From an optimization exercise on the open Yosys and OpenROAD flow, aimed at small area and a short achievable clock period; shortcuts taken in it are not production practice. RTL that was checked went through simulation tests only; none was proved equivalent to the original. The series may have gaps, and a smaller design here may also do less where the tests do not look. The RTL of runs 2 to 9 was laid out without a check of its function.

### design.v
`timescale 1ns / 1ps
module full_adder(
    input a,
    input b,
    input cin,
    output s,
    output cout
    );
	 wire ab;
	 wire bc;
	 wire ca;
	 wire axb;
	 xor T0(axb, a, b);
	 xor T1(s, axb, cin);
	 and T2(ab, a, b);
	 and T3(bc, b, cin);
	 and T4(ca, cin, a);
	 or T5(cout, ab, bc, ca);
endmodule
`timescale 1ns / 1ps
module multibit_adder(
    input [7:0] a,
    input [7:0] b,
    output [7:0] out
    );
	 wire [7:0] cin;
	 full_adder T1(a[0], b[0], 1'b0, out[0], cin[0]);
	 full_adder T2(a[1], b[1], cin[0], out[1], cin[1]);
	 full_adder T3(a[2], b[2], cin[1], out[2], cin[2]);
	 full_adder T4(a[3], b[3], cin[2], out[3], cin[3]);
	 full_adder T5(a[4], b[4], cin[3], out[4], cin[4]);
	 full_adder T6(a[5], b[5], cin[4], out[5], cin[5]);
	 full_adder T7(a[6], b[6], cin[5], out[6], cin[6]);
	 full_adder T8(a[7], b[7], cin[6], out[7], cin[7]);
endmodule
`timescale 1ns / 1ps
module ALU(
    input [7:0] a,
    input [7:0] b,
    input m,
    output [7:0] out
    );
	 wire [7:0] add;
	 multibit_adder T1(a, b, add);
	 assign out = add;
endmodule
`timescale 1ns / 1ps
module BCDto7(
    input [3:0] BCD,
    output reg[6:0] seg
    );
	always@(BCD) begin
		case(BCD)
			4'd0: seg = 7'b0111111;
			4'd1: seg = 7'b0000110;
			4'd2: seg = 7'b1011011;
			4'd3: seg = 7'b1001111;
			4'd4: seg = 7'b1100110;
			4'd5: seg = 7'b1101101;
			4'd6: seg = 7'b1111101;
			4'd7: seg = 7'b0000111;
			4'd8: seg = 7'b1111111;
			4'd9: seg = 7'b1101111;
			4'd10: seg = 7'b1110111;
			4'd11: seg = 7'b1011110;
			4'd12: seg = 7'b0111001;
			4'd13: seg = 7'b1001110;
			4'd14: seg = 7'b1111001;
			4'd15: seg = 7'b1110001;
			default: seg = 7'd0;
		endcase
	end
endmodule
`timescale 1ns / 1ps
module Control(
    input [1:0] op,
    output reg Branch,
    output reg MemtoReg,
    output reg MemRead,
    output reg MemWrite,
    output reg ALUOp,
    output reg ALUSrc,
    output reg RegWrite,
    output reg RegDst
    );
	 always @* begin
		if(op == 2'b00) begin
			RegDst = 1'b1;
			RegWrite = 1'b1;
			ALUSrc = 1'b0;
			Branch = 1'b0;
			MemRead = 1'b0;
			MemWrite = 1'b0;
			MemtoReg = 1'b0;
			ALUOp = 1'b1;
		end
		else if(op == 2'b01) begin
			RegDst = 1'b0;
			RegWrite = 1'b1;
			ALUSrc = 1'b1;
			Branch = 1'b0;
			MemRead = 1'b1;
			MemWrite = 1'b0;
			MemtoReg = 1'b1;
			ALUOp = 1'b0;
		end
		else if(op == 2'b10) begin
			RegDst = 1'b1;
			RegWrite = 1'b0;
			ALUSrc = 1'b1;
			Branch = 1'b0;
			MemRead = 1'b0;
			MemWrite = 1'b1;
			MemtoReg = 1'b0;
			ALUOp = 1'b0;
		end
		else begin
			RegDst = 1'b1;
			RegWrite = 1'b0;
			ALUSrc = 1'b0;
			Branch = 1'b1;
			MemRead = 1'b0;
			MemWrite = 1'b0;
			MemtoReg = 1'b0;
			ALUOp = 1'b0;
		end
	 end
endmodule
`timescale 1ns / 1ps
module DataMemory(
    input [7:0] Address,
    input [7:0] WriteData,
    input MemRead,
    input MemWrite,
	 input reset,
	 input clk,
    output [7:0] ReadData,
	 output led
    );
	 assign led = reset;
	 reg [7:0] data [31:0];
	always @(posedge reset or posedge clk) begin
		if(reset==1) begin
			data[0] = 8'd0;
			data[1] = 8'd1;
			data[2] = 8'd2;
			data[3] = 8'd3;
			data[4] = 8'd4;
			data[5] = 8'd5;
			data[6] = 8'd6;
			data[7] = 8'd7;
			data[8] = 8'd8;
			data[9] = 8'd9;
			data[10] = 8'd10;
			data[11] = 8'd11;
			data[12] = 8'd12;
			data[13] = 8'd13;
			data[14] = 8'd14;
			data[15] = 8'd15;
			data[16] = 8'd0;
			data[17] = 8'b11111111;
			data[18] = 8'b11111110;
			data[19] = 8'b11111101;
			data[20] = 8'b11111100;
			data[21] = 8'b11111011;
			data[22] = 8'b11111010;
			data[23] = 8'b11111001;
			data[24] = 8'b11111000;
			data[25] = 8'b11110111;
			data[26] = 8'b11110110;
			data[27] = 8'b11110101;
			data[28] = 8'b11110100;
			data[29] = 8'b11110011;
			data[30] = 8'b11110010;
			data[31] = 8'b11110001;
		end
		else if(MemWrite==1) begin
			data[Address[4:0]] = WriteData;
		end
	end
	assign ReadData = data[Address[4:0]];
endmodule
`timescale 1ns / 1ps
module Mux(
    input [7:0] a,
    input [7:0] b,
    input s,
    output [7:0] out
    );
	 assign out = (s==1'b0) ? a : b;
endmodule
`timescale 1ns / 1ps
module Mux2(
    input[1:0] a,
    input[1:0] b,
    input s,
    output[1:0] out
    );
	 assign out = (s==1'b0) ? a : b;
endmodule
`timescale 1ns / 1ps
module PC(
	 input[7:0] in,
    input clk,
	 input reset,
    output reg [7:0] out
    );
	 always @(posedge clk, posedge reset) begin
		if(reset) begin
			out <= 8'd0;
		end else begin
			out <= in;
		end
	 end
endmodule
`timescale 1ns / 1ps
module Register(
    input [1:0] ReadReg1,
    input [1:0] ReadReg2,
    input [1:0] WriteReg,
    input [7:0] WriteData,
	 input RegWrite,
	 input clk,
	 input reset,
    output [7:0] ReadData1,
    output [7:0] ReadData2,
    output [3:0] BCD_ten,
    output [3:0] BCD_one
    );
	 reg [7:0] register [3:0];
	 assign BCD_ten = WriteData[7:4];
	 assign BCD_one = WriteData[3:0];
	 assign ReadData1[7:0] = register[ReadReg1];
	 assign ReadData2[7:0] = register[ReadReg2];
	 always @(posedge clk, posedge reset) begin
	   if(reset) begin
			register[0] = 8'd0;
			register[1] = 8'd0;
			register[2] = 8'd0;
			register[3] = 8'd0;
		end else begin
		if(RegWrite==1'b1) begin
			register[WriteReg] = WriteData;
		end	
		end
	 end
endmodule
`timescale 1ns / 1ps
module SignExtend(
    input [1:0] in,
    output [7:0] extended
    );
	 assign extended = {in[1], in[1], in[1], in[1], in[1], in[1], in[1], in[0]};
endmodule
`timescale 1ns / 1ps
module Main(
    input clk,
    input [7:0] instruction,
	 input reset,
    output [7:0] ReadAddress,
	 output [6:0] seg_ten,
	 output [6:0] seg_one,
	 output led
    );
	 wire Branch;
	 wire MemtoReg;
	 wire MemRead;
	 wire MemWrite;
	 wire ALUOp;
	 wire ALUSrc;
	 wire RegWrite;
	 wire RegDst;
	 wire[7:0] extended;
	 wire[1:0] WriteReg;
	 wire[7:0] RegWriteData;
	 wire[7:0] ReadData1;
	 wire[7:0] ReadData2;
	 wire[3:0] BCD_ten;
	 wire[3:0] BCD_one;
	 wire[7:0] ALUin;
	 wire[7:0] Address;
	 wire[7:0] ReadDataMem;
	 wire[7:0] PC_in;
	 wire[7:0] PC_out;
	 wire[7:0] nextPC;
	 wire[7:0] AddtoMux;
	 assign ReadAddress = PC_out;
	 Control T1(instruction[7:6], Branch, MemtoReg, MemRead, MemWrite, ALUOp, ALUSrc, RegWrite, RegDst);
	 SignExtend T2(instruction[1:0], extended);
	 Mux2 T3(instruction[3:2], instruction[1:0], RegDst, WriteReg);
	 Register T4(instruction[5:4], instruction[3:2], WriteReg, RegWriteData, RegWrite, clk, reset, ReadData1, ReadData2, BCD_ten, BCD_one);
	 Mux T5(ReadData2, extended, ALUSrc, ALUin);
	 ALU T6(ReadData1, ALUin, ALUOp, Address);
	 DataMemory T7(Address, ReadData2, MemRead, MemWrite, reset, clk, ReadDataMem, led);
	 Mux T8(Address, ReadDataMem, MemtoReg, RegWriteData);
	 PC T9(PC_in, clk, reset, PC_out);
	 multibit_adder T10(PC_out, 8'd1, nextPC);
	 multibit_adder T11(nextPC, extended, AddtoMux);
	 Mux T12(nextPC, AddtoMux, Branch, PC_in);
	 BCDto7 T13(BCD_ten, seg_ten);
	 BCDto7 T14(BCD_one, seg_one);
endmodule
### run.sh
#!/bin/bash
# synth_recipe.tcl (not shown) runs the flow's synth.tcl, then flattens the netlist and writes it again
# the make line also repeats each setting of config.mk as NAME=value (left out here)
make -C /OpenROAD-flow-scripts/flow DESIGN_CONFIG=/design/flow/config.mk WORK_HOME=/design/flow/orfs CLKGATE_MAP_FILE= SYNTH_SCRIPT=/design/flow/synth_recipe.tcl finish
### config.mk
export PLATFORM = sky130hd
export DESIGN_NAME = Main
export DESIGN_NICKNAME = Main
export VERILOG_FILES = /design/flow/design.v
export SDC_FILE = /design/flow/constraint.sdc
export NUM_CORES = 4
export LEC_CHECK = 0
export CAP_MARGIN = 20
export CORE_MARGIN = 2
export CORE_UTILIZATION = 40
export SLEW_MARGIN = 20
### constraint.sdc
create_clock -name core_clock -period 9.0 [get_ports {clk}]
set_input_delay 1.8000 -clock core_clock [delete_from_list [all_inputs] [get_ports {clk}]]
set_output_delay 1.8000 -clock core_clock [all_outputs]
set_load 0.01 [all_outputs]
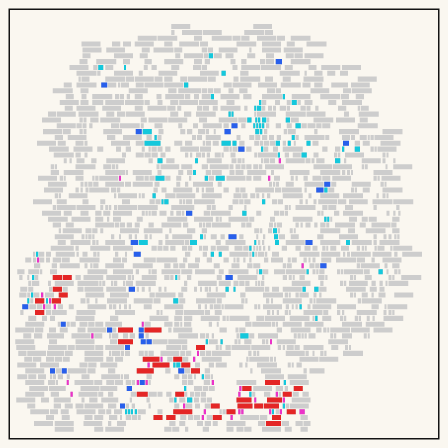
Figure 1: run 1, selected gate families.
family	colour	cells
AND-OR and OR-AND gates	blue	31
adder and majority cells	red	37
NOR gates	cyan	99
inverters	magenta	35

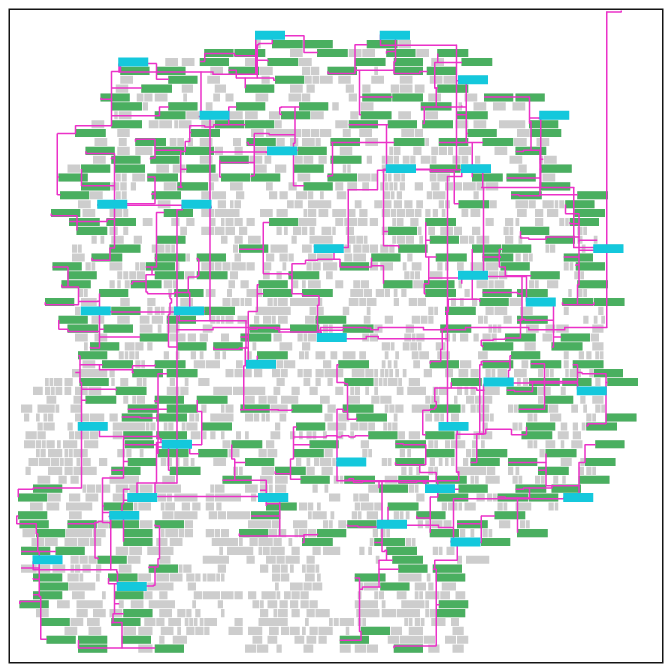
Figure 2: run 1, clock wires, drivers and flops.
[cells driving clock nets] cyan | count: 34
[clock wires] magenta | length: 4,130 um
[flip-flops] green | count: 296
flops lie	spread over the die
routed clock nets	35
worst skew pair latency: 0.55 ns

==> summary.txt, run 1 <==
The post-cts hold buffer count came out at 0. For this run, the post-layout net count is 1,611. The most used flip-flop cell after synthesis is dfrtp_1.

The share of the synthesized area in the top cell type is 0.282. The sequential fraction of the synthesis area is 0.495. The area inside the core boundary came out at 0.0377 mm^2. The total count of max-transition violations in the final report came to 0. For the worst setup path, the data required time is 7.20 ns. The synthesized design contains between 200 and 300 register bits.

The via density per instance came out at about 6. The slowest cell on the critical path is fa_2. The critical path startpoint is instruction[6]. In this run the critical register-to-register path is launched from T4.register[2][0]. The proportion of synthesized flip-flops having asynchronous set or reset came out at 1.00.

Routability-driven placement finished with a final weighted congestion of 0.974. The startpoint kind of the worst setup timing path is an input port. The final antenna-violating net count came out at 0. Yosys instantiated no cell more often than nand2_1.

The maximum level of the CTS H-tree is 2. For this run, the detailed router's first-pass iteration total came to 6. The final worst slack is 0.233 ns.

The actual slew at the worst max-slew pin is 1.16 ns. TritonCTS built the clock tree. The initial standard-cell utilization of the core came out at 0.406. The initial antenna violation count is 2. Summed over all layers, the global routing overflow is 0. The floorplan has 71 rows. Of the total synthesized cell area, the portion taken by full adders, half adders and majority gates is 0.0362. In the layout the commonest cells are nand2_1, buf_4, dfrtp_1.

Synthesis handed over a netlist of approximately 1,400 instances. Counting instances in the post-synthesis netlist gives the leading cell types as nand2_1, dfrtp_1, mux2_2. The total wirelength of the detailed-routed design is 52,600 um. Clock skew on the completed layout was measured at 0.0332 ns. The global-route wire length before repair is 79,300 um.

The number of sinks handled by clock tree synthesis is just under 300. The wire length per cell is 25.1 um. The parity-gate share of the synthesized area counting xor and xnor cells came out at 0.00344. The critical path contains buffers and inverters numbering 10 combined. The run finished with no timing, DRC or antenna violations. Summing every instance area after synthesis gives 0.0153 mm^2. The estimated wirelength of the detail-placed design is roughly 37,000 um. In this run the tool buffered the top-level ports with 32 buffer cells.

Adding up every negative setup slack in the final design gives 0 ns. For this run, the total global-route usage over all layers was measured as 0.273. The hold violation count in the final report was 0. From left edge to right edge, the die measures 199 um. The detailed router finished its first iteration with approximately 1,200 violations.

The portion of netlist area occupied by mux cells is 0.167. The number of cells on the critical path came out at 26. The total setup violations reported at the end of the flow is 0. The max-slew headroom at the worst pin is 0.221. The utilization after layout is 0.494. The worst slack at placement is -0.965 ns.

The number of synthesis warnings is 7. The area of the die came out at between 0.03 and 0.04 mm^2. The area of placed instances is 0.0172 mm^2.

The number of inserted diodes came out at 0. The main combinational cell family by area after synthesis is multiplexers. For this run, the slowest stage of the critical path takes 0.58 ns.

Each instance of the synthesized netlist takes up on average 10.9 um^2. Setup slack on the worst reg-to-reg path comes out at 3.84 ns. On the final layout, the worst hold slack is 0.480 ns. The via count of the first global-routing pass is between 10,000 and 15,000. The worst hold path startpoint is T7.data[18][1]. The number of fillers in the final layout is 3,450. Of the cells placed in the final design, the portion with a size suffix greater than 1 is 0.382. For the worst setup path, the data arrival time is 6.97 ns. The depth of the most critical reg-to-reg path is 23. The clock transition at the registers of the reported paths came out at 0.05 ns.

The share of synthesized cell area in and, or, nand and nor gates is 0.120. The pin count of the biggest net entering global routing came out at about 180.

The most frequent cell on the critical path is fa_2. The count of pins on the block boundary came out at 33. The kind of capture point of the worst setup path is a primary output. The buffer depth of the longest clock path is 3. The post-route fraction of the period consumed by the critical path is 0.974. The maximum fanout along the worst path came out at 10. The number of nets produced by synthesis is about 1,500. The worst setup path is of the input port to primary output kind. Setup repair after global routing left no endpoint under its margin.

The hold path endpoint is T7.data[18][1]. The library cell used most frequently in the layout, excluding fill and tap cells, is nand2_1. The number of buffers added for setup after CTS is 10.
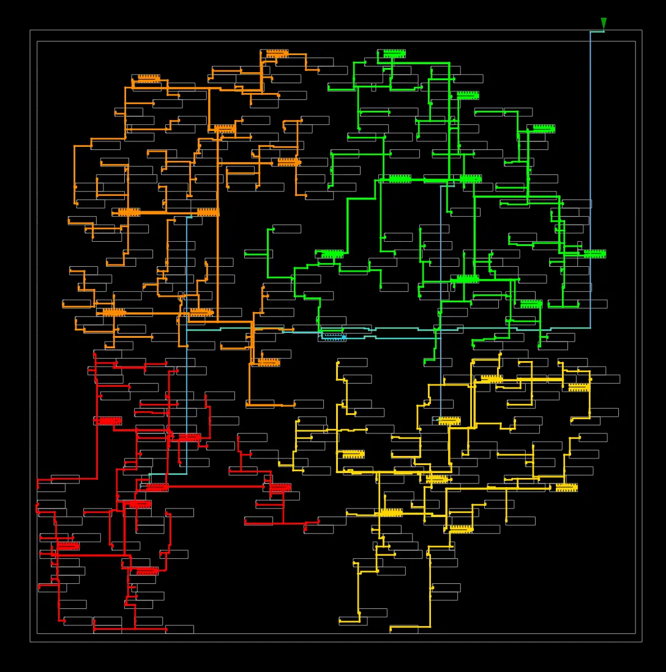
Figure 3: run 1, clock tree after CTS.
Root Buffer: clkbuf_16
Num CTS Buffers: 34

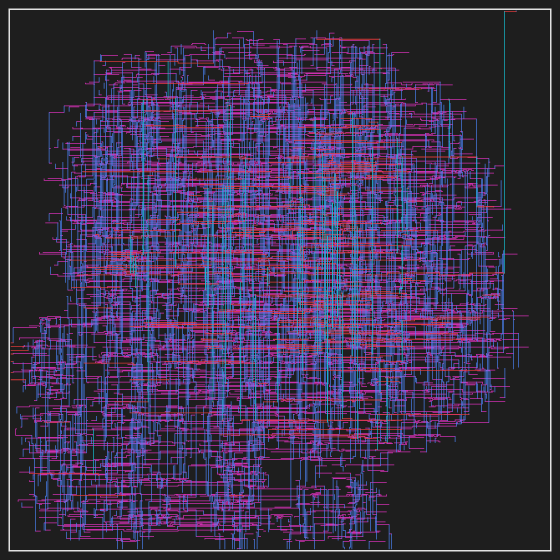
Figure 4: run 1, routed metal, one colour a layer.
layer	colour	wire length
met4	cyan	2,220 um
met2	blue	23.5 mm
met3	red	3,890 um
met1	magenta	23.0 mm

[run 1: final cells by class]
| cell class | instances | area, um^2 | area share |
|---|---|---|---|
| clock buffer | 51 | 997 | 0.0536 |
| multi-input combinational | 970 | 7270 | 0.391 |
| tap | 511 | 639 | 0.0344 |
| inverter | 35 | 135 | 0.00726 |
| clock inverter | 9 | 126 | 0.00679 |
| sequential | 296 | 7560 | 0.406 |
| timing repair buffer | 227 | 1880 | 0.101 |
[run 1: routing by layer]
layer	part of all wire	routed length [um]	track usage
met5	0	0	0
met4	0.042	2220	0.116
met3	0.074	3890	0.0501
met2	0.45	23500	0.415
met1	0.44	23000	0.381
[run 1: tightest hold or removal path, delay by kind of cell, from the launching register on]
| family | cells | cell delay (ns) |
|---|---|---|
| compound gates | 1 | 0.07 |
| flops | 1 | 0.36 |
| simple gates | 1 | 0.04 |
[run 1: cell families (layout without fill, tap and decap cells)]
kind of cell,count (synthesis),in the layout
simple gates,388,388
mux,223,223
compound gates,316,316
buf+inv,141,322
fa+ha+maj,37,37
flops,296,296
xor+xnor,6,6
[run 1: state kept, by name (all words and copies together), names as in the netlist]
register and count:
T9.out 8, T7.data 256, T4.register 32
==> run 2: changes to the inputs <==
==> design.v (replaced) <==
`timescale 1ns / 1ps
module Main(
    input clk,
    input [7:0] instruction,
    input reset,
    output [7:0] ReadAddress,
    output [6:0] seg_ten,
    output [6:0] seg_one,
    output led
    );
  wire [1:0] op = instruction[7:6];
  wire [1:0] rs = instruction[5:4];
  wire [1:0] rt = instruction[3:2];
  wire [1:0] x  = instruction[1:0];
  wire [7:0] imm = {{7{x[1]}}, x[0]};
  wire is_add  = (op == 2'b00);
  wire is_lw   = (op == 2'b01);
  wire is_sw   = (op == 2'b10);
  wire is_jump = (op == 2'b11);
  reg [7:0] R [0:3];
  wire [7:0] A = R[rs];
  wire [7:0] B = R[rt];
  wire [7:0] sum  = A + ((is_lw | is_sw) ? imm : B);
  wire [4:0] addr = sum[4:0];
  reg [7:0] M [0:31];
  wire [7:0] rd = M[addr];
  wire [7:0] W = is_lw ? rd : sum;
  integer i;
  always @(posedge clk or posedge reset) begin
    if (reset) begin
      for (i = 0; i < 4; i = i + 1) R[i] <= 8'd0;
    end else if (is_add) begin
      R[x] <= W;
    end else if (is_lw) begin
      R[rt] <= W;
    end
  end
  always @(posedge clk or posedge reset) begin
    if (reset) begin
      for (i = 0; i < 32; i = i + 1) M[i] <= (i <= 16) ? (i % 16) : (272 - i);
    end else if (is_sw) begin
      M[addr] <= B;
    end
  end
  reg [7:0] PC;
  always @(posedge clk or posedge reset) begin
    if (reset) PC <= 8'd0;
    else PC <= PC + 8'd1 + (is_jump ? imm : 8'd0);
  end
  assign ReadAddress = PC;
  assign led = reset;
  function [6:0] seg7(input [3:0] v);
    case (v)
      4'h0: seg7 = 7'b0111111;
      4'h1: seg7 = 7'b0000110;
      4'h2: seg7 = 7'b1011011;
      4'h3: seg7 = 7'b1001111;
      4'h4: seg7 = 7'b1100110;
      4'h5: seg7 = 7'b1101101;
      4'h6: seg7 = 7'b1111101;
      4'h7: seg7 = 7'b0000111;
      4'h8: seg7 = 7'b1111111;
      4'h9: seg7 = 7'b1101111;
      4'hA: seg7 = 7'b1110111;
      4'hB: seg7 = 7'b1011110;
      4'hC: seg7 = 7'b0111001;
      4'hD: seg7 = 7'b1001110;
      4'hE: seg7 = 7'b1111001;
      default: seg7 = 7'b1110001;
    endcase
  endfunction
  assign seg_ten = seg7(W[7:4]);
  assign seg_one = seg7(W[3:0]);
endmodule
==> run 2 against run 1 <==
Net effect: core utilization shrank 0.75 points; still clean; cell count shrank 0.38%; flip-flop and latch count is the same; critical endpoint unchanged; largest cell class unchanged; global-route usage shrank 1.2 points; setup slack lost 0.037 ns; register-to-register slack gained 0.77 ns; count of clock-buffer cells in the layout shrank 2; critical path type unchanged; via count shrank 2.2%; critical path depth shrank 4; synthesized area shrank 1.4%.
==> summary.txt, run 2 <==
The cell class with the largest area share is registers (unchanged). The via count of the first global-routing pass came out at 12,105 (was 12,209). The area of the die came to 0.0392 mm^2 (was 0.0398 mm^2). The first-iteration detailed-routing DRC count is 1,038 (was 1,202). The initial standard-cell utilization of the core came out at 0.403 (was 0.406).

The proportion of synthesized flip-flops having asynchronous set or reset is 1.00 (unchanged). The adder-cell share of the synthesized area came out at 0.0292 (was 0.0362). The total setup violations reported at the end of the flow is 0 (unchanged). The detailed-routed wire length on met2 came out at 22,600 um (was 23,500 um). The sum of negative setup slack is 0 ns (unchanged). The post-cts hold buffer count is 0 (unchanged). The number of detailed-route iterations in the first pass came out at 7 (was 6). The count of buffers inserted at the top-level ports was 32 (unchanged). The post-route fraction of the period consumed by the critical path was 0.978 (was 0.974). The number of standard-cell rows in the floorplan came out at 71 (unchanged).

The sequential fraction of the synthesis area is 0.502 (was 0.495). The highest signal layer in the routed design is met4 (unchanged). The prevailing post-synth register cell was dfrtp_1 (unchanged). The share of synthesized cell area in and, or, nand and nor gates came out at 0.109 (was 0.120). The number of max-capacitance violations reported came out at 0 (unchanged). The net count of the finished layout came out at 1,597 (was 1,611). The synthesized area per cell came out at 10.4 um^2 (was 10.9 um^2).

The buffer depth of the longest clock path was 3 (unchanged). The main combinational cell family by area after synthesis is multiplexers (unchanged). The number of fillers in the final layout is 3,425 (was 3,450). The overflow left after global routing is 0 (unchanged). Cell types with the highest counts after synthesis: nand2_1, o21ai_0, dfrtp_1 (was nand2_1, dfrtp_1, mux2_2).

The total count of max-transition violations in the final report came out at 0 (unchanged). The max-slew headroom at the worst pin is 0.199 (was 0.221). The number of buffers added for setup after CTS came to 5 (was 10). The final worst slack is 0.197 ns (was 0.233 ns).

The critical path start-end classification was input port to primary output (unchanged). The clock tree from TritonCTS was built (unchanged). The count of flip-flops with a built-in enable after synthesis is 0 (unchanged). The routed wire length on met3 came out at 3610 um (was 3890 um). The last weighted congestion value of the routability-driven placer is 0.934 (was 0.974). The required time of the critical path was 7.20 ns (about the same).

The depth of the most critical reg-to-reg path was 21 (was 23). The number of logic inverters in the finished layout is 21 (was 35). The actual slew at the worst max-slew pin came to 1.20 ns (was 1.16 ns). The number of CTS-inserted buffers is 35 (was 34). The clock latency on the worst-skew pair was 0.53 ns (was 0.55 ns).

The portion of netlist area occupied by mux cells was 0.164 (was 0.167). The startpoint kind of the worst setup timing path is an input port (unchanged). The number of clock-tree buffers in the layout was 49 (was 51). The met2 track demand over resource in global routing is 0.408 (was 0.415).

Top library cells by usage in the layout, fill and taps aside: nand2_1, o21ai_0, dfrtp_1 (was nand2_1, buf_4, dfrtp_1). The fraction of met1 tracks used by global routing came out at 0.356 (was 0.381). The number of nets produced by synthesis is 1,486 (was 1,454).

The die width came to 198 um (was 199 um). The number of storage elements in the synthesis netlist came out at 296 (unchanged). The area inside the core boundary is 0.0374 mm^2 (was 0.0377 mm^2).

The maximum fanout along the worst path came to 13 (was 10). The hold violation count in the final report is 0 (unchanged).

The global-route wire length before repair is 76,200 um (was 79,300 um).

Result of the run: complete, no violations (unchanged). RSZ-0062 raised after global routing: true (was false). The pin count of the biggest net entering global routing is 173 (was 175). The number of flip-flops under the largest register name came out at 256 (unchanged). The number of non-clock buffers in the layout came out at 182 (was 227). The share of the synthesized area in the top cell type was 0.286 (was 0.282).

The count of mapped cells out of synthesis came out at 1,442 (was 1,407). The kind of capture point of the worst setup path is a primary output (unchanged). The number of inserted diodes came out at 1 (was 0).

The global routing's busiest layer is met2 (unchanged). The global-route track usage on met3 came out at 0.0434 (was 0.0501). The cell area after synthesis came out at 0.0151 mm^2 (was 0.0153 mm^2). The total number of multi-input combinational cells came to 1,017 (was 970). The final antenna-violating net count came to 0 (unchanged).

The clock tree root buffer cell was clkbuf_16 (unchanged). The worst slack on hold paths is 0.479 ns (was 0.480 ns). The initial antenna violation count is 1 (was 2). The clock-cell share of area came out at 0.0665 (was 0.0604). The fraction of layout cells with a size suffix above 1 was 0.336 (was 0.382). The worst slack at placement was -0.0564 ns (was -0.965 ns). The clock transition at the registers of the reported paths is 0.06 ns (was 0.05 ns).
==> run 2: cell types whose count changed in the layout (fill, tap and decap cells not counted), sizes merged, moves of 10 or more <==
cell / change
nor3b: -10
inv: -16
a21oi: +18
fa: -10
clkdlybuf4s50: +15
mux2: -19
buf: -46
mux2i: +10
nand2: +62
o21ai: +40
a32oi: -13
==> run 2: path summary, 6_finish.rpt <==
path / start / end / slack (ns)
max in group asynchronous: reset / M[12][5] / 5.73
min in group asynchronous: reset / M[11][2] / 1.87
worst max register to register: R[0][0] / R[2][4] / 4.61
worst max-delay path: instruction[2] / seg_one[6] / 0.20
worst min-delay path: M[25][2] / M[25][2] / 0.48
worst min register to register: M[25][2] / M[25][2] / 0.48
==> run 2: worst max-delay path, cell delays in order <==
cell and delay (ns):
clkdlybuf4s50_1 0.53, buf_4 0.17, buf_6 0.18, mux2_2 0.36
o21ai_1 0.17, o21ai_0 0.11, ha_2 0.41, nor2_1 0.09
a21oi_4 0.26, xnor2_4 0.19, buf_4 0.19, buf_12 0.14
nor2_1 0.07, a22o_1 0.22, a2111oi_1 0.38, a31oi_1 0.26
buf_4 0.23, ha_1 0.24, mux2_2 0.27, nand2_1 0.06
o31a_1 0.12, clkdlybuf4s50_1 0.53
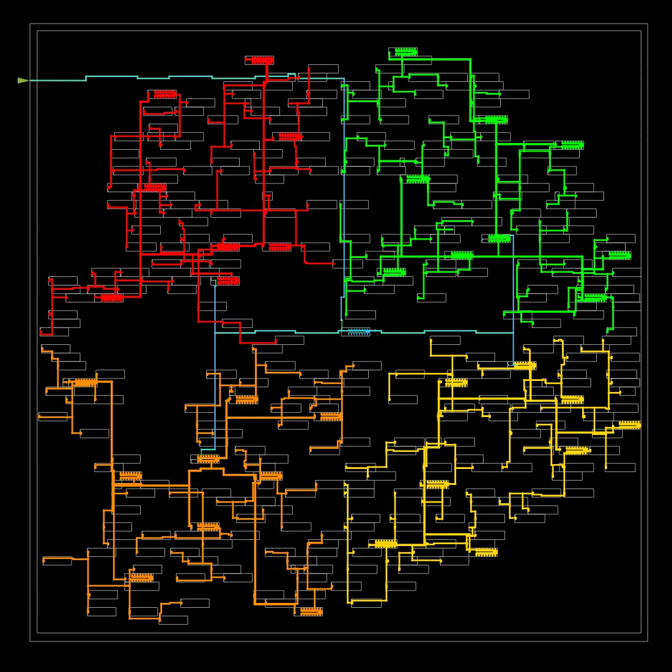
Figure 5: run 2, clock tree after CTS.
deepest level of the CTS H-tree: 2
count of clock tree sinks: 296
layout sequential cell count: 296

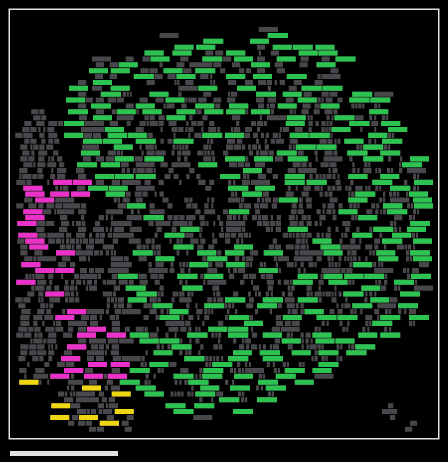
Figure 6: run 2, sequential cells coloured by netlist name.
Scale bar: 50 um. Other cells in grey.
netlist name	colour	placed flops
R	magenta	32
PC	yellow	8
M	green	256
footprint of the flip-flops and latches: 0.00756 mm^2
sequential cell area share: 0.415
Finished Core Util: 0.487

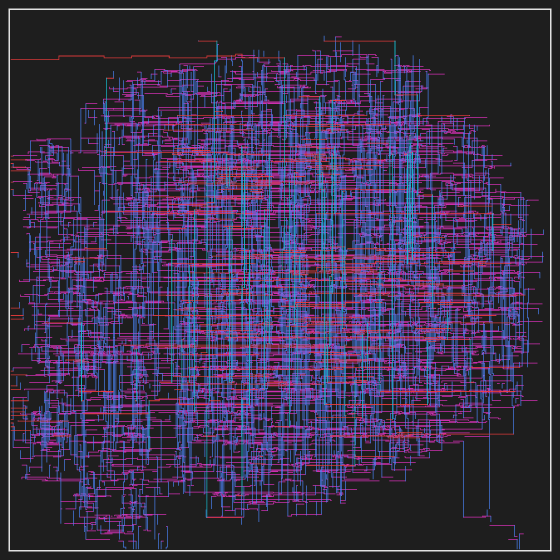
Figure 7: run 2, routed metal, one colour a layer.
layer	colour	wire length
met1	magenta	21.2 mm
met4	cyan	2,160 um
met3	red	3,610 um
met2	blue	22.6 mm
overall global routing resource usage: 0.260
total number of vias: 11,972
final routed wirelength across all metal layers: 49,500 um
drt wl/cell: 23.7 um

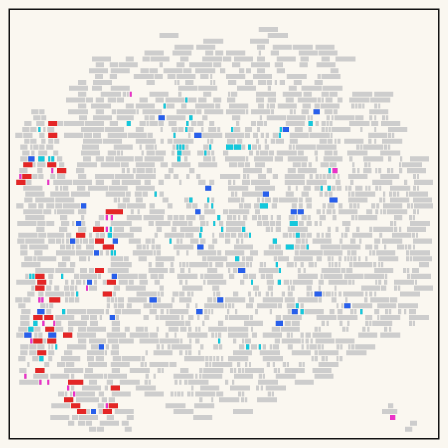
Figure 8: run 2, selected gate families.
family	colour	cells
NOR gates	cyan	70
adder and majority cells	red	34
inverters	magenta	21
AND-OR and OR-AND gates	blue	33
fraction of area in multi-input gates: 0.392
non-filler instance count after layout: 2,091

==> run 3: changes to the inputs <==
--- a/design.v
+++ b/design.v
@@ -19,27 +19,64 @@
   wire is_jump = (op == 2'b11);
   reg [7:0] R [0:3];
-  wire [7:0] A = R[rs];
-  wire [7:0] B = R[rt];
-  wire [7:0] sum  = A + ((is_lw | is_sw) ? imm : B);
-  wire [4:0] addr = sum[4:0];
+  reg [3:0] RV;                  
+  wire [3:0] selA, selB;
+  genvar j;
+  generate
+    for (j = 0; j < 4; j = j + 1) begin : rsel
+      assign selA[j] = (rs == j) & RV[j];
+      assign selB[j] = (rt == j) & RV[j];
+    end
+  endgenerate
+  wire [7:0] A = ({8{selA[0]}} & R[0]) | ({8{selA[1]}} & R[1]) |
+                 ({8{selA[2]}} & R[2]) | ({8{selA[3]}} & R[3]);
+  wire [7:0] B = ({8{selB[0]}} & R[0]) | ({8{selB[1]}} & R[1]) |
+                 ({8{selB[2]}} & R[2]) | ({8{selB[3]}} & R[3]);
+  wire [7:0] sum_ab = A + B;      
+  wire [7:0] sum_ai = A + imm;    
+  wire [4:0] addr = sum_ai[4:0];
   reg [7:0] M [0:31];
-  wire [7:0] rd = M[addr];
-  wire [7:0] W = is_lw ? rd : sum;
-  integer i;
+  reg [31:0] MV;                 
+  wire [31:0] dec;
+  genvar i;
+  generate
+    for (i = 0; i < 32; i = i + 1) begin : mdec
+      assign dec[i] = (addr == i);
+    end
+  endgenerate
+  wire [31:0] msel = dec & MV;
+  reg [7:0] rdm;
+  integer k;
+  always @* begin
+    rdm = 8'd0;
+    for (k = 0; k < 32; k = k + 1)
+      rdm = rdm | ({8{msel[k]}} & M[k]);
+  end
+  wire written = |msel;
+  wire [7:0] init = {{4{addr[4] & (addr[3:0] != 4'd0)}},
+                     addr[4] ? (4'd0 - addr[3:0]) : addr[3:0]};
+  wire [7:0] rd = rdm | ({8{~written}} & init);
+  wire [7:0] W = is_lw ? rd : (is_sw ? sum_ai : sum_ab);
+  wire [3:0] rwe;
+  generate
+    for (j = 0; j < 4; j = j + 1) begin : rw
+      assign rwe[j] = (is_add & (x == j)) | (is_lw & (rt == j));
+      always @(posedge clk)
+        if (rwe[j]) R[j] <= W;
+    end
+  endgenerate
   always @(posedge clk or posedge reset) begin
-    if (reset) begin
-      for (i = 0; i < 4; i = i + 1) R[i] <= 8'd0;
-    end else if (is_add) begin
-      R[x] <= W;
-    end else if (is_lw) begin
-      R[rt] <= W;
+    if (reset) RV <= 4'd0;
+    else RV <= RV | rwe;
+  end
+  wire [31:0] mwe = {32{is_sw}} & dec;
+  generate
+    for (i = 0; i < 32; i = i + 1) begin : mw
+      always @(posedge clk)
+        if (mwe[i]) M[i] <= B;
     end
-  end
+  endgenerate
   always @(posedge clk or posedge reset) begin
-    if (reset) begin
-      for (i = 0; i < 32; i = i + 1) M[i] <= (i <= 16) ? (i % 16) : (272 - i);
-    end else if (is_sw) begin
-      M[addr] <= B;
-    end
+    if (reset) MV <= 32'd0;
+    else MV <= MV | mwe;
   end
   reg [7:0] PC;
==> run 3 against run 2 <==
Net effect: sequential share of layout area is 11 points higher; critical path type unchanged; global-route usage is 1.4 points lower; largest cell class unchanged; first-iteration DRC count is 35% higher; non-clock buffer count is 28 higher; clock skew is 0.00093 ns higher; count of clock-buffer cells in the layout stayed put; die area is 0.23% higher.
==> summary.txt, run 3 <==
The net count of the finished layout was 1,367 (was 1,597). The utilization after layout is 0.495 (was 0.487). The clock transition at the registers of the reported paths is 0.05 ns (was 0.06 ns).

The initial antenna violation count is 1 (unchanged). CP cell instances: clkdlybuf4s50_1 > and3b_1 > a22oi_1 > o21ai_1 > ha_2 > fa_2 > inv_1 > ha_2 > buf_4 > and2_1 > nor4_2 > o21ai_2 > o311ai_1 > and4_4 > and2_0 > a211o_1 > inv_1 > ha_1 > inv_1 > mux4_2 > dlygate4sd2_1 (was clkdlybuf4s50_1 > buf_4 > buf_6 > mux2_2 > o21ai_1 > o21ai_0 > ha_2 > nor2_1 > a21oi_4 > xnor2_4 > buf_4 > buf_12 > nor2_1 > a22o_1 > a2111oi_1 > a31oi_1 > buf_4 > ha_1 > mux2_2 > nand2_1 > o31a_1 > clkdlybuf4s50_1). The first-iteration detailed-routing DRC count came out at 1,399 (was 1,038). The max-slew headroom at the worst pin came out at 0.229 (was 0.199). The maximum fanout along the worst path is 7 (was 13). The final worst slack came out at 0.249 ns (was 0.197 ns).

The longest individual stage delay on the worst path came to 0.65 ns (was 0.53 ns). The number of standard-cell rows in the floorplan is 71 (unchanged). The number of cells in the finished layout apart from fillers was 1,857 (was 2,091).

The total buffers and inverters traversed by the critical path is 6 (was 7). The number of detailed-route iterations in the first pass came out at 6 (was 7). Result of the run: complete, no violations (unchanged). The wire length on met1 came out at 20,300 um (was 21,200 um). The startpoint kind of the worst setup timing path is an input port (unchanged). The initial standard-cell utilization of the core is 0.404 (was 0.403). The most frequent cell on the critical path is inv_1 (was buf_4).

The post-cts hold buffer count was 0 (unchanged). The pin count of the biggest net entering global routing came out at 45 (was 173). The via density per instance is 5.93 (was 5.73). The total setup violations reported at the end of the flow came to 0 (unchanged). The number of synthesis warnings came to 3 (unchanged). The required time of the critical path came to 7.20 ns (about the same). The area of the die is 0.0393 mm^2 (was 0.0392 mm^2). The total count of max-transition violations in the final report is 0 (unchanged). The overflow left after global routing is 0 (unchanged). The number of max-capacitance violations reported is 0 (unchanged). The clock tree from TritonCTS is built (unchanged). The estimated wirelength of the detail-placed design is 33,000 um (was 34,800 um).

The kind of capture point of the worst setup path is a primary output (unchanged). Top library cells by usage in the layout, fill and taps aside: edfxtp_1, buf_4, nand2_1 (was nand2_1, o21ai_0, dfrtp_1). The most common cell after layout, fill and taps aside is edfxtp_1 (was nand2_1). The critical path start-end classification is input port to primary output (unchanged). The total number of multi-input combinational cells is 710 (was 1,017). The area inside the core boundary came to 0.0374 mm^2 (unchanged). The area occupied by registers is 0.00975 mm^2 (was 0.00756 mm^2). The last weighted congestion value of the routability-driven placer came out at 1.03 (was 0.934).

The post-route fraction of the period consumed by the critical path is 0.972 (was 0.978). The global-route track usage on met3 is 0.0528 (was 0.0434). The portion of the layout cell area used by non-clock buffers came out at 0.0912 (was 0.0863). The clock-cell share of area is 0.0632 (was 0.0665).

The global routing's busiest layer is met2 (unchanged).
==> run 3: cell types whose count changed in the layout (fill, tap and decap cells not counted), sizes merged, moves of 40 or more <==
| cell | change |
|---|---|
| edfxtp | +288 |
| nand2 | -177 |
| o21ai | -173 |
| mux2 | -148 |
| dfrtp | -128 |
| dfstp | -124 |
| mux2i | -48 |
| or2 | +40 |
==> run 3: cell families (layout without fill, tap and decap cells) <==
logic type / Yosys count / after routing / synth area share
compound gates: 298 / 298 / 0.155
xor+xnor: 24 / 24 / 0.0144
fa+ha+maj: 38 / 38 / 0.0330
buf+inv: 97 / 304 / 0.0268
flops: 332 / 332 / 0.645
mux: 10 / 10 / 0.00779
simple gates: 340 / 340 / 0.118
==> run 3: path summary, 6_finish.rpt <==
check                                from         end  slack, ns  cells after the start
max in group asynchronous           reset      MV[14]       6.67                      3
hold reg to reg                    MV[14]      MV[14]       0.46                      1
setup reg to reg                    RV[1]     R[2][3]       4.19                     18
hold / removal                     MV[14]      MV[14]       0.46                      1
min in group asynchronous           reset       PC[2]       1.81                      3
setup / recovery           instruction[4]  seg_one[3]       0.25                     21
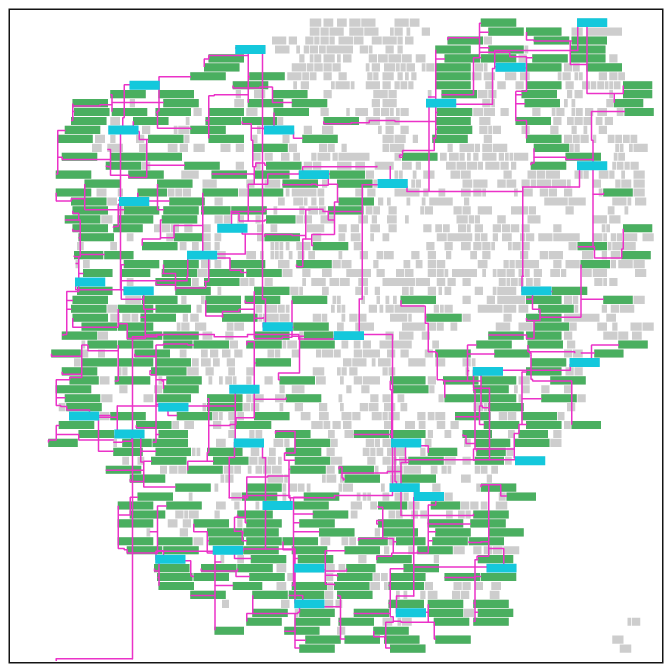
Figure 9: run 3, clock wires, drivers and flops.
[cells driving clock nets] cyan | count: 36
[clock wires] magenta | length: 4,000 um
[flip-flops] green | count: 332
flops lie	spread over the die
routed clock nets	37
worst-case clock skew: 0.0158 ns
worst skew pair latency: 0.54 ns

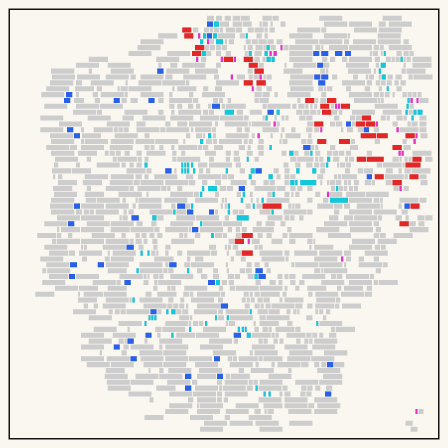
Figure 10: run 3, selected gate families.
family	colour	cells
adder and majority cells	red	38
AND-OR and OR-AND gates	blue	56
inverters	magenta	29
NOR gates	cyan	99

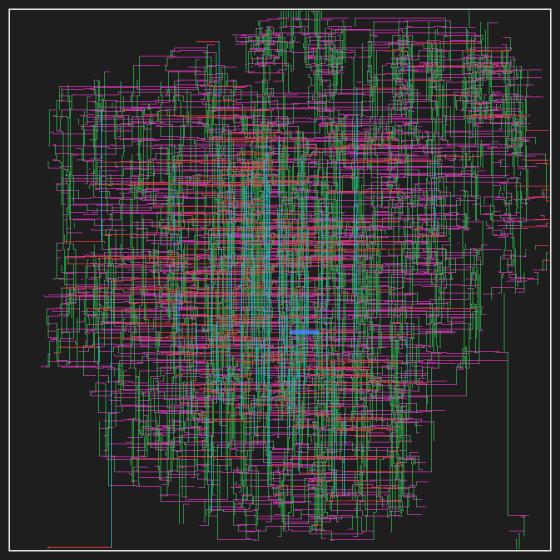
Figure 11: run 3, routed metal, one colour a layer.
layer	colour	wire length
met5	blue	9.20 um
met3	red	4,280 um
met1	magenta	20.3 mm
met4	cyan	2,190 um
met2	green	21.1 mm
total number of vias: 11,013
drt wl/cell: 25.8 um
overall global routing resource usage: 0.246
final routed wirelength across all metal layers: 47,900 um

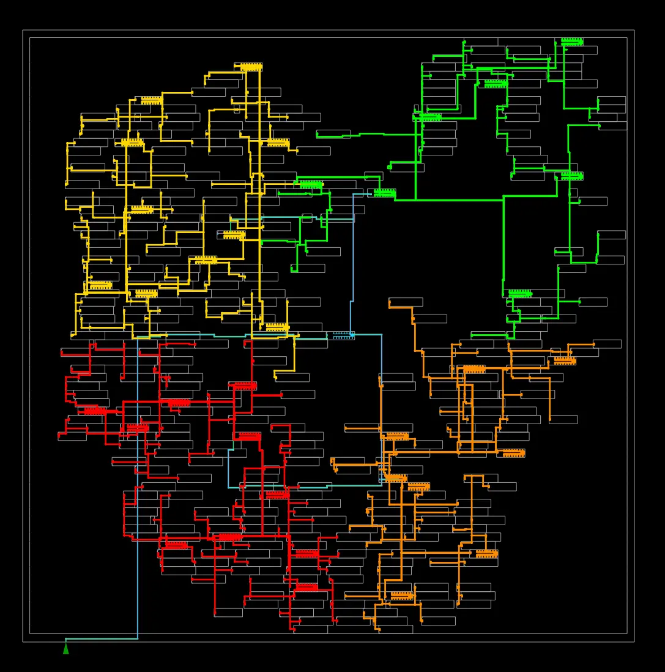
Figure 12: run 3, clock tree after CTS.
count of clock tree sinks: 332
layout sequential cell count: 332
Num CTS Buffers: 36

==> run 4: changes to the inputs <==
--- a/config.mk
+++ b/config.mk
@@ -9,3 +9,4 @@
 export CORE_MARGIN = 2
 export CORE_UTILIZATION = 40
+export GPL_TIMING_DRIVEN = 0
 export SLEW_MARGIN = 20
==> run 4 against run 3 <==
Net effect: still clean; synthesized area stayed put; clock skew is 0.0042 ns lower; via count is 4.6% lower; maximum frequency barely moved; final area fell by 1.6%; core utilization decreased by 0.78 points; highest routed layer is now met4.
==> summary.txt, run 4 <==
The post-route fraction of the period consumed by the critical path came to 0.973 (was 0.972). The first-iteration detailed-routing DRC count came out at 1,301 (was 1,399). The fraction of layout cells with a size suffix above 1 is 0.219 (was 0.247). The post-cts hold buffer count came to 0 (unchanged). The hold path endpoint is MV[14] (unchanged). The kind of cell adding the most delay to the critical path is compound AO/OA/AOI/OAI gates (was adder cells).

The synthesized-area fraction occupied by ao, oa, aoi and oai cells is 0.155 (unchanged). The detailed-routed wire length on met2 is 21,400 um (was 21,100 um). The total count of max-transition violations in the final report is 0 (unchanged). The clock latency on the worst-skew pair is 0.53 ns (was 0.54 ns). The worst slack at placement came out at -2.19 ns (was -0.463 ns).

The via count of the first global-routing pass is 10,185 (was 10,780). The worst hold path startpoint was MV[14] (unchanged). The number of storage elements in the synthesis netlist came out at 332 (unchanged). The area inside the core boundary came out at 0.0374 mm^2 (unchanged). The library cell with the highest instance count after synthesis is edfxtp_1 (unchanged). The cell area after synthesis is 0.0151 mm^2 (unchanged). The buffer depth of the longest clock path was 3 (unchanged). The slowest cell on the critical path was ha_1 (was fa_2). The count of pins on the block boundary is 33 (unchanged).

The initial standard-cell utilization of the core is 0.404 (unchanged). RSZ-0062 raised after global routing: false (unchanged). The utilization after layout is 0.487 (was 0.495).

The routed wire length on met3 came to 3890 um (was 4280 um). Result of the run: complete, no violations (unchanged). The hold violation count in the final report came out at 0 (unchanged). The parity-gate share of the synthesized area counting xor and xnor cells is 0.0144 (unchanged).

The global-route track usage on met3 is 0.0479 (was 0.0528). The overflow left after global routing is 0 (unchanged). The met2 track demand over resource in global routing is 0.376 (was 0.363). The max-slew headroom at the worst pin is 0.153 (was 0.229). The clock tree from TritonCTS was built (unchanged).

The synthesized area per cell was 13.3 um^2 (unchanged). The depth of the most critical reg-to-reg path came out at 15 (was 18). The adder-cell share of the synthesized area came out at 0.0330 (unchanged). The startpoint kind of the worst setup timing path was an input port (unchanged). The initial antenna violation count is 0 (was 1).

The last weighted congestion value of the routability-driven placer came out at 0.939 (was 1.03). The capture instance of the worst register-to-register path was MV[23] (was R[2][3]).

The number of max-capacitance violations reported came out at 0 (unchanged). The net count of the finished layout was 1,259 (was 1,367). The actual slew at the worst max-slew pin was 1.27 ns (was 1.15 ns). The area of the die came out at 0.0393 mm^2 (unchanged). The final antenna-violating net count came out at 0 (unchanged). The global routing's busiest layer is met2 (unchanged). The most frequent cell on the critical path is inv_1 (unchanged). The overall via count from detail_route came to 10,510 (was 11,013).

The via density per instance came out at 6.00 (was 5.93). The wire length on met1 was 19,500 um (was 20,300 um).

The count of cells along the worst hold path is 1 (unchanged).
run 4: changes by cell type in the layout (fill, tap and decap cells not counted), moves of 8 or more:
cell | before | now
buf_4 | 176 | 26
and2_1 | 39 | 20
clkbuf_1 | 6 | 20
and2_2 | 0 | 10
and2_4 | 0 | 9
nand2_1 | 70 | 62
run 4: area by class of cell:
class | count | area (um^2)
clock buffers | 51 | 1060
plain buffers | 40 | 280
multi-input cells | 710 | 5490
well taps | 511 | 639
inverters | 29 | 113
clock inverters | 19 | 220
flip-flops and latches | 332 | 9750
fillers | 3234 | 19200
repair buffers | 60 | 657
run 4: how the worst max path moves through the flow:
stage	cells after the start	end	slack [ns]	startpoint
2_1_floorplan	22	seg_one[3]	0.68	instruction[5]
6_report	20	seg_one[3]	0.24	instruction[4]
4_1_cts	22	seg_one[3]	-0.02	instruction[5]
3_5_place_dp	23	seg_ten[3]	-2.19	instruction[5]
5_1_grt	20	seg_one[3]	0.02	instruction[4]
3_3_place_gp	24	seg_one[3]	-2.21	instruction[5]
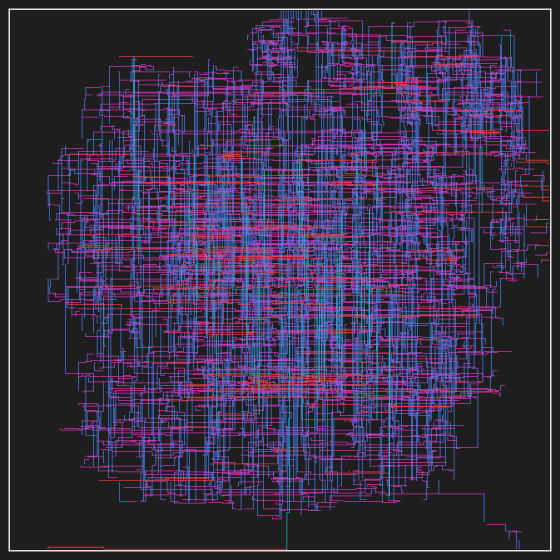
Figure 13: run 4, routed metal, one colour a layer.
layer	colour	wire length
met3	red	3,890 um
met1	magenta	19,500 um
met2	blue	21.4 mm
met4	cyan	1,620 um

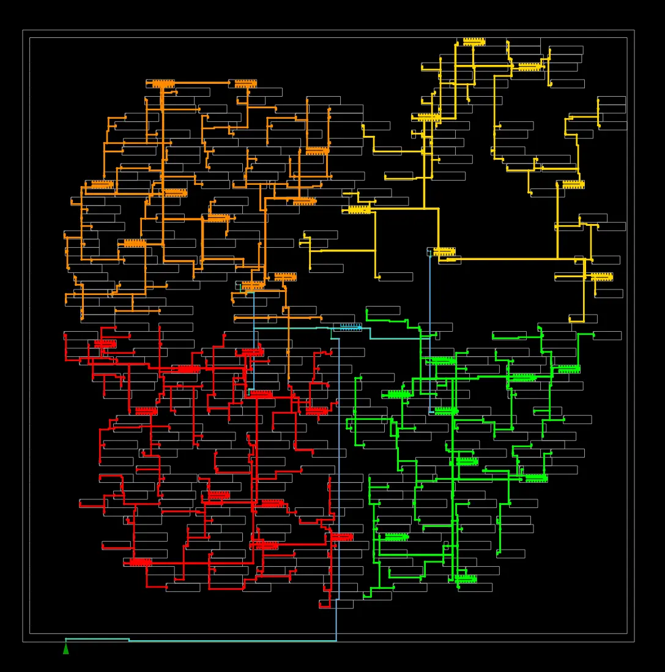
Figure 14: run 4, clock tree after CTS.
Num CTS Buffers: 38

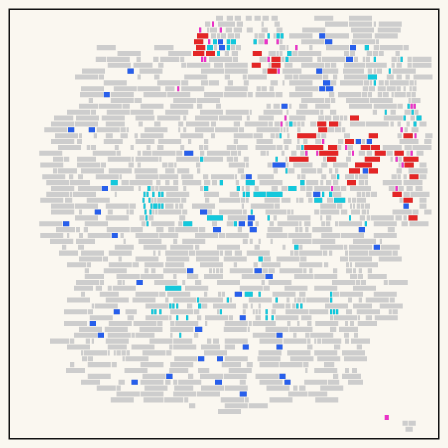
Figure 15: run 4, selected gate families.
family	colour	cells
inverters	magenta	29
adder and majority cells	red	38
NOR gates	cyan	99
AND-OR and OR-AND gates	blue	56

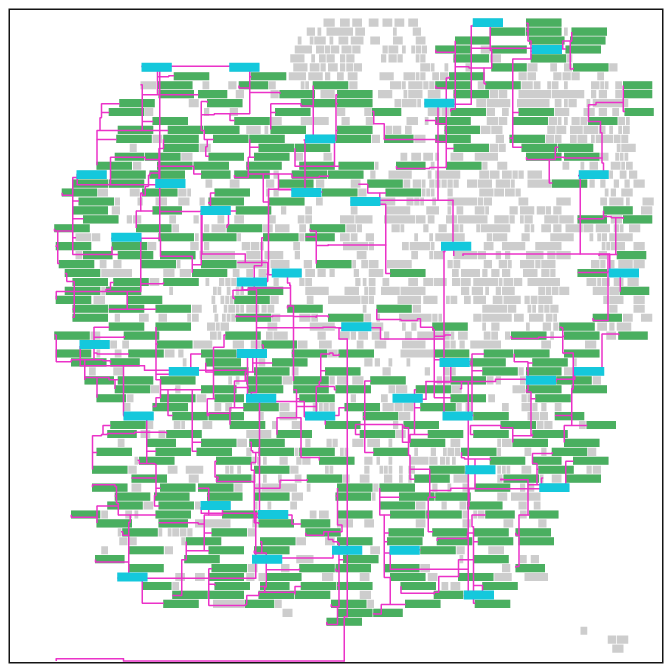
Figure 16: run 4, clock wires, drivers and flops.
[flip-flops] green | count: 332
[cells driving clock nets] cyan | count: 38
[clock wires] magenta | length: 4,030 um
flops lie	spread over the die

==> run 5: changes to the inputs <==
--- a/config.mk
+++ b/config.mk
@@ -9,4 +9,4 @@
 export CORE_MARGIN = 2
 export CORE_UTILIZATION = 40
-export GPL_TIMING_DRIVEN = 0
+export SETUP_SLACK_MARGIN = 3.0
 export SLEW_MARGIN = 20
==> run 5 against run 4 <==
Net effect: still clean; sequential share of layout area is 3.0 points lower; first-iteration DRC count rose by 2.6%; non-clock buffer count rose by 114; worst hold slack better by 0.0046 ns; critical endpoint unchanged; largest cell class unchanged.
==> summary.txt, run 5 <==
Result of the run: complete, no violations (unchanged). The via count of the first global-routing pass came to 10,897 (was 10,185). The number of detailed-route iterations in the first pass came out at 6 (unchanged). The kind of capture point of the worst setup path is a primary output (unchanged). The worst slack at placement came to -0.0520 ns (was -2.19 ns). The fraction of met1 tracks used by global routing is 0.342 (was 0.329). The net count of the finished layout came to 1,372 (was 1,259). The area of the die is 0.0393 mm^2 (unchanged).

The hold violation count in the final report came to 0 (unchanged). The post-route fraction of the period consumed by the critical path is 0.893 (was 0.973). The utilization after layout came out at 0.516 (was 0.487). The global routing's busiest layer is met2 (unchanged). The cell area after synthesis is 0.0151 mm^2 (unchanged).

The startpoint kind of the worst setup timing path was an input port (unchanged). The post-route minimum period came out at 8.04 ns (was 8.76 ns). The initial standard-cell utilization of the core is 0.404 (unchanged).

The library cell with the highest instance count after synthesis was edfxtp_1 (unchanged). The number of flip-flops under the largest register name came to 256 (unchanged).

The depth of the most critical reg-to-reg path is 18 (was 15). The number of max-capacitance violations reported is 0 (unchanged). The clock tree from TritonCTS is built (unchanged).

CP cell instances: buf_6 > and3b_2 > a22oi_2 > o21ai_2 > ha_2 > fa_2 > ha_4 > buf_6 > a222oi_1 > mux2_4 > a311oi_2 > buf_4 > o21ai_4 > and4_4 > and2_4 > a211o_1 > inv_2 > ha_4 > inv_1 > mux4_2 > buf_6 (was clkbuf_1 > and3_2 > a22o_1 > a221o_1 > ha_1 > o21ai_1 > or2_0 > clkbuf_2 > nand2_1 > clkbuf_4 > buf_4 > nand3_1 > a32oi_2 > a31oi_1 > a211o_4 > inv_1 > ha_2 > inv_1 > mux4_2 > dlygate4sd2_1). The estimated wirelength of the detail-placed design came out at 32,200 um (was 31,200 um). The worst clock skew came out at 0.0281 ns (was 0.0116 ns). The initial antenna violation count came out at 2 (was 0). The count of pins on the block boundary is 33 (unchanged). The share of the synthesized area in the top cell type is 0.573 (unchanged).

The synthesized-area fraction occupied by ao, oa, aoi and oai cells is 0.155 (unchanged). The number of storage elements in the synthesis netlist is 332 (unchanged). The area inside the core boundary is 0.0374 mm^2 (unchanged). The wire length per cell was 25.9 um (was 26.5 um). Cell types with the highest counts after synthesis: edfxtp_1, nand2_1, nor2_1 (unchanged). The overall track demand over capacity in global routing came out at 0.248 (was 0.239). The count of flip-flops with a built-in enable after synthesis was 288 (unchanged). The number of synthesis warnings came out at 3 (unchanged). The number of sinks handled by clock tree synthesis is 332 (unchanged). The prevailing post-synth register cell is edfxtp_1 (unchanged). The clock transition at the registers of the reported paths is 0.06 ns (about the same).

The sequential fraction of the synthesis area came to 0.645 (unchanged). The maximum level of the CTS H-tree was 2 (unchanged). The count of cells along the worst hold path came out at 1 (unchanged). The number of nets produced by synthesis is 1,187 (unchanged). The wire length on met1 is 19,900 um (was 19,500 um). The actual slew at the worst max-slew pin came to 1.16 ns (was 1.27 ns). The slowest cell on the critical path was fa_2 (was ha_1). The adder-cell share of the synthesized area came out at 0.0330 (unchanged). The synthesized area per cell is 13.3 um^2 (unchanged).

The sum of negative setup slack is 0 ns (unchanged). The clock tree root buffer cell was clkbuf_16 (unchanged). The first-iteration detailed-routing DRC count is 1,335 (was 1,301). The final worst slack is 0.960 ns (was 0.245 ns). The pin count of the biggest net entering global routing came out at 45 (was 34). The highest signal layer in the routed design is met4 (unchanged). The required time of the critical path is 7.20 ns (about the same). The number of standard-cell rows in the floorplan came out at 71 (unchanged). The final antenna-violating net count is 0 (unchanged).

The total wirelength of the detailed-routed design came out at 48,200 um (was 46,400 um). The area of placed instances is 0.0172 mm^2 (was 0.0162 mm^2). The die width came to 198 um (unchanged).

The portion of netlist area occupied by mux cells was 0.00779 (unchanged). The clock latency on the worst-skew pair is 0.55 ns (was 0.53 ns). The worst slack on hold paths is 0.460 ns (was 0.455 ns). The number of fillers in the final layout is 3,149 (was 3,234). The critical path start-end classification is input port to primary output (unchanged). The main combinational cell family by area after synthesis was compound AO/OA/AOI/OAI gates (unchanged). The buffer depth of the longest clock path came out at 3 (unchanged). The most frequent cell on the critical path is buf_6 (was inv_1).

The number of inserted diodes came to 0 (unchanged). The longest individual stage delay on the worst path came out at 0.71 ns (was 0.44 ns). The count of mapped cells out of synthesis came out at 1,139 (unchanged).

The fraction of layout cells with a size suffix above 1 came out at 0.328 (was 0.219). The largest area contributor in the netlist was edfxtp_1 (unchanged). The routed wire length on met3 is 4420 um (was 3890 um). The last weighted congestion value of the routability-driven placer came out at 0.929 (was 0.939). The area occupied by registers was 0.00975 mm^2 (unchanged). The max-slew headroom at the worst pin came to 0.227 (was 0.153). The footprint of the multi-input gates came out at 0.00582 mm^2 (was 0.00549 mm^2).

Top library cells by usage in the layout, fill and taps aside: edfxtp_1, buf_4, nand2_1 (was edfxtp_1, nand2_1, nor2_1). The count of buffers inserted at the top-level ports came out at 32 (was 31). The total setup violations reported at the end of the flow came out at 0 (unchanged).

The total count of max-transition violations in the final report came out at 0 (unchanged). The global-route track usage on met3 was 0.0523 (was 0.0479). The met2 track demand over resource in global routing came out at 0.389 (was 0.376). The maximum fanout along the worst path came to 5 (was 10). The parity-gate share of the synthesized area counting xor and xnor cells came out at 0.0144 (unchanged). The via density per instance came out at 5.90 (was 6.00). The global-route wire length before repair was 71,200 um (was 68,000 um). The proportion of synthesized flip-flops having asynchronous set or reset came out at 0.133 (unchanged).

The share of synthesized cell area in and, or, nand and nor gates was 0.118 (unchanged). The detailed-routed wire length on met2 is 22,200 um (was 21,400 um). The overflow left after global routing came out at 0 (unchanged). RSZ-0062 raised after global routing: true (was false).

The data arrival at the endpoint of the critical path was 6.24 ns (was 6.96 ns).
## run 5: path summary, 6_finish.rpt
path | startpoint | endpoint | slack [ns]
worst max register to register | RV[1] | R[3][3] | 4.41
max in group asynchronous | reset | MV[4] | 6.66
min in group asynchronous | reset | MV[17] | 1.82
worst max-delay path | instruction[4] | seg_one[3] | 0.96
worst min-delay path | MV[31] | MV[31] | 0.46
worst min register to register | MV[31] | MV[31] | 0.46
## run 5: repair_timing
action / 4_1_cts / 5_1_grt
buffers inserted: 28 / 10
hold buffers: 0 / 0
pin swaps: 46 / 36
resized for setup: 173 / 59
setup endpoints to repair: 30 / 14
## run 5: worst max-delay path: cells and delay by family
| kind | cells | cell delay (ns) |
|---|---|---|
| compound gates | 6 | 1.00 |
| mux | 2 | 0.74 |
| simple gates | 3 | 0.58 |
| fa+ha+maj | 4 | 1.35 |
| buf+inv | 6 | 0.76 |
## run 5: area by class of cell
type / instances / share of cell area
Timing Repair Buffer: 214 / 0.0959
Sequential cell: 332 / 0.505
Inverter: 29 / 0.00616
Multi-Input combinational cell: 710 / 0.301
Clock inverter: 10 / 0.00421
Tap cell: 511 / 0.0331
Clock buffer: 57 / 0.0540
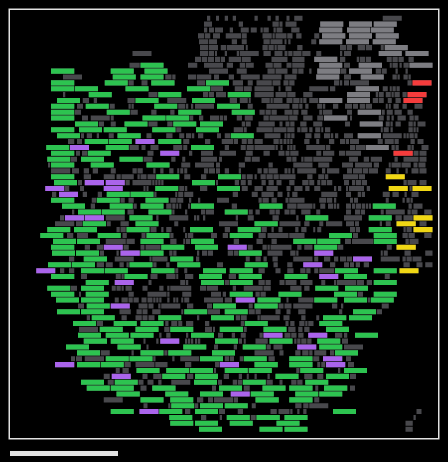
Figure 17: run 5, sequential cells coloured by netlist name.
Scale bar: 50 um. Other sequential cells in the stronger grey, the rest of the logic in the fainter grey.
netlist name	colour	placed flops
MV	purple	32
RV	red	4
M	green	256
PC	yellow	8
not coloured	32

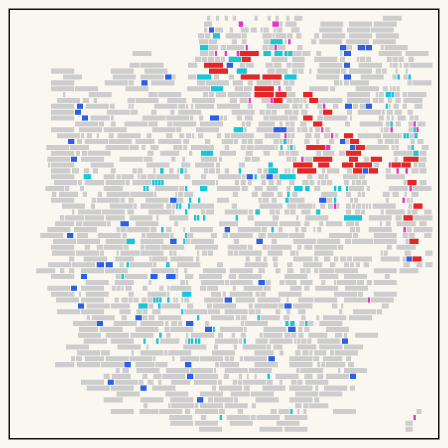
Figure 18: run 5, selected gate families.
family	colour	cells
adder and majority cells	red	38
inverters	magenta	29
AND-OR and OR-AND gates	blue	56
NOR gates	cyan	99
leading cell type in the layout, fill and taps excluded: edfxtp_1
non-filler instance count after layout: 1,863

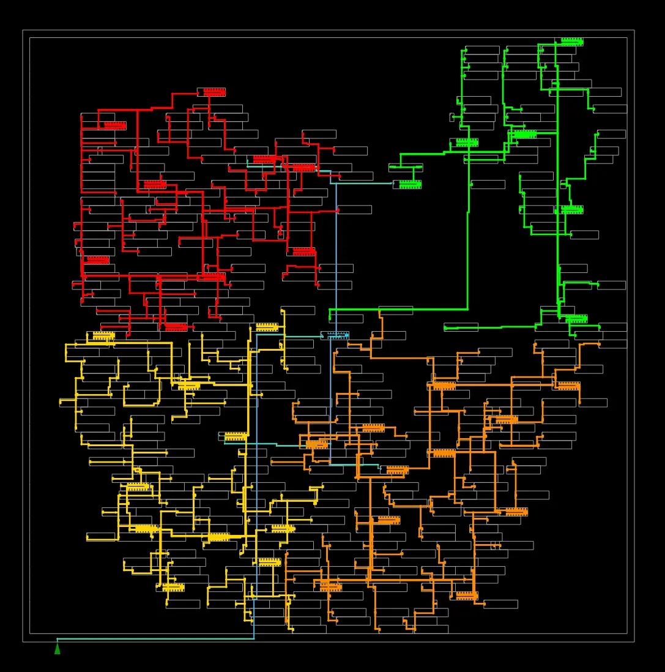
Figure 19: run 5, clock tree after CTS.
Num CTS Buffers: 37

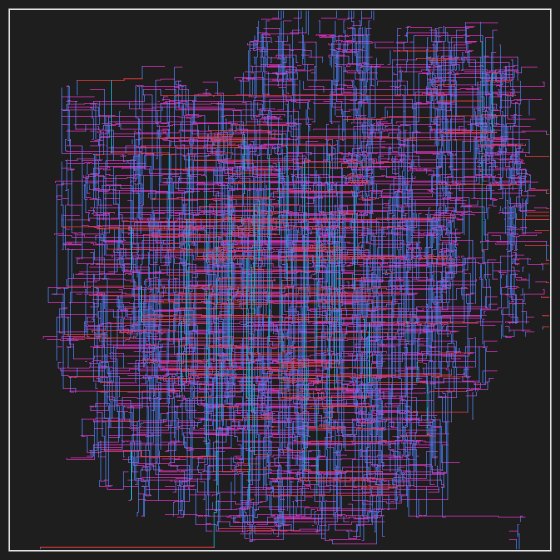
Figure 20: run 5, routed metal, one colour a layer.
layer	colour	wire length
met4	cyan	1,750 um
met2	blue	22.2 mm
met3	red	4,420 um
met1	magenta	19,900 um

==> run 6: changes to the inputs <==
--- a/config.mk
+++ b/config.mk
@@ -9,4 +9,5 @@
 export CORE_MARGIN = 2
 export CORE_UTILIZATION = 40
-export SETUP_SLACK_MARGIN = 3.0
+export CTS_BUF_LIST = sky130_fd_sc_hd__clkbuf_4 sky130_fd_sc_hd__clkbuf_8
+export GPL_TIMING_DRIVEN = 0
 export SLEW_MARGIN = 20
==> run 6 against run 5 <==
Net effect: critical path type unchanged; sequential share of layout area grew 3.4 points; core utilization shrank 3.3 points; still clean on timing, DRC and antenna; clock skew grew 0.0041 ns; worst hold slack lost 0.0045 ns; flip-flop and latch count is the same.
==> summary.txt, run 6 <==
Result of the run: complete, no violations (unchanged). The area of placed instances is 0.0162 mm^2 (was 0.0172 mm^2).

The global-route wire length before repair came to 68,600 um (was 71,200 um). The kind of cell adding the most delay to the critical path is compound AO/OA/AOI/OAI gates (was adder cells). The worst slack at placement came out at -2.19 ns (was -0.0520 ns).

The sum of negative setup slack came out at 0 ns (unchanged). The number of sinks handled by clock tree synthesis is 332 (unchanged). The overall via count from detail_route came out at 10,667 (was 10,986). The overflow left after global routing is 0 (unchanged).

The proportion of synthesized flip-flops having asynchronous set or reset came out at 0.133 (unchanged). The slowest cell on the critical path is ha_1 (was fa_2). The area inside the core boundary is 0.0374 mm^2 (unchanged). The highest signal layer in the routed design is met4 (unchanged). The data arrival at the endpoint of the critical path came to 6.97 ns (was 6.24 ns). The largest area contributor in the netlist is edfxtp_1 (unchanged). The count of buffers inserted at the top-level ports came to 31 (was 32). The sequential fraction of the synthesis area came to 0.645 (unchanged).

The adder-cell share of the synthesized area is 0.0330 (unchanged). The global-route track usage on met3 was 0.0523 (unchanged). The critical path endpoint is seg_one[3] (unchanged).

The worst hold path startpoint is MV[14] (was MV[31]). The share of the synthesized area in the top cell type was 0.573 (unchanged). The first-iteration detailed-routing DRC count came out at 1,337 (was 1,335). The prevailing post-synth register cell is edfxtp_1 (unchanged).

The clock transition at the registers of the reported paths came out at 0.06 ns (about the same). The met2 track demand over resource in global routing is 0.374 (was 0.389). The count of flip-flops with a built-in enable after synthesis is 288 (unchanged). The library cell with the highest instance count after synthesis was edfxtp_1 (unchanged). The number of detailed-route iterations in the first pass came to 6 (unchanged). The worst clock skew is 0.0322 ns (was 0.0281 ns). The number of synthesis warnings is 3 (unchanged). The via density per instance is 5.98 (was 5.90). The synthesized-area fraction occupied by ao, oa, aoi and oai cells came out at 0.155 (unchanged). The clock-cell share of area came out at 0.0642 (was 0.0582). The routed wire length on met3 came out at 4100 um (was 4420 um).

The area of the die is 0.0393 mm^2 (unchanged). The total setup violations reported at the end of the flow came out at 0 (unchanged). The parity-gate share of the synthesized area counting xor and xnor cells is 0.0144 (unchanged).

The number of storage elements in the synthesis netlist came out at 332 (unchanged). The count of cells along the worst hold path is 1 (unchanged). The longest individual stage delay on the worst path is 0.44 ns (was 0.71 ns). The main combinational cell family by area after synthesis is compound AO/OA/AOI/OAI gates (unchanged).

The most frequent cell on the critical path is inv_1 (was buf_6). The reg2reg setup slack came out at 4.31 ns (was 4.41 ns). The via count of the first global-routing pass came out at 10,343 (was 10,897).

The required time of the critical path is 7.20 ns (about the same). The overall track demand over capacity in global routing was 0.242 (was 0.248). The kind of capture point of the worst setup path is a primary output (unchanged). The synthesized area per cell came out at 13.3 um^2 (unchanged).

The total count of max-transition violations in the final report came out at 0 (unchanged). The number of fillers in the final layout is 3,258 (was 3,149). The initial antenna violation count came out at 0 (was 2).

The depth of the most critical reg-to-reg path was 14 (was 18). The clock latency on the worst-skew pair came out at 0.66 ns (was 0.55 ns). CP cell instances: clkbuf_1 > and3_2 > a22o_1 > a221o_1 > ha_1 > o21ai_1 > or2_0 > clkbuf_2 > nand2_1 > clkbuf_4 > buf_4 > nand3_1 > a32oi_2 > a31oi_1 > a211o_4 > inv_1 > ha_2 > inv_1 > mux4_2 > dlygate4sd2_1 (was buf_6 > and3b_2 > a22oi_2 > o21ai_2 > ha_2 > fa_2 > ha_4 > buf_6 > a222oi_1 > mux2_4 > a311oi_2 > buf_4 > o21ai_4 > and4_4 > and2_4 > a211o_1 > inv_2 > ha_4 > inv_1 > mux4_2 > buf_6). The number of non-clock buffers in the layout is 100 (was 214). The capture instance of the worst register-to-register path is MV[23] (was R[3][3]).

The post-route minimum period is 8.77 ns (was 8.04 ns). The footprint of the multi-input gates is 0.00550 mm^2 (was 0.00582 mm^2).

The area occupied by registers is 0.00975 mm^2 (unchanged). The total wirelength of the detailed-routed design came out at 46,800 um (was 48,200 um). The net count of the finished layout is 1,276 (was 1,372).

The maximum fanout along the worst path came out at 10 (was 5). The number of flip-flops under the largest register name is 256 (unchanged). The last weighted congestion value of the routability-driven placer is 0.939 (was 0.929). The cell class with the largest area share is registers (unchanged). The critical path start-end classification is input port to primary output (unchanged).
[run 6: cell types whose count changed in the layout (fill, tap and decap cells not counted), sizes merged, moves of 3 or more]
cell | previous run | this run
buf | 198 | 47
clkbuf | 57 | 109
dlygate4sd2 | 0 | 10
clkdlybuf4s50 | 16 | 19
clkinv | 9 | 12
[run 6: worst register-to-register path, delay by kind of cell (launching register included)]
kind                       cells  cell delay, ns
xor gates and xnor gates       1            0.19
and+or+nand+nor                5            1.28
DFF                            1            0.46
adders and majority gates      1            0.45
buffers and inverters          3            0.64
AOI/OAI and AO/OA              4            1.56
[run 6: repair_timing]
item	in CTS	in global routing
buffers inserted	21	1
pin swaps	28	8
endpoints found under the setup margin	14	14
gates cloned	0	0
gates resized for setup	143	21
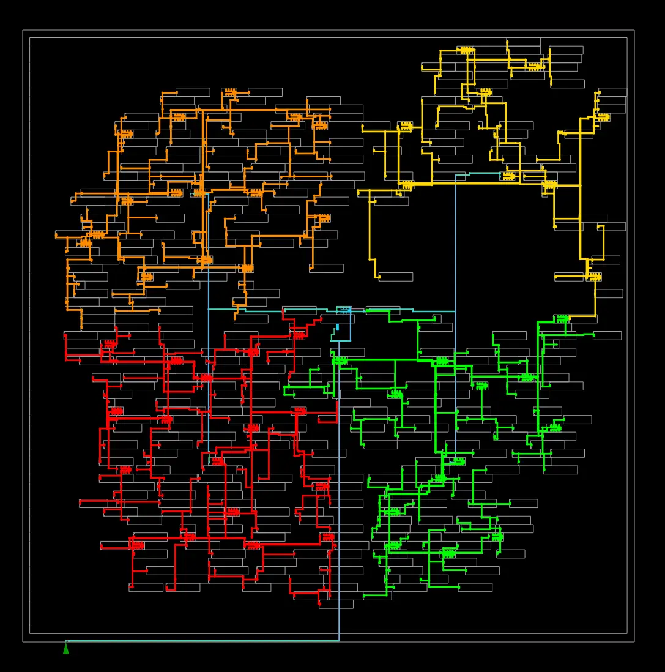
Figure 21: run 6, clock tree after CTS.
Num CTS Buffers: 55
Root Buffer: clkbuf_8

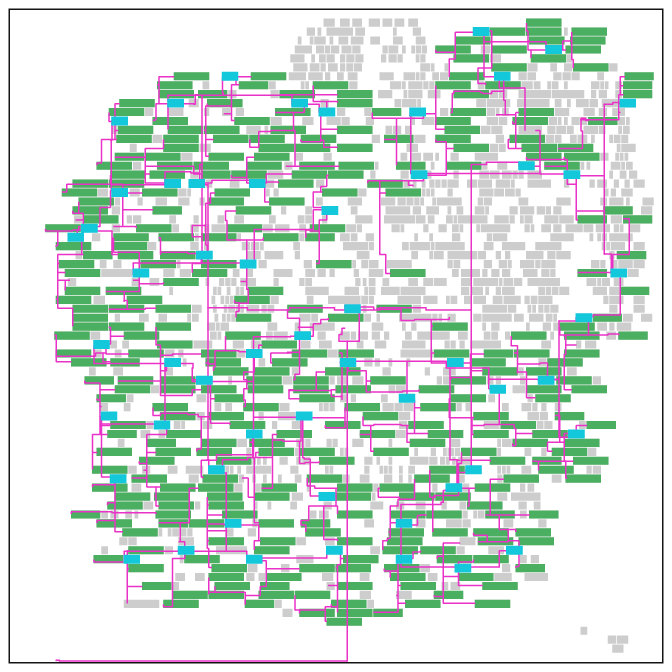
Figure 22: run 6, clock wires, drivers and flops.
[clock wires] magenta | length: 4,460 um
[flip-flops] green | count: 332
[cells driving clock nets] cyan | count: 55
routed clock nets	56

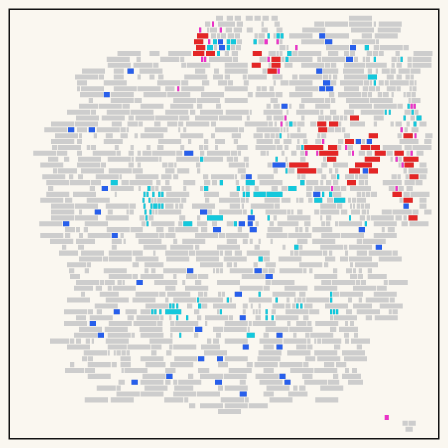
Figure 23: run 6, selected gate families.
family	colour	cells
AND-OR and OR-AND gates	blue	56
adder and majority cells	red	38
NOR gates	cyan	99
inverters	magenta	29

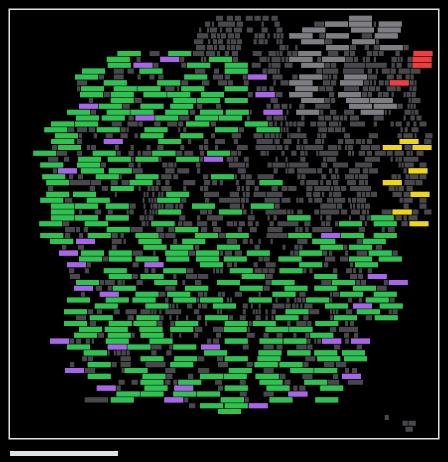
Figure 24: run 6, sequential cells coloured by netlist name.
Scale bar: 50 um. Other sequential cells in the stronger grey, the rest of the logic in the fainter grey.
netlist name	colour	placed flops
PC	yellow	8
MV	purple	32
M	green	256
RV	red	4
Finished Core Util: 0.483

==> run 7: a larger rewrite; changed files in full <==
==> design.v <==
`timescale 1ns / 1ps
module Main(
    input clk,
    input [7:0] instruction,
    input reset,
    output [7:0] ReadAddress,
    output [6:0] seg_ten,
    output [6:0] seg_one,
    output led
    );
  wire [1:0] op = instruction[7:6];
  wire [1:0] rs = instruction[5:4];
  wire [1:0] rt = instruction[3:2];
  wire [1:0] x  = instruction[1:0];
  wire [7:0] imm = {{7{x[1]}}, x[0]};
  wire is_add  = (op == 2'b00);
  wire is_lw   = (op == 2'b01);
  wire is_sw   = (op == 2'b10);
  wire is_jump = (op == 2'b11);
  wire [3:0] rsd = {rs == 2'd3, rs == 2'd2, rs == 2'd1, rs == 2'd0};
  wire [3:0] rtd = {rt == 2'd3, rt == 2'd2, rt == 2'd1, rt == 2'd0};
  reg [7:0] R0, R1, R2, R3;
  wire [7:0] A, B, HA;
  wire [3:0] LA;
  genvar b;
  generate
    for (b = 0; b < 8; b = b + 1) begin : rdport
      cpu_ao4 ua (.s(rsd), .d({R3[b], R2[b], R1[b], R0[b]}), .y(A[b]));
      cpu_ao4 ub (.s(rtd), .d({R3[b], R2[b], R1[b], R0[b]}), .y(B[b]));
      cpu_ao4 uh (.s(rsd), .d({R3[4:2] == b, R2[4:2] == b, R1[4:2] == b, R0[4:2] == b}), .y(HA[b]));
    end
    for (b = 0; b < 4; b = b + 1) begin : rdlo
      cpu_ao4 ul (.s(rsd), .d({R3[1:0] == b, R2[1:0] == b, R1[1:0] == b, R0[1:0] == b}), .y(LA[b]));
    end
  endgenerate
  wire [7:0] sum_ab, sum_ai;
  cpu_add8 u_addab (.a(A), .b(B), .s(sum_ab));      
  cpu_add8 u_addai (.a(A), .b(imm), .s(sum_ai));    
  wire [3:0] lo;
  wire c2;
  cpu_lo u_lo (.la(LA), .x(x), .lo(lo), .c2(c2));
  wire [7:0] hi;
  cpu_hi u_hi (.ha(HA), .c2(c2), .x1(x[1]), .hi(hi));
  wire [31:0] dec;
  cpu_dec u_dec (.hi(hi), .lo(lo), .dec(dec));
  reg [7:0] M [0:31];
  reg [31:0] MV;                 
  wire [7:0] rdm;
  wire written;
  genvar i;
  generate
    for (b = 0; b < 8; b = b + 1) begin : rdmem
      wire [31:0] col;
      for (i = 0; i < 32; i = i + 1) begin : c
        assign col[i] = M[i][b];
      end
      cpu_ao32 u (.s(dec), .d(col), .y(rdm[b]));
    end
  endgenerate
  cpu_ao32 u_wr (.s(dec), .d(MV), .y(written));
  wire [4:0] addr = sum_ai[4:0];
  wire [7:0] init = {{4{addr[4] & (addr[3:0] != 4'd0)}},
                     addr[4] ? (4'd0 - addr[3:0]) : addr[3:0]};
  wire [7:0] W;
  cpu_wmux u_w (.rdm(rdm), .written(written), .init(init),
                .sum_ai(sum_ai), .sum_ab(sum_ab), .is_lw(is_lw), .is_sw(is_sw), .w(W));
  wire [3:0] rwe;
  assign rwe[0] = (is_add & (x == 2'd0)) | (is_lw & (rt == 2'd0));
  assign rwe[1] = (is_add & (x == 2'd1)) | (is_lw & (rt == 2'd1));
  assign rwe[2] = (is_add & (x == 2'd2)) | (is_lw & (rt == 2'd2));
  assign rwe[3] = (is_add & (x == 2'd3)) | (is_lw & (rt == 2'd3));
  always @(posedge clk or posedge reset) begin
    if (reset) begin
      R0 <= 8'd0; R1 <= 8'd0; R2 <= 8'd0; R3 <= 8'd0;
    end else begin
      if (rwe[0]) R0 <= W;
      if (rwe[1]) R1 <= W;
      if (rwe[2]) R2 <= W;
      if (rwe[3]) R3 <= W;
    end
  end
  wire [31:0] mwe = {32{is_sw}} & dec;
  generate
    for (i = 0; i < 32; i = i + 1) begin : mw
      always @(posedge clk)
        if (mwe[i]) M[i] <= B;
    end
  endgenerate
  always @(posedge clk or posedge reset) begin
    if (reset) MV <= 32'd0;
    else MV <= MV | mwe;
  end
  reg [7:0] PC;
  always @(posedge clk or posedge reset) begin
    if (reset) PC <= 8'd0;
    else PC <= PC + 8'd1 + (is_jump ? imm : 8'd0);
  end
  assign ReadAddress = PC;
  assign led = reset;
  cpu_seg7 u_ten (.v(W[7:4]), .seg(seg_ten));
  cpu_seg7 u_one (.v(W[3:0]), .seg(seg_one));
endmodule
module cpu_ao4(input [3:0] s, input [3:0] d, output y);
  assign y = |(s & d);
endmodule
module cpu_ao32(input [31:0] s, input [31:0] d, output y);
  assign y = |(s & d);
endmodule
module cpu_add8(input [7:0] a, input [7:0] b, output [7:0] s);
  assign s = a + b;
endmodule
module cpu_lo(input [3:0] la, input [1:0] x, output [3:0] lo, output c2);
  assign lo = (x == 2'd0) ? la :
              (x == 2'd1) ? {la[2:0], la[3]} :
              (x == 2'd2) ? {la[1:0], la[3:2]} :
                            {la[0], la[3:1]};
  assign c2 = (x == 2'd0) ? 1'b0 :
              (x == 2'd1) ? la[3] :
              (x == 2'd2) ? (la[2] | la[3]) :
                            (la[1] | la[2] | la[3]);
endmodule
module cpu_hi(input [7:0] ha, input c2, input x1, output [7:0] hi);
  wire [7:0] up   = {ha[6:0], ha[7]};
  wire [7:0] down = {ha[0], ha[7:1]};
  assign hi = x1 ? (c2 ? ha : down) : (c2 ? up : ha);
endmodule
module cpu_dec(input [7:0] hi, input [3:0] lo, output [31:0] dec);
  genvar i;
  generate
    for (i = 0; i < 32; i = i + 1) begin : d
      assign dec[i] = hi[i / 4] & lo[i % 4];
    end
  endgenerate
endmodule
module cpu_wmux(input [7:0] rdm, input written, input [7:0] init,
                input [7:0] sum_ai, input [7:0] sum_ab,
                input is_lw, input is_sw, output [7:0] w);
  wire [7:0] rd = written ? rdm : init;
  assign w = is_lw ? rd : (is_sw ? sum_ai : sum_ab);
endmodule
module cpu_seg7(input [3:0] v, output reg [6:0] seg);
  always @* begin
    case (v)
      4'h0: seg = 7'b0111111;
      4'h1: seg = 7'b0000110;
      4'h2: seg = 7'b1011011;
      4'h3: seg = 7'b1001111;
      4'h4: seg = 7'b1100110;
      4'h5: seg = 7'b1101101;
      4'h6: seg = 7'b1111101;
      4'h7: seg = 7'b0000111;
      4'h8: seg = 7'b1111111;
      4'h9: seg = 7'b1101111;
      4'hA: seg = 7'b1110111;
      4'hB: seg = 7'b1011110;
      4'hC: seg = 7'b0111001;
      4'hD: seg = 7'b1001110;
      4'hE: seg = 7'b1111001;
      default: seg = 7'b1110001;
    endcase
  end
endmodule
==> config.mk <==
export PLATFORM = sky130hd
export DESIGN_NAME = Main
export DESIGN_NICKNAME = Main
export VERILOG_FILES = /design/flow/design.v
export SDC_FILE = /design/flow/constraint.sdc
export NUM_CORES = 4
export LEC_CHECK = 0
export CAP_MARGIN = 20
export CORE_MARGIN = 2
export CORE_UTILIZATION = 40
export CTS_BUF_LIST = sky130_fd_sc_hd__clkbuf_4 sky130_fd_sc_hd__clkbuf_8
export GPL_TIMING_DRIVEN = 0
export SETUP_SLACK_MARGIN = 2.5
export SLEW_MARGIN = 20
export SYNTH_HIERARCHICAL = 1
==> run 7 against run 6 <==
Net effect: via count shrank 6.0%; count of clock-buffer cells in the layout decreased by 2; global-route usage shrank 4.0 points; die area hardly changed; synthesized area hardly changed; register-to-register slack better by 0.26 ns.
==> summary.txt, run 7 <==
The most common cell after layout, fill and taps aside is edfxtp_1 (unchanged). The number of inserted diodes is 0 (was 1). The startpoint kind of the worst setup timing path is an input port (unchanged). The number of cells in the finished layout apart from fillers came out at 1,803 (was 1,785).

The area of the die came to 0.0393 mm^2 (about the same). The kind of capture point of the worst setup path is a primary output (unchanged). The worst clock skew came to 0.0455 ns (was 0.0322 ns). The number of standard-cell rows in the floorplan came out at 71 (unchanged).

The inserted tap cell count came out at 511 (unchanged). The number of non-clock buffers in the layout is 124 (was 100). The cell area after synthesis came out at 0.0151 mm^2 (about the same). The total buffers and inverters traversed by the critical path was 8 (was 7).

The clock-cell share of area is 0.0641 (was 0.0642). Result of the run: complete, no violations (unchanged). The die width came out at 198 um (about the same). The count of buffers inserted at the top-level ports was 31 (unchanged). The final antenna-violating net count is 0 (unchanged). The wire length on met1 came out at 16,700 um (was 19,500 um). The count of mapped cells out of synthesis is 1,089 (was 1,139).

The sum of negative setup slack came to 0 ns (unchanged). The portion of the layout cell area used by non-clock buffers came out at 0.0578 (was 0.0510). The number of storage elements in the synthesis netlist came out at 328 (was 332). The initial standard-cell utilization of the core was 0.403 (was 0.404).

The area inside the core boundary is 0.0374 mm^2 (unchanged). The worst hold path startpoint is PC[7] (was MV[14]). The estimated wirelength of the detail-placed design came out at 24,400 um (was 31,200 um). The total count of max-transition violations in the final report is 0 (unchanged).

The library cell with the highest instance count after synthesis is edfxtp_1 (unchanged). The via count of the first global-routing pass is 10,092 (was 10,343). RSZ-0062 raised after global routing: true (was false). The synthesized area per cell came out at 13.9 um^2 (was 13.3 um^2).

The clock tree from TritonCTS is built (unchanged). The required time of the critical path came to 7.20 ns (about the same). The post-route minimum period came out at 7.76 ns (was 8.77 ns).

The worst slack on hold paths came out at 0.469 ns (was 0.455 ns). The wire length per cell came out at 21.7 um (was 26.2 um). The total setup violations reported at the end of the flow was 0 (unchanged). The fraction of met1 tracks used by global routing was 0.268 (was 0.331). The critical path start-end classification is input port to primary output (unchanged). The clock transition at the registers of the reported paths came out at 0.06 ns (about the same). The post-cts hold buffer count was 0 (unchanged).

The routed wire length on met3 came out at 2220 um (was 4100 um). The slowest cell on the critical path is or4_4 (was ha_1). The detailed-routed wire length on met2 was 19,000 um (was 21,500 um). The prevailing post-synth register cell is edfxtp_1 (unchanged). The last weighted congestion value of the routability-driven placer is 0.868 (was 0.939). The count of flip-flops with a built-in enable after synthesis came out at 256 (was 288). The highest signal layer in the routed design is met4 (unchanged). Top library cells by usage in the layout, fill and taps aside: edfxtp_1, a22oi_1, dfrtp_1 (was edfxtp_1, clkbuf_8, nand2_1).

The number of synthesis warnings is 9 (was 3). The global-route track usage on met3 is 0.0351 (was 0.0523). The first-iteration detailed-routing DRC count came to 830 (was 1,337).

The clock latency on the worst-skew pair is 0.61 ns (was 0.66 ns). The kind of cell adding the most delay to the critical path is simple AND/OR/NAND/NOR gates (was compound AO/OA/AOI/OAI gates).

The worst slack at placement was -0.681 ns (was -2.19 ns). The largest area contributor in the netlist is edfxtp_1 (unchanged). The final worst slack was 1.24 ns (was 0.228 ns).
## run 7: changes by cell type in the layout (fill, tap and decap cells not counted), moves of 25 or more
cell / delta
a22oi_1: +119
nand3_1: -35
edfxtp_1: -32
nor2_1: -32
a22o_1: -29
a22oi_2: +28
dfrtp_1: +28
nand2_1: -28
mux2_2: +26
nand4_1: +25
## run 7: path summary, 6_finish.rpt
path,endpoint,slack [ns],cells past startpoint
hold reg to reg,PC[7],0.47,1
min in group asynchronous,MV[17],1.57,2
setup / recovery,seg_one[6],1.24,21
hold / removal,PC[7],0.47,1
setup reg to reg,R1[6],4.57,17
max in group asynchronous,PC[1],6.77,3
## run 7: cell families after synthesis
kind of cell	count (synthesis)	share of synthesized area
simple gates	308	0.121
compound gates	273	0.136
flops	328	0.629
fa+ha+maj	33	0.0284
mux	75	0.0572
xor+xnor	18	0.0104
buf+inv	54	0.0188
## run 7: timing repair
| item | CTS | global route |
|---|---|---|
| cloned | 6 | 1 |
| buffers inserted | 46 | 17 |
| endpoints found under the setup margin | 14 | 14 |
| pin swaps | 34 | 43 |
| gates resized for setup | 218 | 53 |
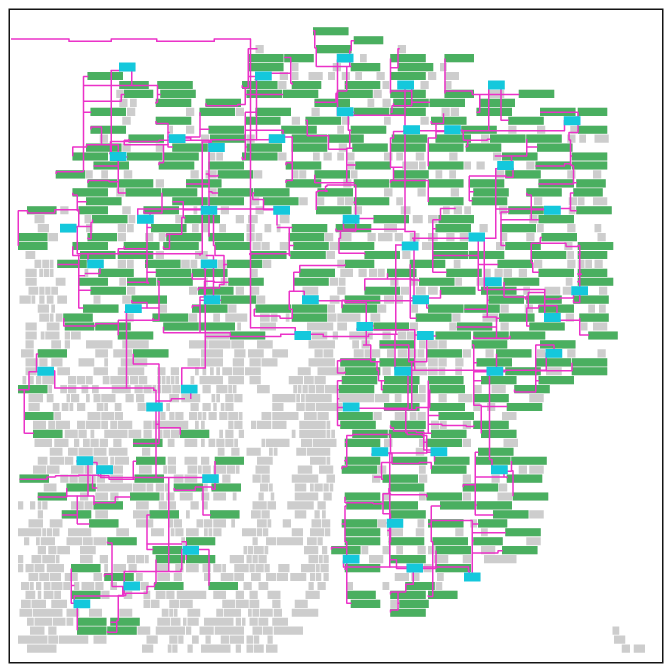
Figure 25: run 7, clock wires, drivers and flops.
[cells driving clock nets] cyan | count: 54
[flip-flops] green | count: 328
[clock wires] magenta | length: 4,140 um
flops lie	spread over the die
routed clock nets	55

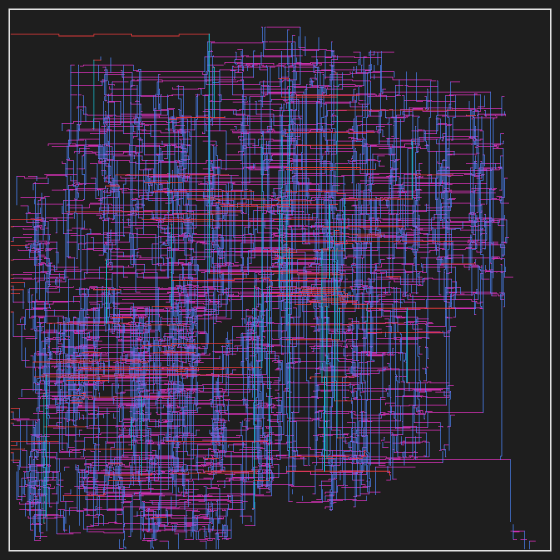
Figure 26: run 7, routed metal, one colour a layer.
layer	colour	wire length
met1	magenta	16,700 um
met4	cyan	1,270 um
met2	blue	19,000 um
met3	red	2,220 um
overall global routing resource usage: 0.202
total number of vias: 10,029
final routed wirelength across all metal layers: 39,200 um

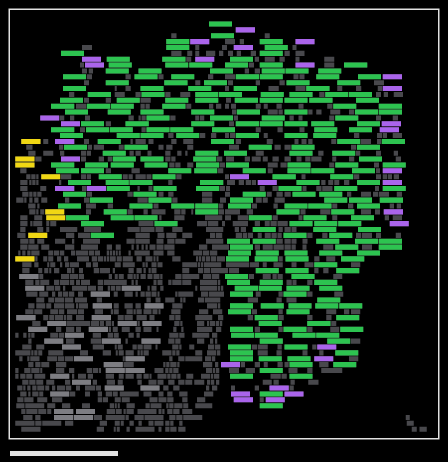
Figure 27: run 7, sequential cells coloured by netlist name.
Scale bar: 50 um. Other sequential cells in the stronger grey, the rest of the logic in the fainter grey.
netlist name	colour	placed flops
M	green	256
MV	purple	32
PC	yellow	8
sequential cell area share: 0.508
footprint of the flip-flops and latches: 0.00949 mm^2
Finished Core Util: 0.499

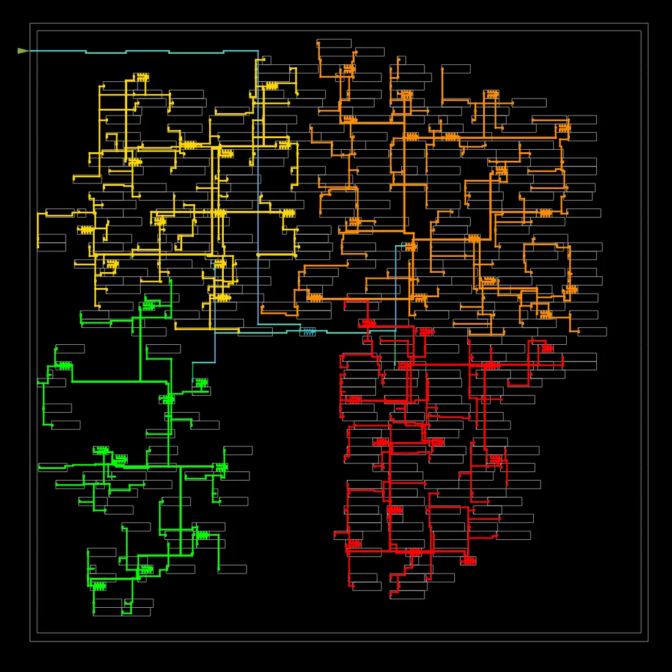
Figure 28: run 7, clock tree after CTS.
Num CTS Buffers: 54
count of clock tree sinks: 328
layout sequential cell count: 328

==> run 8: a larger rewrite; changed files in full <==
==> design.v <==
`timescale 1ns / 1ps
module Main(
    input clk,
    input [7:0] instruction,
    input reset,
    output [7:0] ReadAddress,
    output [6:0] seg_ten,
    output [6:0] seg_one,
    output led
    );
  wire [1:0] op = instruction[7:6];
  wire [1:0] rs = instruction[5:4];
  wire [1:0] rt = instruction[3:2];
  wire [1:0] x  = instruction[1:0];
  wire [7:0] imm = {{7{x[1]}}, x[0]};
  wire is_add  = (op == 2'b00);
  wire is_lw   = (op == 2'b01);
  wire is_sw   = (op == 2'b10);
  wire is_jump = (op == 2'b11);
  wire [3:0] rsd = {rs == 2'd3, rs == 2'd2, rs == 2'd1, rs == 2'd0};
  wire [3:0] rtd = {rt == 2'd3, rt == 2'd2, rt == 2'd1, rt == 2'd0};
  reg [7:0] R0, R1, R2, R3;
  wire [7:0] A, B, HA;
  wire [3:0] LA;
  genvar b;
  generate
    for (b = 0; b < 8; b = b + 1) begin : rdport
      cpu_ao4 ua (.s(rsd), .d({R3[b], R2[b], R1[b], R0[b]}), .y(A[b]));
      cpu_ao4 ub (.s(rtd), .d({R3[b], R2[b], R1[b], R0[b]}), .y(B[b]));
      cpu_ao4 uh (.s(rsd), .d({R3[4:2] == b, R2[4:2] == b, R1[4:2] == b, R0[4:2] == b}), .y(HA[b]));
    end
    for (b = 0; b < 4; b = b + 1) begin : rdlo
      cpu_ao4 ul (.s(rsd), .d({R3[1:0] == b, R2[1:0] == b, R1[1:0] == b, R0[1:0] == b}), .y(LA[b]));
    end
  endgenerate
  wire [7:0] sum_ab, sum_ai;
  cpu_add8 u_addab (.a(A), .b(B), .s(sum_ab));      
  cpu_addimm u_addai (.a(A), .x(x), .s(sum_ai));    
  wire [3:0] xd = {x == 2'd3, x == 2'd2, x == 2'd1, x == 2'd0};
  wire [3:0] lo;
  cpu_ao4 u_lo0 (.s(xd), .d({LA[1], LA[2], LA[3], LA[0]}), .y(lo[0]));
  cpu_ao4 u_lo1 (.s(xd), .d({LA[2], LA[3], LA[0], LA[1]}), .y(lo[1]));
  cpu_ao4 u_lo2 (.s(xd), .d({LA[3], LA[0], LA[1], LA[2]}), .y(lo[2]));
  cpu_ao4 u_lo3 (.s(xd), .d({LA[0], LA[1], LA[2], LA[3]}), .y(lo[3]));
  wire c2;
  cpu_ao3 u_c2 (.s({x == 2'd3, x[1], x != 2'd0}), .d({LA[1], LA[2], LA[3]}), .y(c2));
  wire [7:0] hc0 = x[1] ? {HA[0], HA[7:1]} : HA;
  wire [7:0] hc1 = x[1] ? HA : {HA[6:0], HA[7]};
  wire [7:0] hi;
  generate
    for (b = 0; b < 8; b = b + 1) begin : hsel
      cpu_mux2 u (.s(c2), .a(hc0[b]), .b(hc1[b]), .y(hi[b]));
    end
  endgenerate
  wire [3:0] lo_sw = lo & {4{is_sw}};
  wire [31:0] mwe;
  genvar i, g;
  generate
    for (i = 0; i < 32; i = i + 1) begin : we
      assign mwe[i] = hi[i / 4] & lo_sw[i % 4];
    end
  endgenerate
  reg [7:0] M [0:31];
  reg [31:0] MV;                 
  wire [3:0] lo_lw = lo & {4{is_lw}};
  wire [7:0] rdm;
  wire written_lw;               
  generate
    for (b = 0; b < 9; b = b + 1) begin : rdmem
      wire [7:0] grp;
      for (g = 0; g < 8; g = g + 1) begin : gr
        if (b < 8) begin : d
          cpu_ao4 u (.s(lo), .d({M[4*g+3][b], M[4*g+2][b], M[4*g+1][b], M[4*g][b]}), .y(grp[g]));
        end else begin : v
          cpu_ao4 u (.s(lo_lw), .d(MV[4*g+3:4*g]), .y(grp[g]));
        end
      end
      if (b < 8) begin : o
        cpu_ao8 u (.s(hi), .d(grp), .y(rdm[b]));
      end else begin : ov
        cpu_ao8 u (.s(hi), .d(grp), .y(written_lw));
      end
    end
  endgenerate
  wire [4:0] addr = sum_ai[4:0];
  wire [7:0] init = {{4{addr[4] & (addr[3:0] != 4'd0)}},
                     addr[4] ? (4'd0 - addr[3:0]) : addr[3:0]};
  wire [7:0] other = is_lw ? init : (is_sw ? sum_ai : sum_ab);
  wire [7:0] W;
  cpu_wmux u_w (.rdm(rdm), .sel(written_lw), .other(other), .w(W));
  wire [3:0] rwe;
  assign rwe[0] = (is_add & (x == 2'd0)) | (is_lw & (rt == 2'd0));
  assign rwe[1] = (is_add & (x == 2'd1)) | (is_lw & (rt == 2'd1));
  assign rwe[2] = (is_add & (x == 2'd2)) | (is_lw & (rt == 2'd2));
  assign rwe[3] = (is_add & (x == 2'd3)) | (is_lw & (rt == 2'd3));
  always @(posedge clk or posedge reset) begin
    if (reset) begin
      R0 <= 8'd0; R1 <= 8'd0; R2 <= 8'd0; R3 <= 8'd0;
    end else begin
      if (rwe[0]) R0 <= W;
      if (rwe[1]) R1 <= W;
      if (rwe[2]) R2 <= W;
      if (rwe[3]) R3 <= W;
    end
  end
  generate
    for (i = 0; i < 32; i = i + 1) begin : mw
      always @(posedge clk)
        if (mwe[i]) M[i] <= B;
    end
  endgenerate
  always @(posedge clk or posedge reset) begin
    if (reset) MV <= 32'd0;
    else MV <= MV | mwe;
  end
  reg [7:0] PC;
  always @(posedge clk or posedge reset) begin
    if (reset) PC <= 8'd0;
    else PC <= PC + 8'd1 + (is_jump ? imm : 8'd0);
  end
  assign ReadAddress = PC;
  assign led = reset;
  cpu_seg7 u_ten (.v(W[7:4]), .seg(seg_ten));
  cpu_seg7 u_one (.v(W[3:0]), .seg(seg_one));
endmodule
module cpu_ao4(input [3:0] s, input [3:0] d, output y);
  assign y = |(s & d);
endmodule
module cpu_ao8(input [7:0] s, input [7:0] d, output y);
  assign y = |(s & d);
endmodule
module cpu_add8(input [7:0] a, input [7:0] b, output [7:0] s);
  assign s = a + b;
endmodule
module cpu_addimm(input [7:0] a, input [1:0] x, output [7:0] s);
  assign s = a + {{7{x[1]}}, x[0]};
endmodule
module cpu_ao3(input [2:0] s, input [2:0] d, output y);
  assign y = |(s & d);
endmodule
module cpu_mux2(input s, input a, input b, output y);
  assign y = s ? b : a;
endmodule
module cpu_wmux(input [7:0] rdm, input sel, input [7:0] other, output [7:0] w);
  assign w = sel ? rdm : other;
endmodule
module cpu_seg7(input [3:0] v, output reg [6:0] seg);
  always @* begin
    case (v)
      4'h0: seg = 7'b0111111;
      4'h1: seg = 7'b0000110;
      4'h2: seg = 7'b1011011;
      4'h3: seg = 7'b1001111;
      4'h4: seg = 7'b1100110;
      4'h5: seg = 7'b1101101;
      4'h6: seg = 7'b1111101;
      4'h7: seg = 7'b0000111;
      4'h8: seg = 7'b1111111;
      4'h9: seg = 7'b1101111;
      4'hA: seg = 7'b1110111;
      4'hB: seg = 7'b1011110;
      4'hC: seg = 7'b0111001;
      4'hD: seg = 7'b1001110;
      4'hE: seg = 7'b1111001;
      default: seg = 7'b1110001;
    endcase
  end
endmodule
==> config.mk <==
export PLATFORM = sky130hd
export DESIGN_NAME = Main
export DESIGN_NICKNAME = Main
export VERILOG_FILES = /design/flow/design.v
export SDC_FILE = /design/flow/constraint.sdc
export NUM_CORES = 4
export LEC_CHECK = 0
export CAP_MARGIN = 20
export CORE_MARGIN = 2
export CORE_UTILIZATION = 40
export SLEW_MARGIN = 20
export SYNTH_HIERARCHICAL = 1
==> run 8 against run 7 <==
Net effect: register-to-register slack improved by 0.50 ns; cell count fell by 2.9%; first-iteration DRC count is 12% higher; worst hold slack barely moved; sequential share of layout area rose by 3.1 points; synthesized area up 1.9%; die area rose by 1.8%; synthesized cell count up 3.9%.
==> summary.txt, run 8 <==
The fraction of met1 tracks used by global routing is 0.279 (was 0.268). The area of the die is 0.0400 mm^2 (was 0.0393 mm^2). The final antenna-violating net count came out at 0 (unchanged).

The last weighted congestion value of the routability-driven placer was 0.877 (was 0.868). The initial antenna violation count came out at 0 (was 1). The number of CTS-inserted buffers came out at 35 (was 54). The number of sinks handled by clock tree synthesis came to 328 (unchanged).

The path type of the worst min-delay path is register to register (unchanged). The number of nets produced by synthesis was 1,175 (was 1,132). The kind of cell adding the most delay to the critical path is buffers and inverters (was simple AND/OR/NAND/NOR gates). The via count of the first global-routing pass came out at 9,627 (was 10,092). The post-route minimum period came out at 8.44 ns (was 7.76 ns). The worst hold path startpoint is MV[13] (was PC[7]). The met2 track demand over resource in global routing is 0.312 (was 0.335). The synthesized area per cell came out at 13.6 um^2 (was 13.9 um^2). The post-route fraction of the period consumed by the critical path came out at 0.937 (was 0.862). The highest signal layer in the routed design was met4 (unchanged). The number of max-capacitance violations reported came to 0 (unchanged). The post-cts hold buffer count came out at 0 (unchanged).

The overflow left after global routing was 0 (unchanged).

The prevailing post-synth register cell is edfxtp_1 (unchanged). The buffer depth of the longest clock path is 3 (unchanged). The largest area contributor in the netlist was edfxtp_1 (unchanged).

The number of detailed-route iterations in the first pass is 6 (was 5). The total buffers and inverters traversed by the critical path was 4 (was 8). The routed wire length on met3 is 2020 um (was 2220 um).

The number of standard-cell rows in the floorplan came out at 71 (unchanged). The data arrival at the endpoint of the critical path is 6.64 ns (was 5.96 ns). The number of remaining DRC errors came out at 0 (unchanged). CP cell instances: clkdlybuf4s50_1 > and2_1 > a22oi_1 > nand2_1 > a222oi_1 > inv_1 > mux2_4 > a22oi_1 > nand4_1 > mux2_4 > inv_1 > ha_1 > nand2_1 > a21oi_1 > a21oi_2 > clkdlybuf4s50_1 (was buf_12 > and2_4 > a22oi_2 > nand2_2 > buf_6 > mux4_2 > and2_4 > a22oi_2 > nand4_1 > or4_4 > buf_12 > buf_4 > buf_6 > mux2i_4 > mux2i_4 > buf_12 > buf_8 > nand2b_4 > nand2_2 > a22oi_2 > buf_2). The global routing's busiest layer was met2 (unchanged). The fraction of layout cells with a size suffix above 1 came out at 0.144 (was 0.342). The estimated wirelength of the detail-placed design is 24,100 um (was 24,400 um).

The count of cells along the worst hold path is 1 (unchanged). The required time of the critical path was 7.20 ns (about the same). The area inside the core boundary came out at 0.0378 mm^2 (was 0.0374 mm^2). The proportion of synthesized flip-flops having asynchronous set or reset was 0.220 (unchanged). The count of buffers inserted at the top-level ports came out at 32 (was 31). The wire length on met1 is 17,600 um (was 16,700 um). The overall track demand over capacity in global routing is 0.196 (was 0.202). The depth of the most critical reg-to-reg path came out at 10 (was 17). The total count of max-transition violations in the final report is 0 (unchanged). The wire length per cell is 22.0 um (was 21.7 um). RSZ-0062 raised after global routing: false (was true). The number of storage elements in the synthesis netlist came out at 328 (unchanged). Cell types with the highest counts after synthesis: edfxtp_1, a22oi_1, nand2_1 (was edfxtp_1, a22oi_1, dfrtp_1). The hold path endpoint was MV[13] (was PC[7]). The clock tree from TritonCTS is built (unchanged). The net count of the finished layout is 1,256 (was 1,290). The critical path startpoint is instruction[4] (was instruction[5]).

The start of the worst register-to-register path is R0[0] (was R0[4]). The maximum clock rate was 0.119 GHz (was 0.129 GHz). The first-iteration detailed-routing DRC count is 930 (was 830).

The sequential fraction of the synthesis area is 0.617 (was 0.629). The maximum level of the CTS H-tree came out at 2 (unchanged). The number of flip-flops under the largest register name came to 256 (unchanged).

The max-slew headroom at the worst pin is 0.450 (was 0.464). The area added between synthesis and finish is 14.5% (was 23.7%). The pin count of the biggest net entering global routing came out at 73 (was 53). The count of pins on the block boundary is 33 (unchanged). The via density per instance is 5.71 (was 5.56). The share of the synthesized area in the top cell type is 0.500 (was 0.509). The cell area after synthesis is 0.0154 mm^2 (was 0.0151 mm^2). The worst slack on hold paths is 0.469 ns (about the same). The count of cell types in the netlist came out at 62 (was 61). The maximum fanout along the worst path was 20 (was 8). The global-route track usage on met3 is 0.0260 (was 0.0351).

Top cells by area, synth: edfxtp_1, a22oi_1, dfrtp_1 (was edfxtp_1, dfrtp_1, a22oi_1). The kind of capture point of the worst setup path is a primary output (unchanged). The detailed-routed wire length on met2 came to 17,800 um (was 19,000 um). The number of cells on the critical path is 16 (was 21). The total setup violations reported at the end of the flow came out at 0 (unchanged). The overall via count from detail_route came out at 9,989 (was 10,029).

The slowest cell on the critical path was a222oi_1 (was or4_4). The library cell with the highest instance count after synthesis was edfxtp_1 (unchanged). The height of the die came out at 200 um (was 198 um). The capture instance of the worst register-to-register path is R0[2] (was R1[6]). The startpoint kind of the worst setup timing path is an input port (unchanged). The longest individual stage delay on the worst path was 0.49 ns (was 0.62 ns). Result of the run: complete, no violations (unchanged).

The number of synthesis warnings came out at 9 (unchanged). The count of mapped cells out of synthesis came out at 1,132 (was 1,089). The count of flip-flops with a built-in enable after synthesis came out at 256 (unchanged). The number of inserted diodes came to 0 (unchanged).

The clock latency on the worst-skew pair is 0.54 ns (was 0.61 ns). The total wirelength of the detailed-routed design came to 38,500 um (was 39,200 um). Top library cells by usage in the layout, fill and taps aside: edfxtp_1, a22oi_1, nand2_1 (was edfxtp_1, a22oi_1, dfrtp_1).

The reg2reg setup slack came out at 5.07 ns (was 4.57 ns). The count of instances resized after the clock tree is built came out at 0 (was 218). The sum of negative setup slack is 0 ns (unchanged).

The critical path start-end classification is input port to primary output (unchanged). The global-route wire length before repair came out at 59,100 um (was 59,600 um). The clock tree root buffer cell is clkbuf_16 (was clkbuf_8). The critical path endpoint is seg_ten[0] (was seg_one[6]). The worst clock skew came out at 0.0192 ns (was 0.0455 ns). The initial standard-cell utilization of the core came out at 0.407 (was 0.403). The hold violation count in the final report is 0 (unchanged). The most common cell after layout, fill and taps aside is edfxtp_1 (unchanged). The clock transition at the registers of the reported paths is 0.06 ns (about the same).

The actual slew at the worst max-slew pin was 0.824 ns (was 0.801 ns). The die width is 200 um (was 198 um). The number of buffers added for setup after CTS came out at 0 (was 46).
[run 8: final cells by class]
class / count / area (um^2)
clock inverters: 22 / 256
flip-flops and latches: 328 / 9490
fillers: 3319 / 20200
well taps: 511 / 639
repair buffers: 59 / 539
inverters: 26 / 98.8
multi-input cells: 763 / 5650
clock buffers: 41 / 928
[run 8: kinds of logic after synthesis]
logic type,after synthesis,synth area share
xor gates and xnor gates,17,0.00969
and+or+nand+nor,326,0.115
buffers and inverters,41,0.0161
muxes,67,0.0608
AOI/OAI and AO/OA,320,0.153
DFF,328,0.617
adders and majority gates,33,0.0278
[run 8: through the flow]
step,setup slack [ns],area (um^2),utilization,cells
final,0.565,17600,0.466,1750
after CTS,0.633,17600,0.466,1750
after global routing,0.283,17600,0.466,1750
after detailed placement,0.646,16400,0.435,1687
after floorplan,1.21,15400,-,1132
after global placement,0.687,16400,0.435,1687
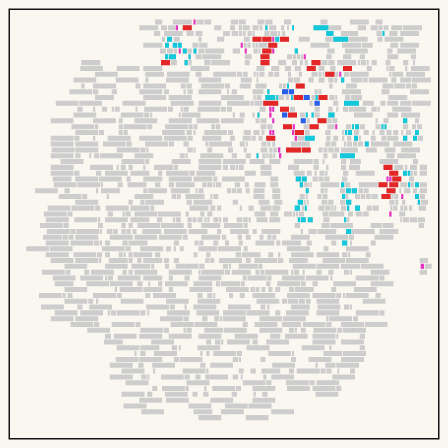
Figure 29: run 8, selected gate families.
family	colour	cells
adder and majority cells	red	33
inverters	magenta	26
NOR gates	cyan	71
AND-OR and OR-AND gates	blue	6
fraction of area in multi-input gates: 0.321
non-filler instance count after layout: 1,750

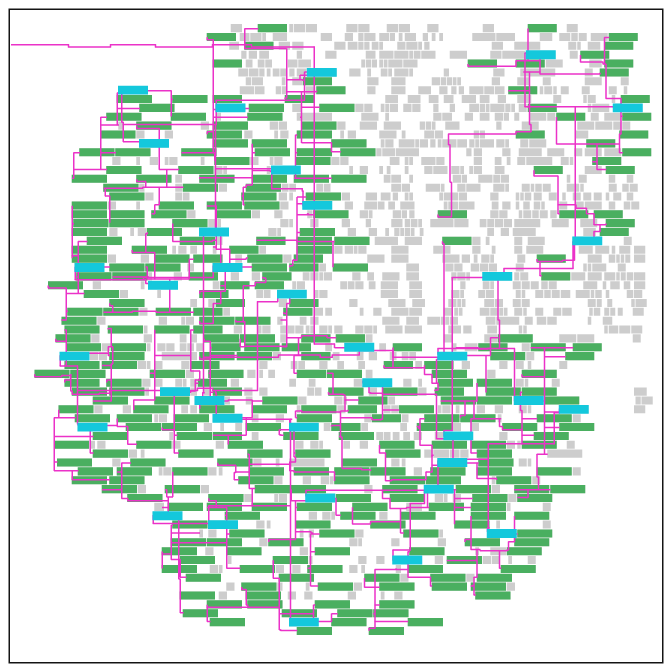
Figure 30: run 8, clock wires, drivers and flops.
[cells driving clock nets] cyan | count: 35
[clock wires] magenta | length: 4,010 um
[flip-flops] green | count: 328
flops lie	spread over the die
routed clock nets	36

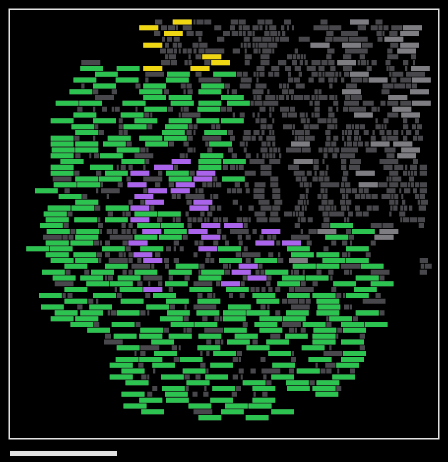
Figure 31: run 8, sequential cells coloured by netlist name.
Scale bar: 50 um. Other sequential cells in the stronger grey, the rest of the logic in the fainter grey.
netlist name	colour	placed flops	where
PC	yellow	8	top middle
MV	purple	32	middle
M	green	256	spread over the die

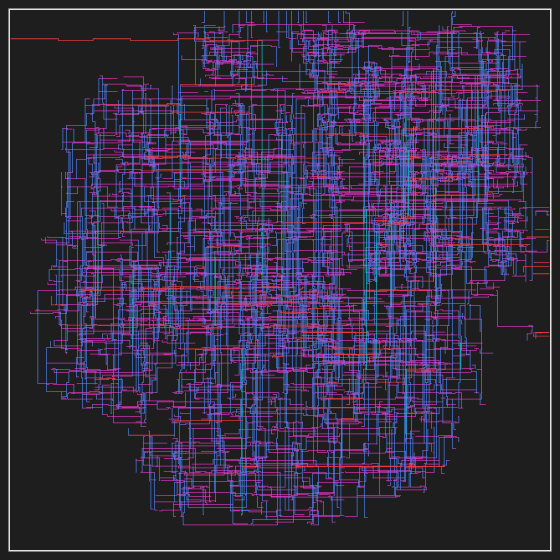
Figure 32: run 8, routed metal, one colour a layer.
layer	colour	wire length
met4	cyan	1,070 um
met1	magenta	17,600 um
met3	red	2,020 um
met2	blue	17,800 um

==> run 9: changes to the inputs <==
--- a/config.mk
+++ b/config.mk
@@ -9,4 +9,5 @@
 export CORE_MARGIN = 2
 export CORE_UTILIZATION = 40
+export SETUP_SLACK_MARGIN = 3.0
 export SLEW_MARGIN = 20
 export SYNTH_HIERARCHICAL = 1
==> run 9 against run 8 <==
Net effect: highest routed layer unchanged; still clean on timing, DRC and antenna; clock skew up 0.0044 ns; largest cell class unchanged; sequential share of layout area down 4.8 points; wire length up 23%; cell count up 6.7%; flip-flop and latch count unchanged; worst hold slack worse by 0.0023 ns; global-route usage up 4.2 points; first-iteration DRC count up 16%; synthesized area unchanged; non-clock buffer count up 101.
==> summary.txt, run 9 <==
The number of sinks handled by clock tree synthesis is 328 (unchanged). The cell area after synthesis is 0.0154 mm^2 (unchanged). The critical path start-end classification is input port to primary output (unchanged). Cell types with the highest counts after synthesis: edfxtp_1, a22oi_1, nand2_1 (unchanged). Top cells by area, synth: edfxtp_1, a22oi_1, dfrtp_1 (unchanged). The share of the synthesized area in the top cell type came out at 0.500 (unchanged). The slowest cell on the critical path is a222oi_1 (unchanged). The count of cells along the worst hold path was 1 (unchanged). The initial standard-cell utilization of the core is 0.407 (unchanged).

The worst hold path startpoint is MV[27] (was MV[13]). The hold violation count in the final report came out at 0 (unchanged). The count of mapped cells out of synthesis is 1,132 (unchanged).

RSZ-0062 raised after global routing: true (was false). The most common cell after layout, fill and taps aside is edfxtp_1 (unchanged). The wire length per cell is 25.3 um (was 22.0 um). The total count of max-transition violations in the final report came to 0 (unchanged).

The number of remaining DRC errors came to 0 (unchanged). The adder-cell share of the synthesized area is 0.0278 (unchanged). The estimated wirelength of the detail-placed design was 24,800 um (was 24,100 um).

The number of inserted diodes is 0 (unchanged). The post-cts hold buffer count was 0 (unchanged). The area of placed instances is 0.0167 mm^2 (was 0.0164 mm^2). The area inside the core boundary is 0.0378 mm^2 (unchanged). The prevailing post-synth register cell was edfxtp_1 (unchanged). The synthesized area per cell is 13.6 um^2 (unchanged). The post-route minimum period is 7.09 ns (was 8.44 ns). The proportion of synthesized flip-flops having asynchronous set or reset came out at 0.220 (unchanged). The via count of the first global-routing pass came out at 10,635 (was 9,627). The clock latency on the worst-skew pair was 0.53 ns (was 0.54 ns). The count of cell types in the netlist came out at 62 (unchanged). The depth of the most critical reg-to-reg path came out at 16 (was 10).

The number of synthesis warnings came out at 9 (unchanged). The count of instances resized after the clock tree is built came out at 173 (was 0). The share of synthesized cell area in and, or, nand and nor gates is 0.115 (unchanged). The fraction of layout cells with a size suffix above 1 came to 0.315 (was 0.144).

The number of nets produced by synthesis came out at 1,175 (unchanged). The area of the die was 0.0400 mm^2 (unchanged). The data arrival at the endpoint of the critical path is 5.29 ns (was 6.64 ns).

The max-slew headroom at the worst pin came out at 0.612 (was 0.450). The maximum fanout along the worst path is 8 (was 20). The hold path endpoint is MV[27] (was MV[13]). The start of the worst register-to-register path is R2[0] (was R0[0]).

The total buffers and inverters traversed by the critical path came out at 6 (was 4). The final design instance area without fill came out at 0.0193 mm^2 (was 0.0176 mm^2). The count of buffers inserted at the top-level ports came out at 32 (unchanged). Result of the run: complete, no violations (unchanged). The overflow left after global routing is 0 (unchanged). The pin count of the biggest net entering global routing was 73 (unchanged). The clock transition at the registers of the reported paths is 0.06 ns (about the same). The overall track demand over capacity in global routing is 0.238 (was 0.196). The initial antenna violation count came out at 0 (unchanged). The critical path startpoint is instruction[4] (unchanged).

The largest area contributor in the netlist was edfxtp_1 (unchanged). The area added between synthesis and finish is 25.7% (was 14.5%). The buffer depth of the longest clock path is 3 (unchanged). The post-route fraction of the period consumed by the critical path came out at 0.788 (was 0.937). The capture instance of the worst register-to-register path is R0[7] (was R0[2]). The count of pins on the block boundary was 33 (unchanged). The number of flip-flops under the largest register name is 256 (unchanged).

The height of the die came to 200 um (unchanged). The actual slew at the worst max-slew pin came out at 0.583 ns (was 0.824 ns). The portion of netlist area occupied by mux cells is 0.0608 (unchanged). The total setup violations reported at the end of the flow is 0 (unchanged).

The number of standard-cell rows in the floorplan is 71 (unchanged). The last weighted congestion value of the routability-driven placer came out at 0.886 (was 0.877). The number of detailed-route iterations in the first pass is 6 (unchanged).
[run 9: cell counts after synthesis]
No cell type changed its count.
[run 9: cell type report]
cell class | count | area [um^2]
inverters | 26 | 124
flip-flops and latches | 328 | 9490
repair buffers | 160 | 1430
fillers | 3166 | 18400
multi-input cells | 780 | 6530
clock buffers | 44 | 951
well taps | 511 | 639
clock inverters | 19 | 168
[run 9: through the flow]
step           setup slack, ns  cells   util  hold slack, ns
2_1_floorplan             2.52   1132      -           0.434
3_3_place_gp             0.774   1676  0.442           0.447
3_5_place_dp             0.746   1676  0.442           0.452
4_1_cts                   2.07   1861  0.507           0.468
5_1_grt                   1.81   1868  0.512           0.479
6_report                  1.91   1868  0.512           0.467
[run 9: routing by layer]
metal,track usage,vias up,routed length (um),part of all wire
li1,-,4881,-,-
met5,0,-,0,0
met1,0.323,5621,20200,0.43
met3,0.0440,103,3240,0.069
met4,0.0840,0,1700,0.036
met2,0.384,448,22100,0.47
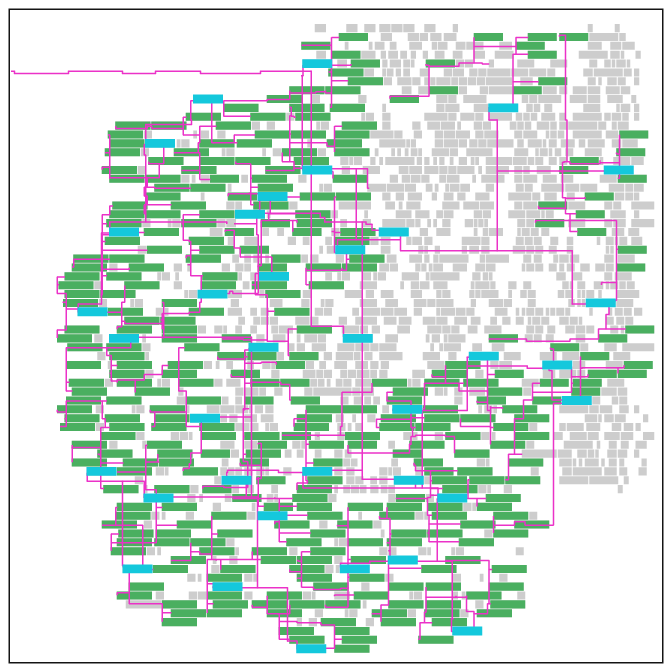
Figure 33: run 9, clock wires, drivers and flops.
[flip-flops] green | count: 328
[clock wires] magenta | length: 4,020 um
[cells driving clock nets] cyan | count: 36
flops lie	spread over the die

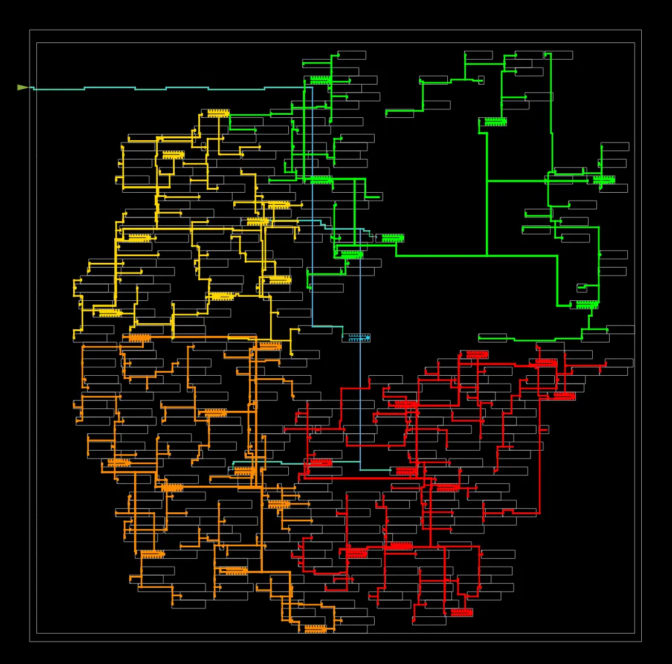
Figure 34: run 9, clock tree after CTS.
Num CTS Buffers: 36
Root Buffer: clkbuf_16

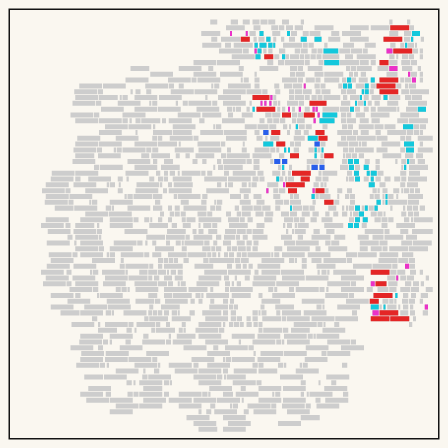
Figure 35: run 9, selected gate families.
family	colour	cells
adder and majority cells	red	33
NOR gates	cyan	74
AND-OR and OR-AND gates	blue	6
inverters	magenta	26
non-filler instance count after layout: 1,868
fraction of area in multi-input gates: 0.338

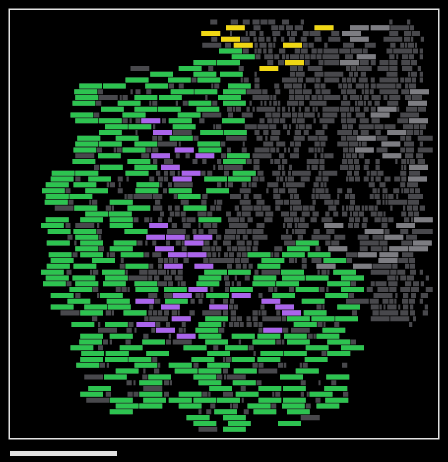
Figure 36: run 9, sequential cells coloured by netlist name.
Scale bar: 50 um. Other sequential cells in the stronger grey, the rest of the logic in the fainter grey.
netlist name	colour	placed flops
M	green	256
MV	purple	32
PC	yellow	8
not coloured	32

==> run 10: changes to the inputs <==
--- a/design.v
+++ b/design.v
@@ -44,5 +44,8 @@
   cpu_ao4 u_lo3 (.s(xd), .d({LA[0], LA[1], LA[2], LA[3]}), .y(lo[3]));
   wire c2;
-  cpu_ao3 u_c2 (.s({x == 2'd3, x[1], x != 2'd0}), .d({LA[1], LA[2], LA[3]}), .y(c2));
+  wire c2_a, c2_b;
+  cpu_aoi22 u_c2a (.a1(x == 2'd3), .a2(LA[1]), .b1(x[1]), .b2(LA[2]), .y(c2_a));
+  cpu_nand2 u_c2b (.a(x != 2'd0), .b(LA[3]), .y(c2_b));
+  cpu_nand2 u_c2 (.a(c2_a), .b(c2_b), .y(c2));
   wire [7:0] hc0 = x[1] ? {HA[0], HA[7:1]} : HA;
   wire [7:0] hc1 = x[1] ? HA : {HA[6:0], HA[7]};
@@ -136,6 +139,9 @@
   assign s = a + {{7{x[1]}}, x[0]};
 endmodule
-module cpu_ao3(input [2:0] s, input [2:0] d, output y);
-  assign y = |(s & d);
+module cpu_aoi22(input a1, input a2, input b1, input b2, output y);
+  assign y = ~((a1 & a2) | (b1 & b2));
+endmodule
+module cpu_nand2(input a, input b, output y);
+  assign y = ~(a & b);
 endmodule
 module cpu_mux2(input s, input a, input b, output y);
--- a/config.mk
+++ b/config.mk
@@ -8,6 +8,7 @@
 export CAP_MARGIN = 20
 export CORE_MARGIN = 2
-export CORE_UTILIZATION = 40
-export SETUP_SLACK_MARGIN = 3.0
+export CORE_UTILIZATION = 55
+export CTS_CLUSTER_SIZE = 50
+export SETUP_SLACK_MARGIN = 2.5
 export SLEW_MARGIN = 20
 export SYNTH_HIERARCHICAL = 1
==> run 10 against run 9 <==
Net effect: register-to-register slack improved by 0.33 ns; synthesized area is essentially flat; synthesized cell count barely moved; die area is 27% lower; critical endpoint is now seg_ten[0].
==> summary.txt, run 10 <==
The last weighted congestion value of the routability-driven placer is 0.897 (was 0.886). The number of cells on the critical path is 20 (was 17). The worst slack at placement is 0.827 ns (was 0.746 ns). Result of the run: complete, no violations (unchanged). The footprint of the multi-input gates came out at 0.00667 mm^2 (was 0.00653 mm^2).

The sum of negative setup slack is 0 ns (unchanged). The depth of the most critical reg-to-reg path came to 15 (was 16). The pin count of the biggest net entering global routing is 73 (unchanged). The number of remaining DRC errors was 0 (unchanged). The total setup violations reported at the end of the flow was 0 (unchanged).

The detailed-routed wire length on met2 is 21,600 um (was 22,100 um). The post-cts hold buffer count came out at 0 (unchanged). The overflow left after global routing came out at 0 (unchanged). The number of synthesis warnings is 9 (unchanged).

RSZ-0062 raised after global routing: true (unchanged). The max-slew headroom at the worst pin was 0.644 (was 0.612). The start of the worst register-to-register path is R0[0] (was R2[0]). The share of synthesized cell area in and, or, nand and nor gates came to 0.116 (was 0.115).

The initial standard-cell utilization of the core is 0.557 (was 0.407). Top library cells by usage in the layout, fill and taps aside: edfxtp_1, a22oi_1, buf_4 (was edfxtp_1, a22oi_1, nand2_1). The data arrival at the endpoint of the critical path came out at 5.12 ns (was 5.29 ns).

The highest signal layer in the routed design was met4 (unchanged). Top cells by area, synth: edfxtp_1, a22oi_1, dfrtp_1 (unchanged). The number of detailed-route iterations in the first pass is 5 (was 6). The path type of the worst min-delay path is register to register (unchanged). The via density per instance came to 6.41 (was 5.92). The clock-cell share of area came to 0.0590 (was 0.0579). The die width is 171 um (was 200 um). The required time of the critical path was 7.20 ns (about the same). The maximum fanout along the worst path is 8 (unchanged). The worst slack on hold paths is 0.468 ns (was 0.467 ns). The number of standard-cell rows in the floorplan came out at 61 (was 71).
-- run 10: cell types whose count changed in the layout (fill, tap and decap cells not counted), sizes merged, moves of 2 or more --
cell,change
buf,+2
clkinv,-5
nand2,+3
clkbuf,+4
-- run 10: worst min-delay path by stage --
stage / startpoint / depth (start not counted) / to
finish: MV[2] / 1 / MV[2]
global route: MV[19] / 1 / MV[19]
CTS: MV[2] / 1 / MV[2]
detailed placement: MV[20] / 1 / MV[20]
global placement: MV[20] / 1 / MV[20]
floorplan: MV[10] / 1 / MV[10]
-- run 10: Yosys stat by module, one instance, submodules excluded --
module      cells  area, um^2  copies in the design
cpu_mux2        1        15.0                     8
cpu_aoi22       1        12.5                     1
cpu_seg7       38         273                     2
cpu_add8       41         310                     1
cpu_ao8         5        36.3                     9
cpu_wmux        9         131                     1
cpu_nand2       1        3.75                     2
cpu_addimm     41         310                     1
cpu_ao4         3        18.8                   104
Main          598       11700                     1
-- run 10: worst reg2reg max path, delay by kind of cell, from the launching register on --
kind                   cells  cell delay, ns
AO/OA/AOI/OAI              4            1.05
AND/OR/NAND/NOR            5            0.83
buffers and inverters      4            0.81
multiplexers               2            0.57
flip-flops                 1            0.47
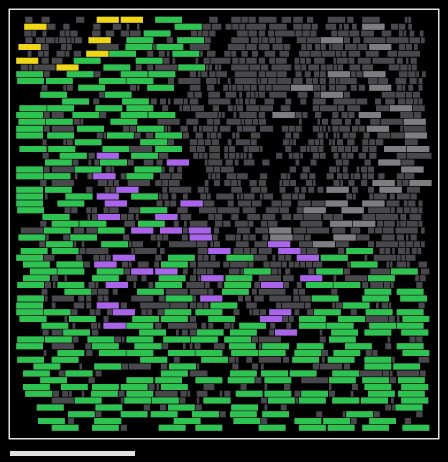
Figure 37: run 10, sequential cells coloured by netlist name.
Scale bar: 50 um. Other sequential cells in the stronger grey, the rest of the logic in the fainter grey.
netlist name	colour	placed flops
PC	yellow	8
M	green	256
MV	purple	32
Finished Core Util: 0.698
sequential cell area share: 0.492

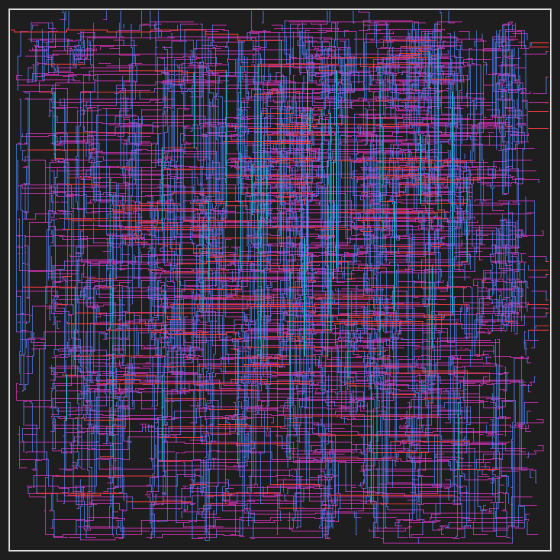
Figure 38: run 10, routed metal, one colour a layer.
layer	colour	wire length
met3	red	3,500 um
met4	cyan	1,870 um
met2	blue	21.6 mm
met1	magenta	19,400 um
final routed wirelength across all metal layers: 46,300 um
total number of vias: 11,146
drt wl/cell: 26.7 um

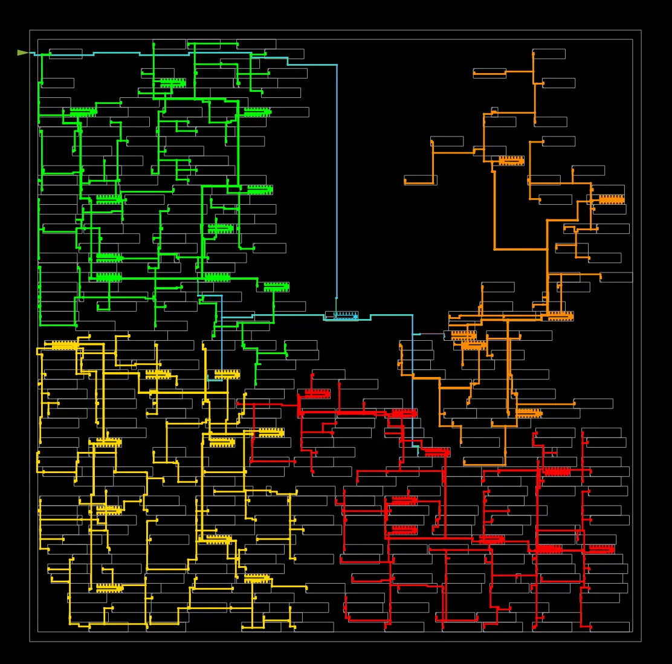
Figure 39: run 10, clock tree after CTS.

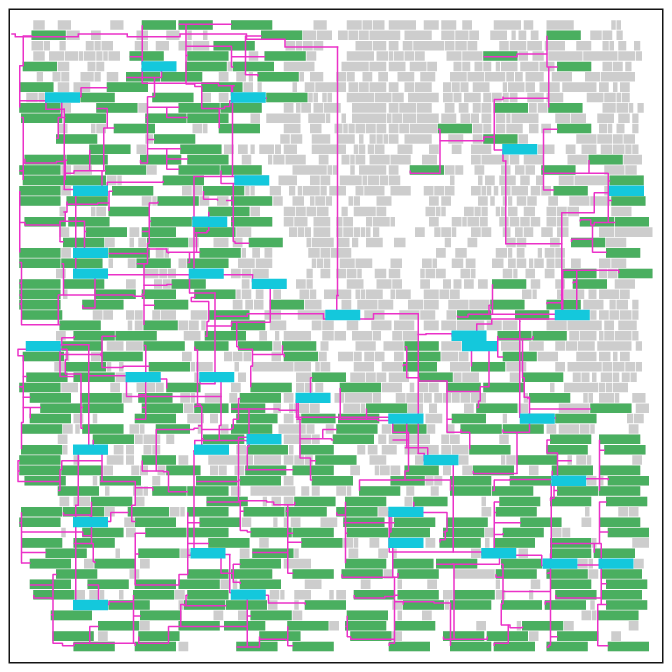
Figure 40: run 10, clock wires, drivers and flops.
[flip-flops] green | count: 328
[clock wires] magenta | length: 3,730 um
[cells driving clock nets] cyan | count: 36
flops lie	spread over the die
routed clock nets	37
worst skew pair latency: 0.52 ns

-- static timing again, ports no longer ideal --
Ports are ideal in the flow. The routed layouts listed here were re-timed in OpenROAD.
Step 1: set_driving_cell puts a clkbuf_16 on clk and a buf_2 on each other input, an assumption about the parent block.
Step 2 adds t to the input delays and takes it off the output delays; t is the mean of the earliest and latest rising clock arrival at the registers after step 1. Input paths then give back, and output paths get back, about the clock's delay inside the block.
Three values: ideal ports, drivers, drivers and shift; two values: the first two.
| run | t, ns | setup WS [ns] | worst data-port slew with drivers (ns) | pins driven straight from the clock port |
|---|---|---|---|---|
| run 1 | 0.587 | 0.233 / 0.214 / 0.214 | 0.04 | 1 |
| run 2 | 0.573 | 0.197 / 0.174 / 0.174 | 0.03 | 1 |
| run 3 | 0.584 | 0.249 / 0.227 / 0.227 | 0.05 | 1 |
| run 4 | 0.578 | 0.245 / 0.223 / 0.223 | 0.06 | 1 |
| run 5 | 0.585 | 0.960 / 0.927 / 0.927 | 0.04 | 1 |
| run 6 | 0.698 | 0.228 / 0.207 / 0.207 | 0.06 | 1 |
| run 7 | 0.639 | 1.244 / 1.199 / 1.199 | 0.07 | 1 |
| run 8 | 0.579 | 0.565 / 0.542 / 0.542 | 0.04 | 1 |
| run 9 | 0.572 | 1.906 / 1.855 / 1.855 | 0.07 | 1 |
| run 10 | 0.561 | 2.083 / 2.036 / 2.036 | 0.06 | 1 |
After both steps every run listed still meets setup and hold. For run 9, which loses most, drivers alone change the setup slack by -0.051 ns; drivers and shift together by -0.051 ns.
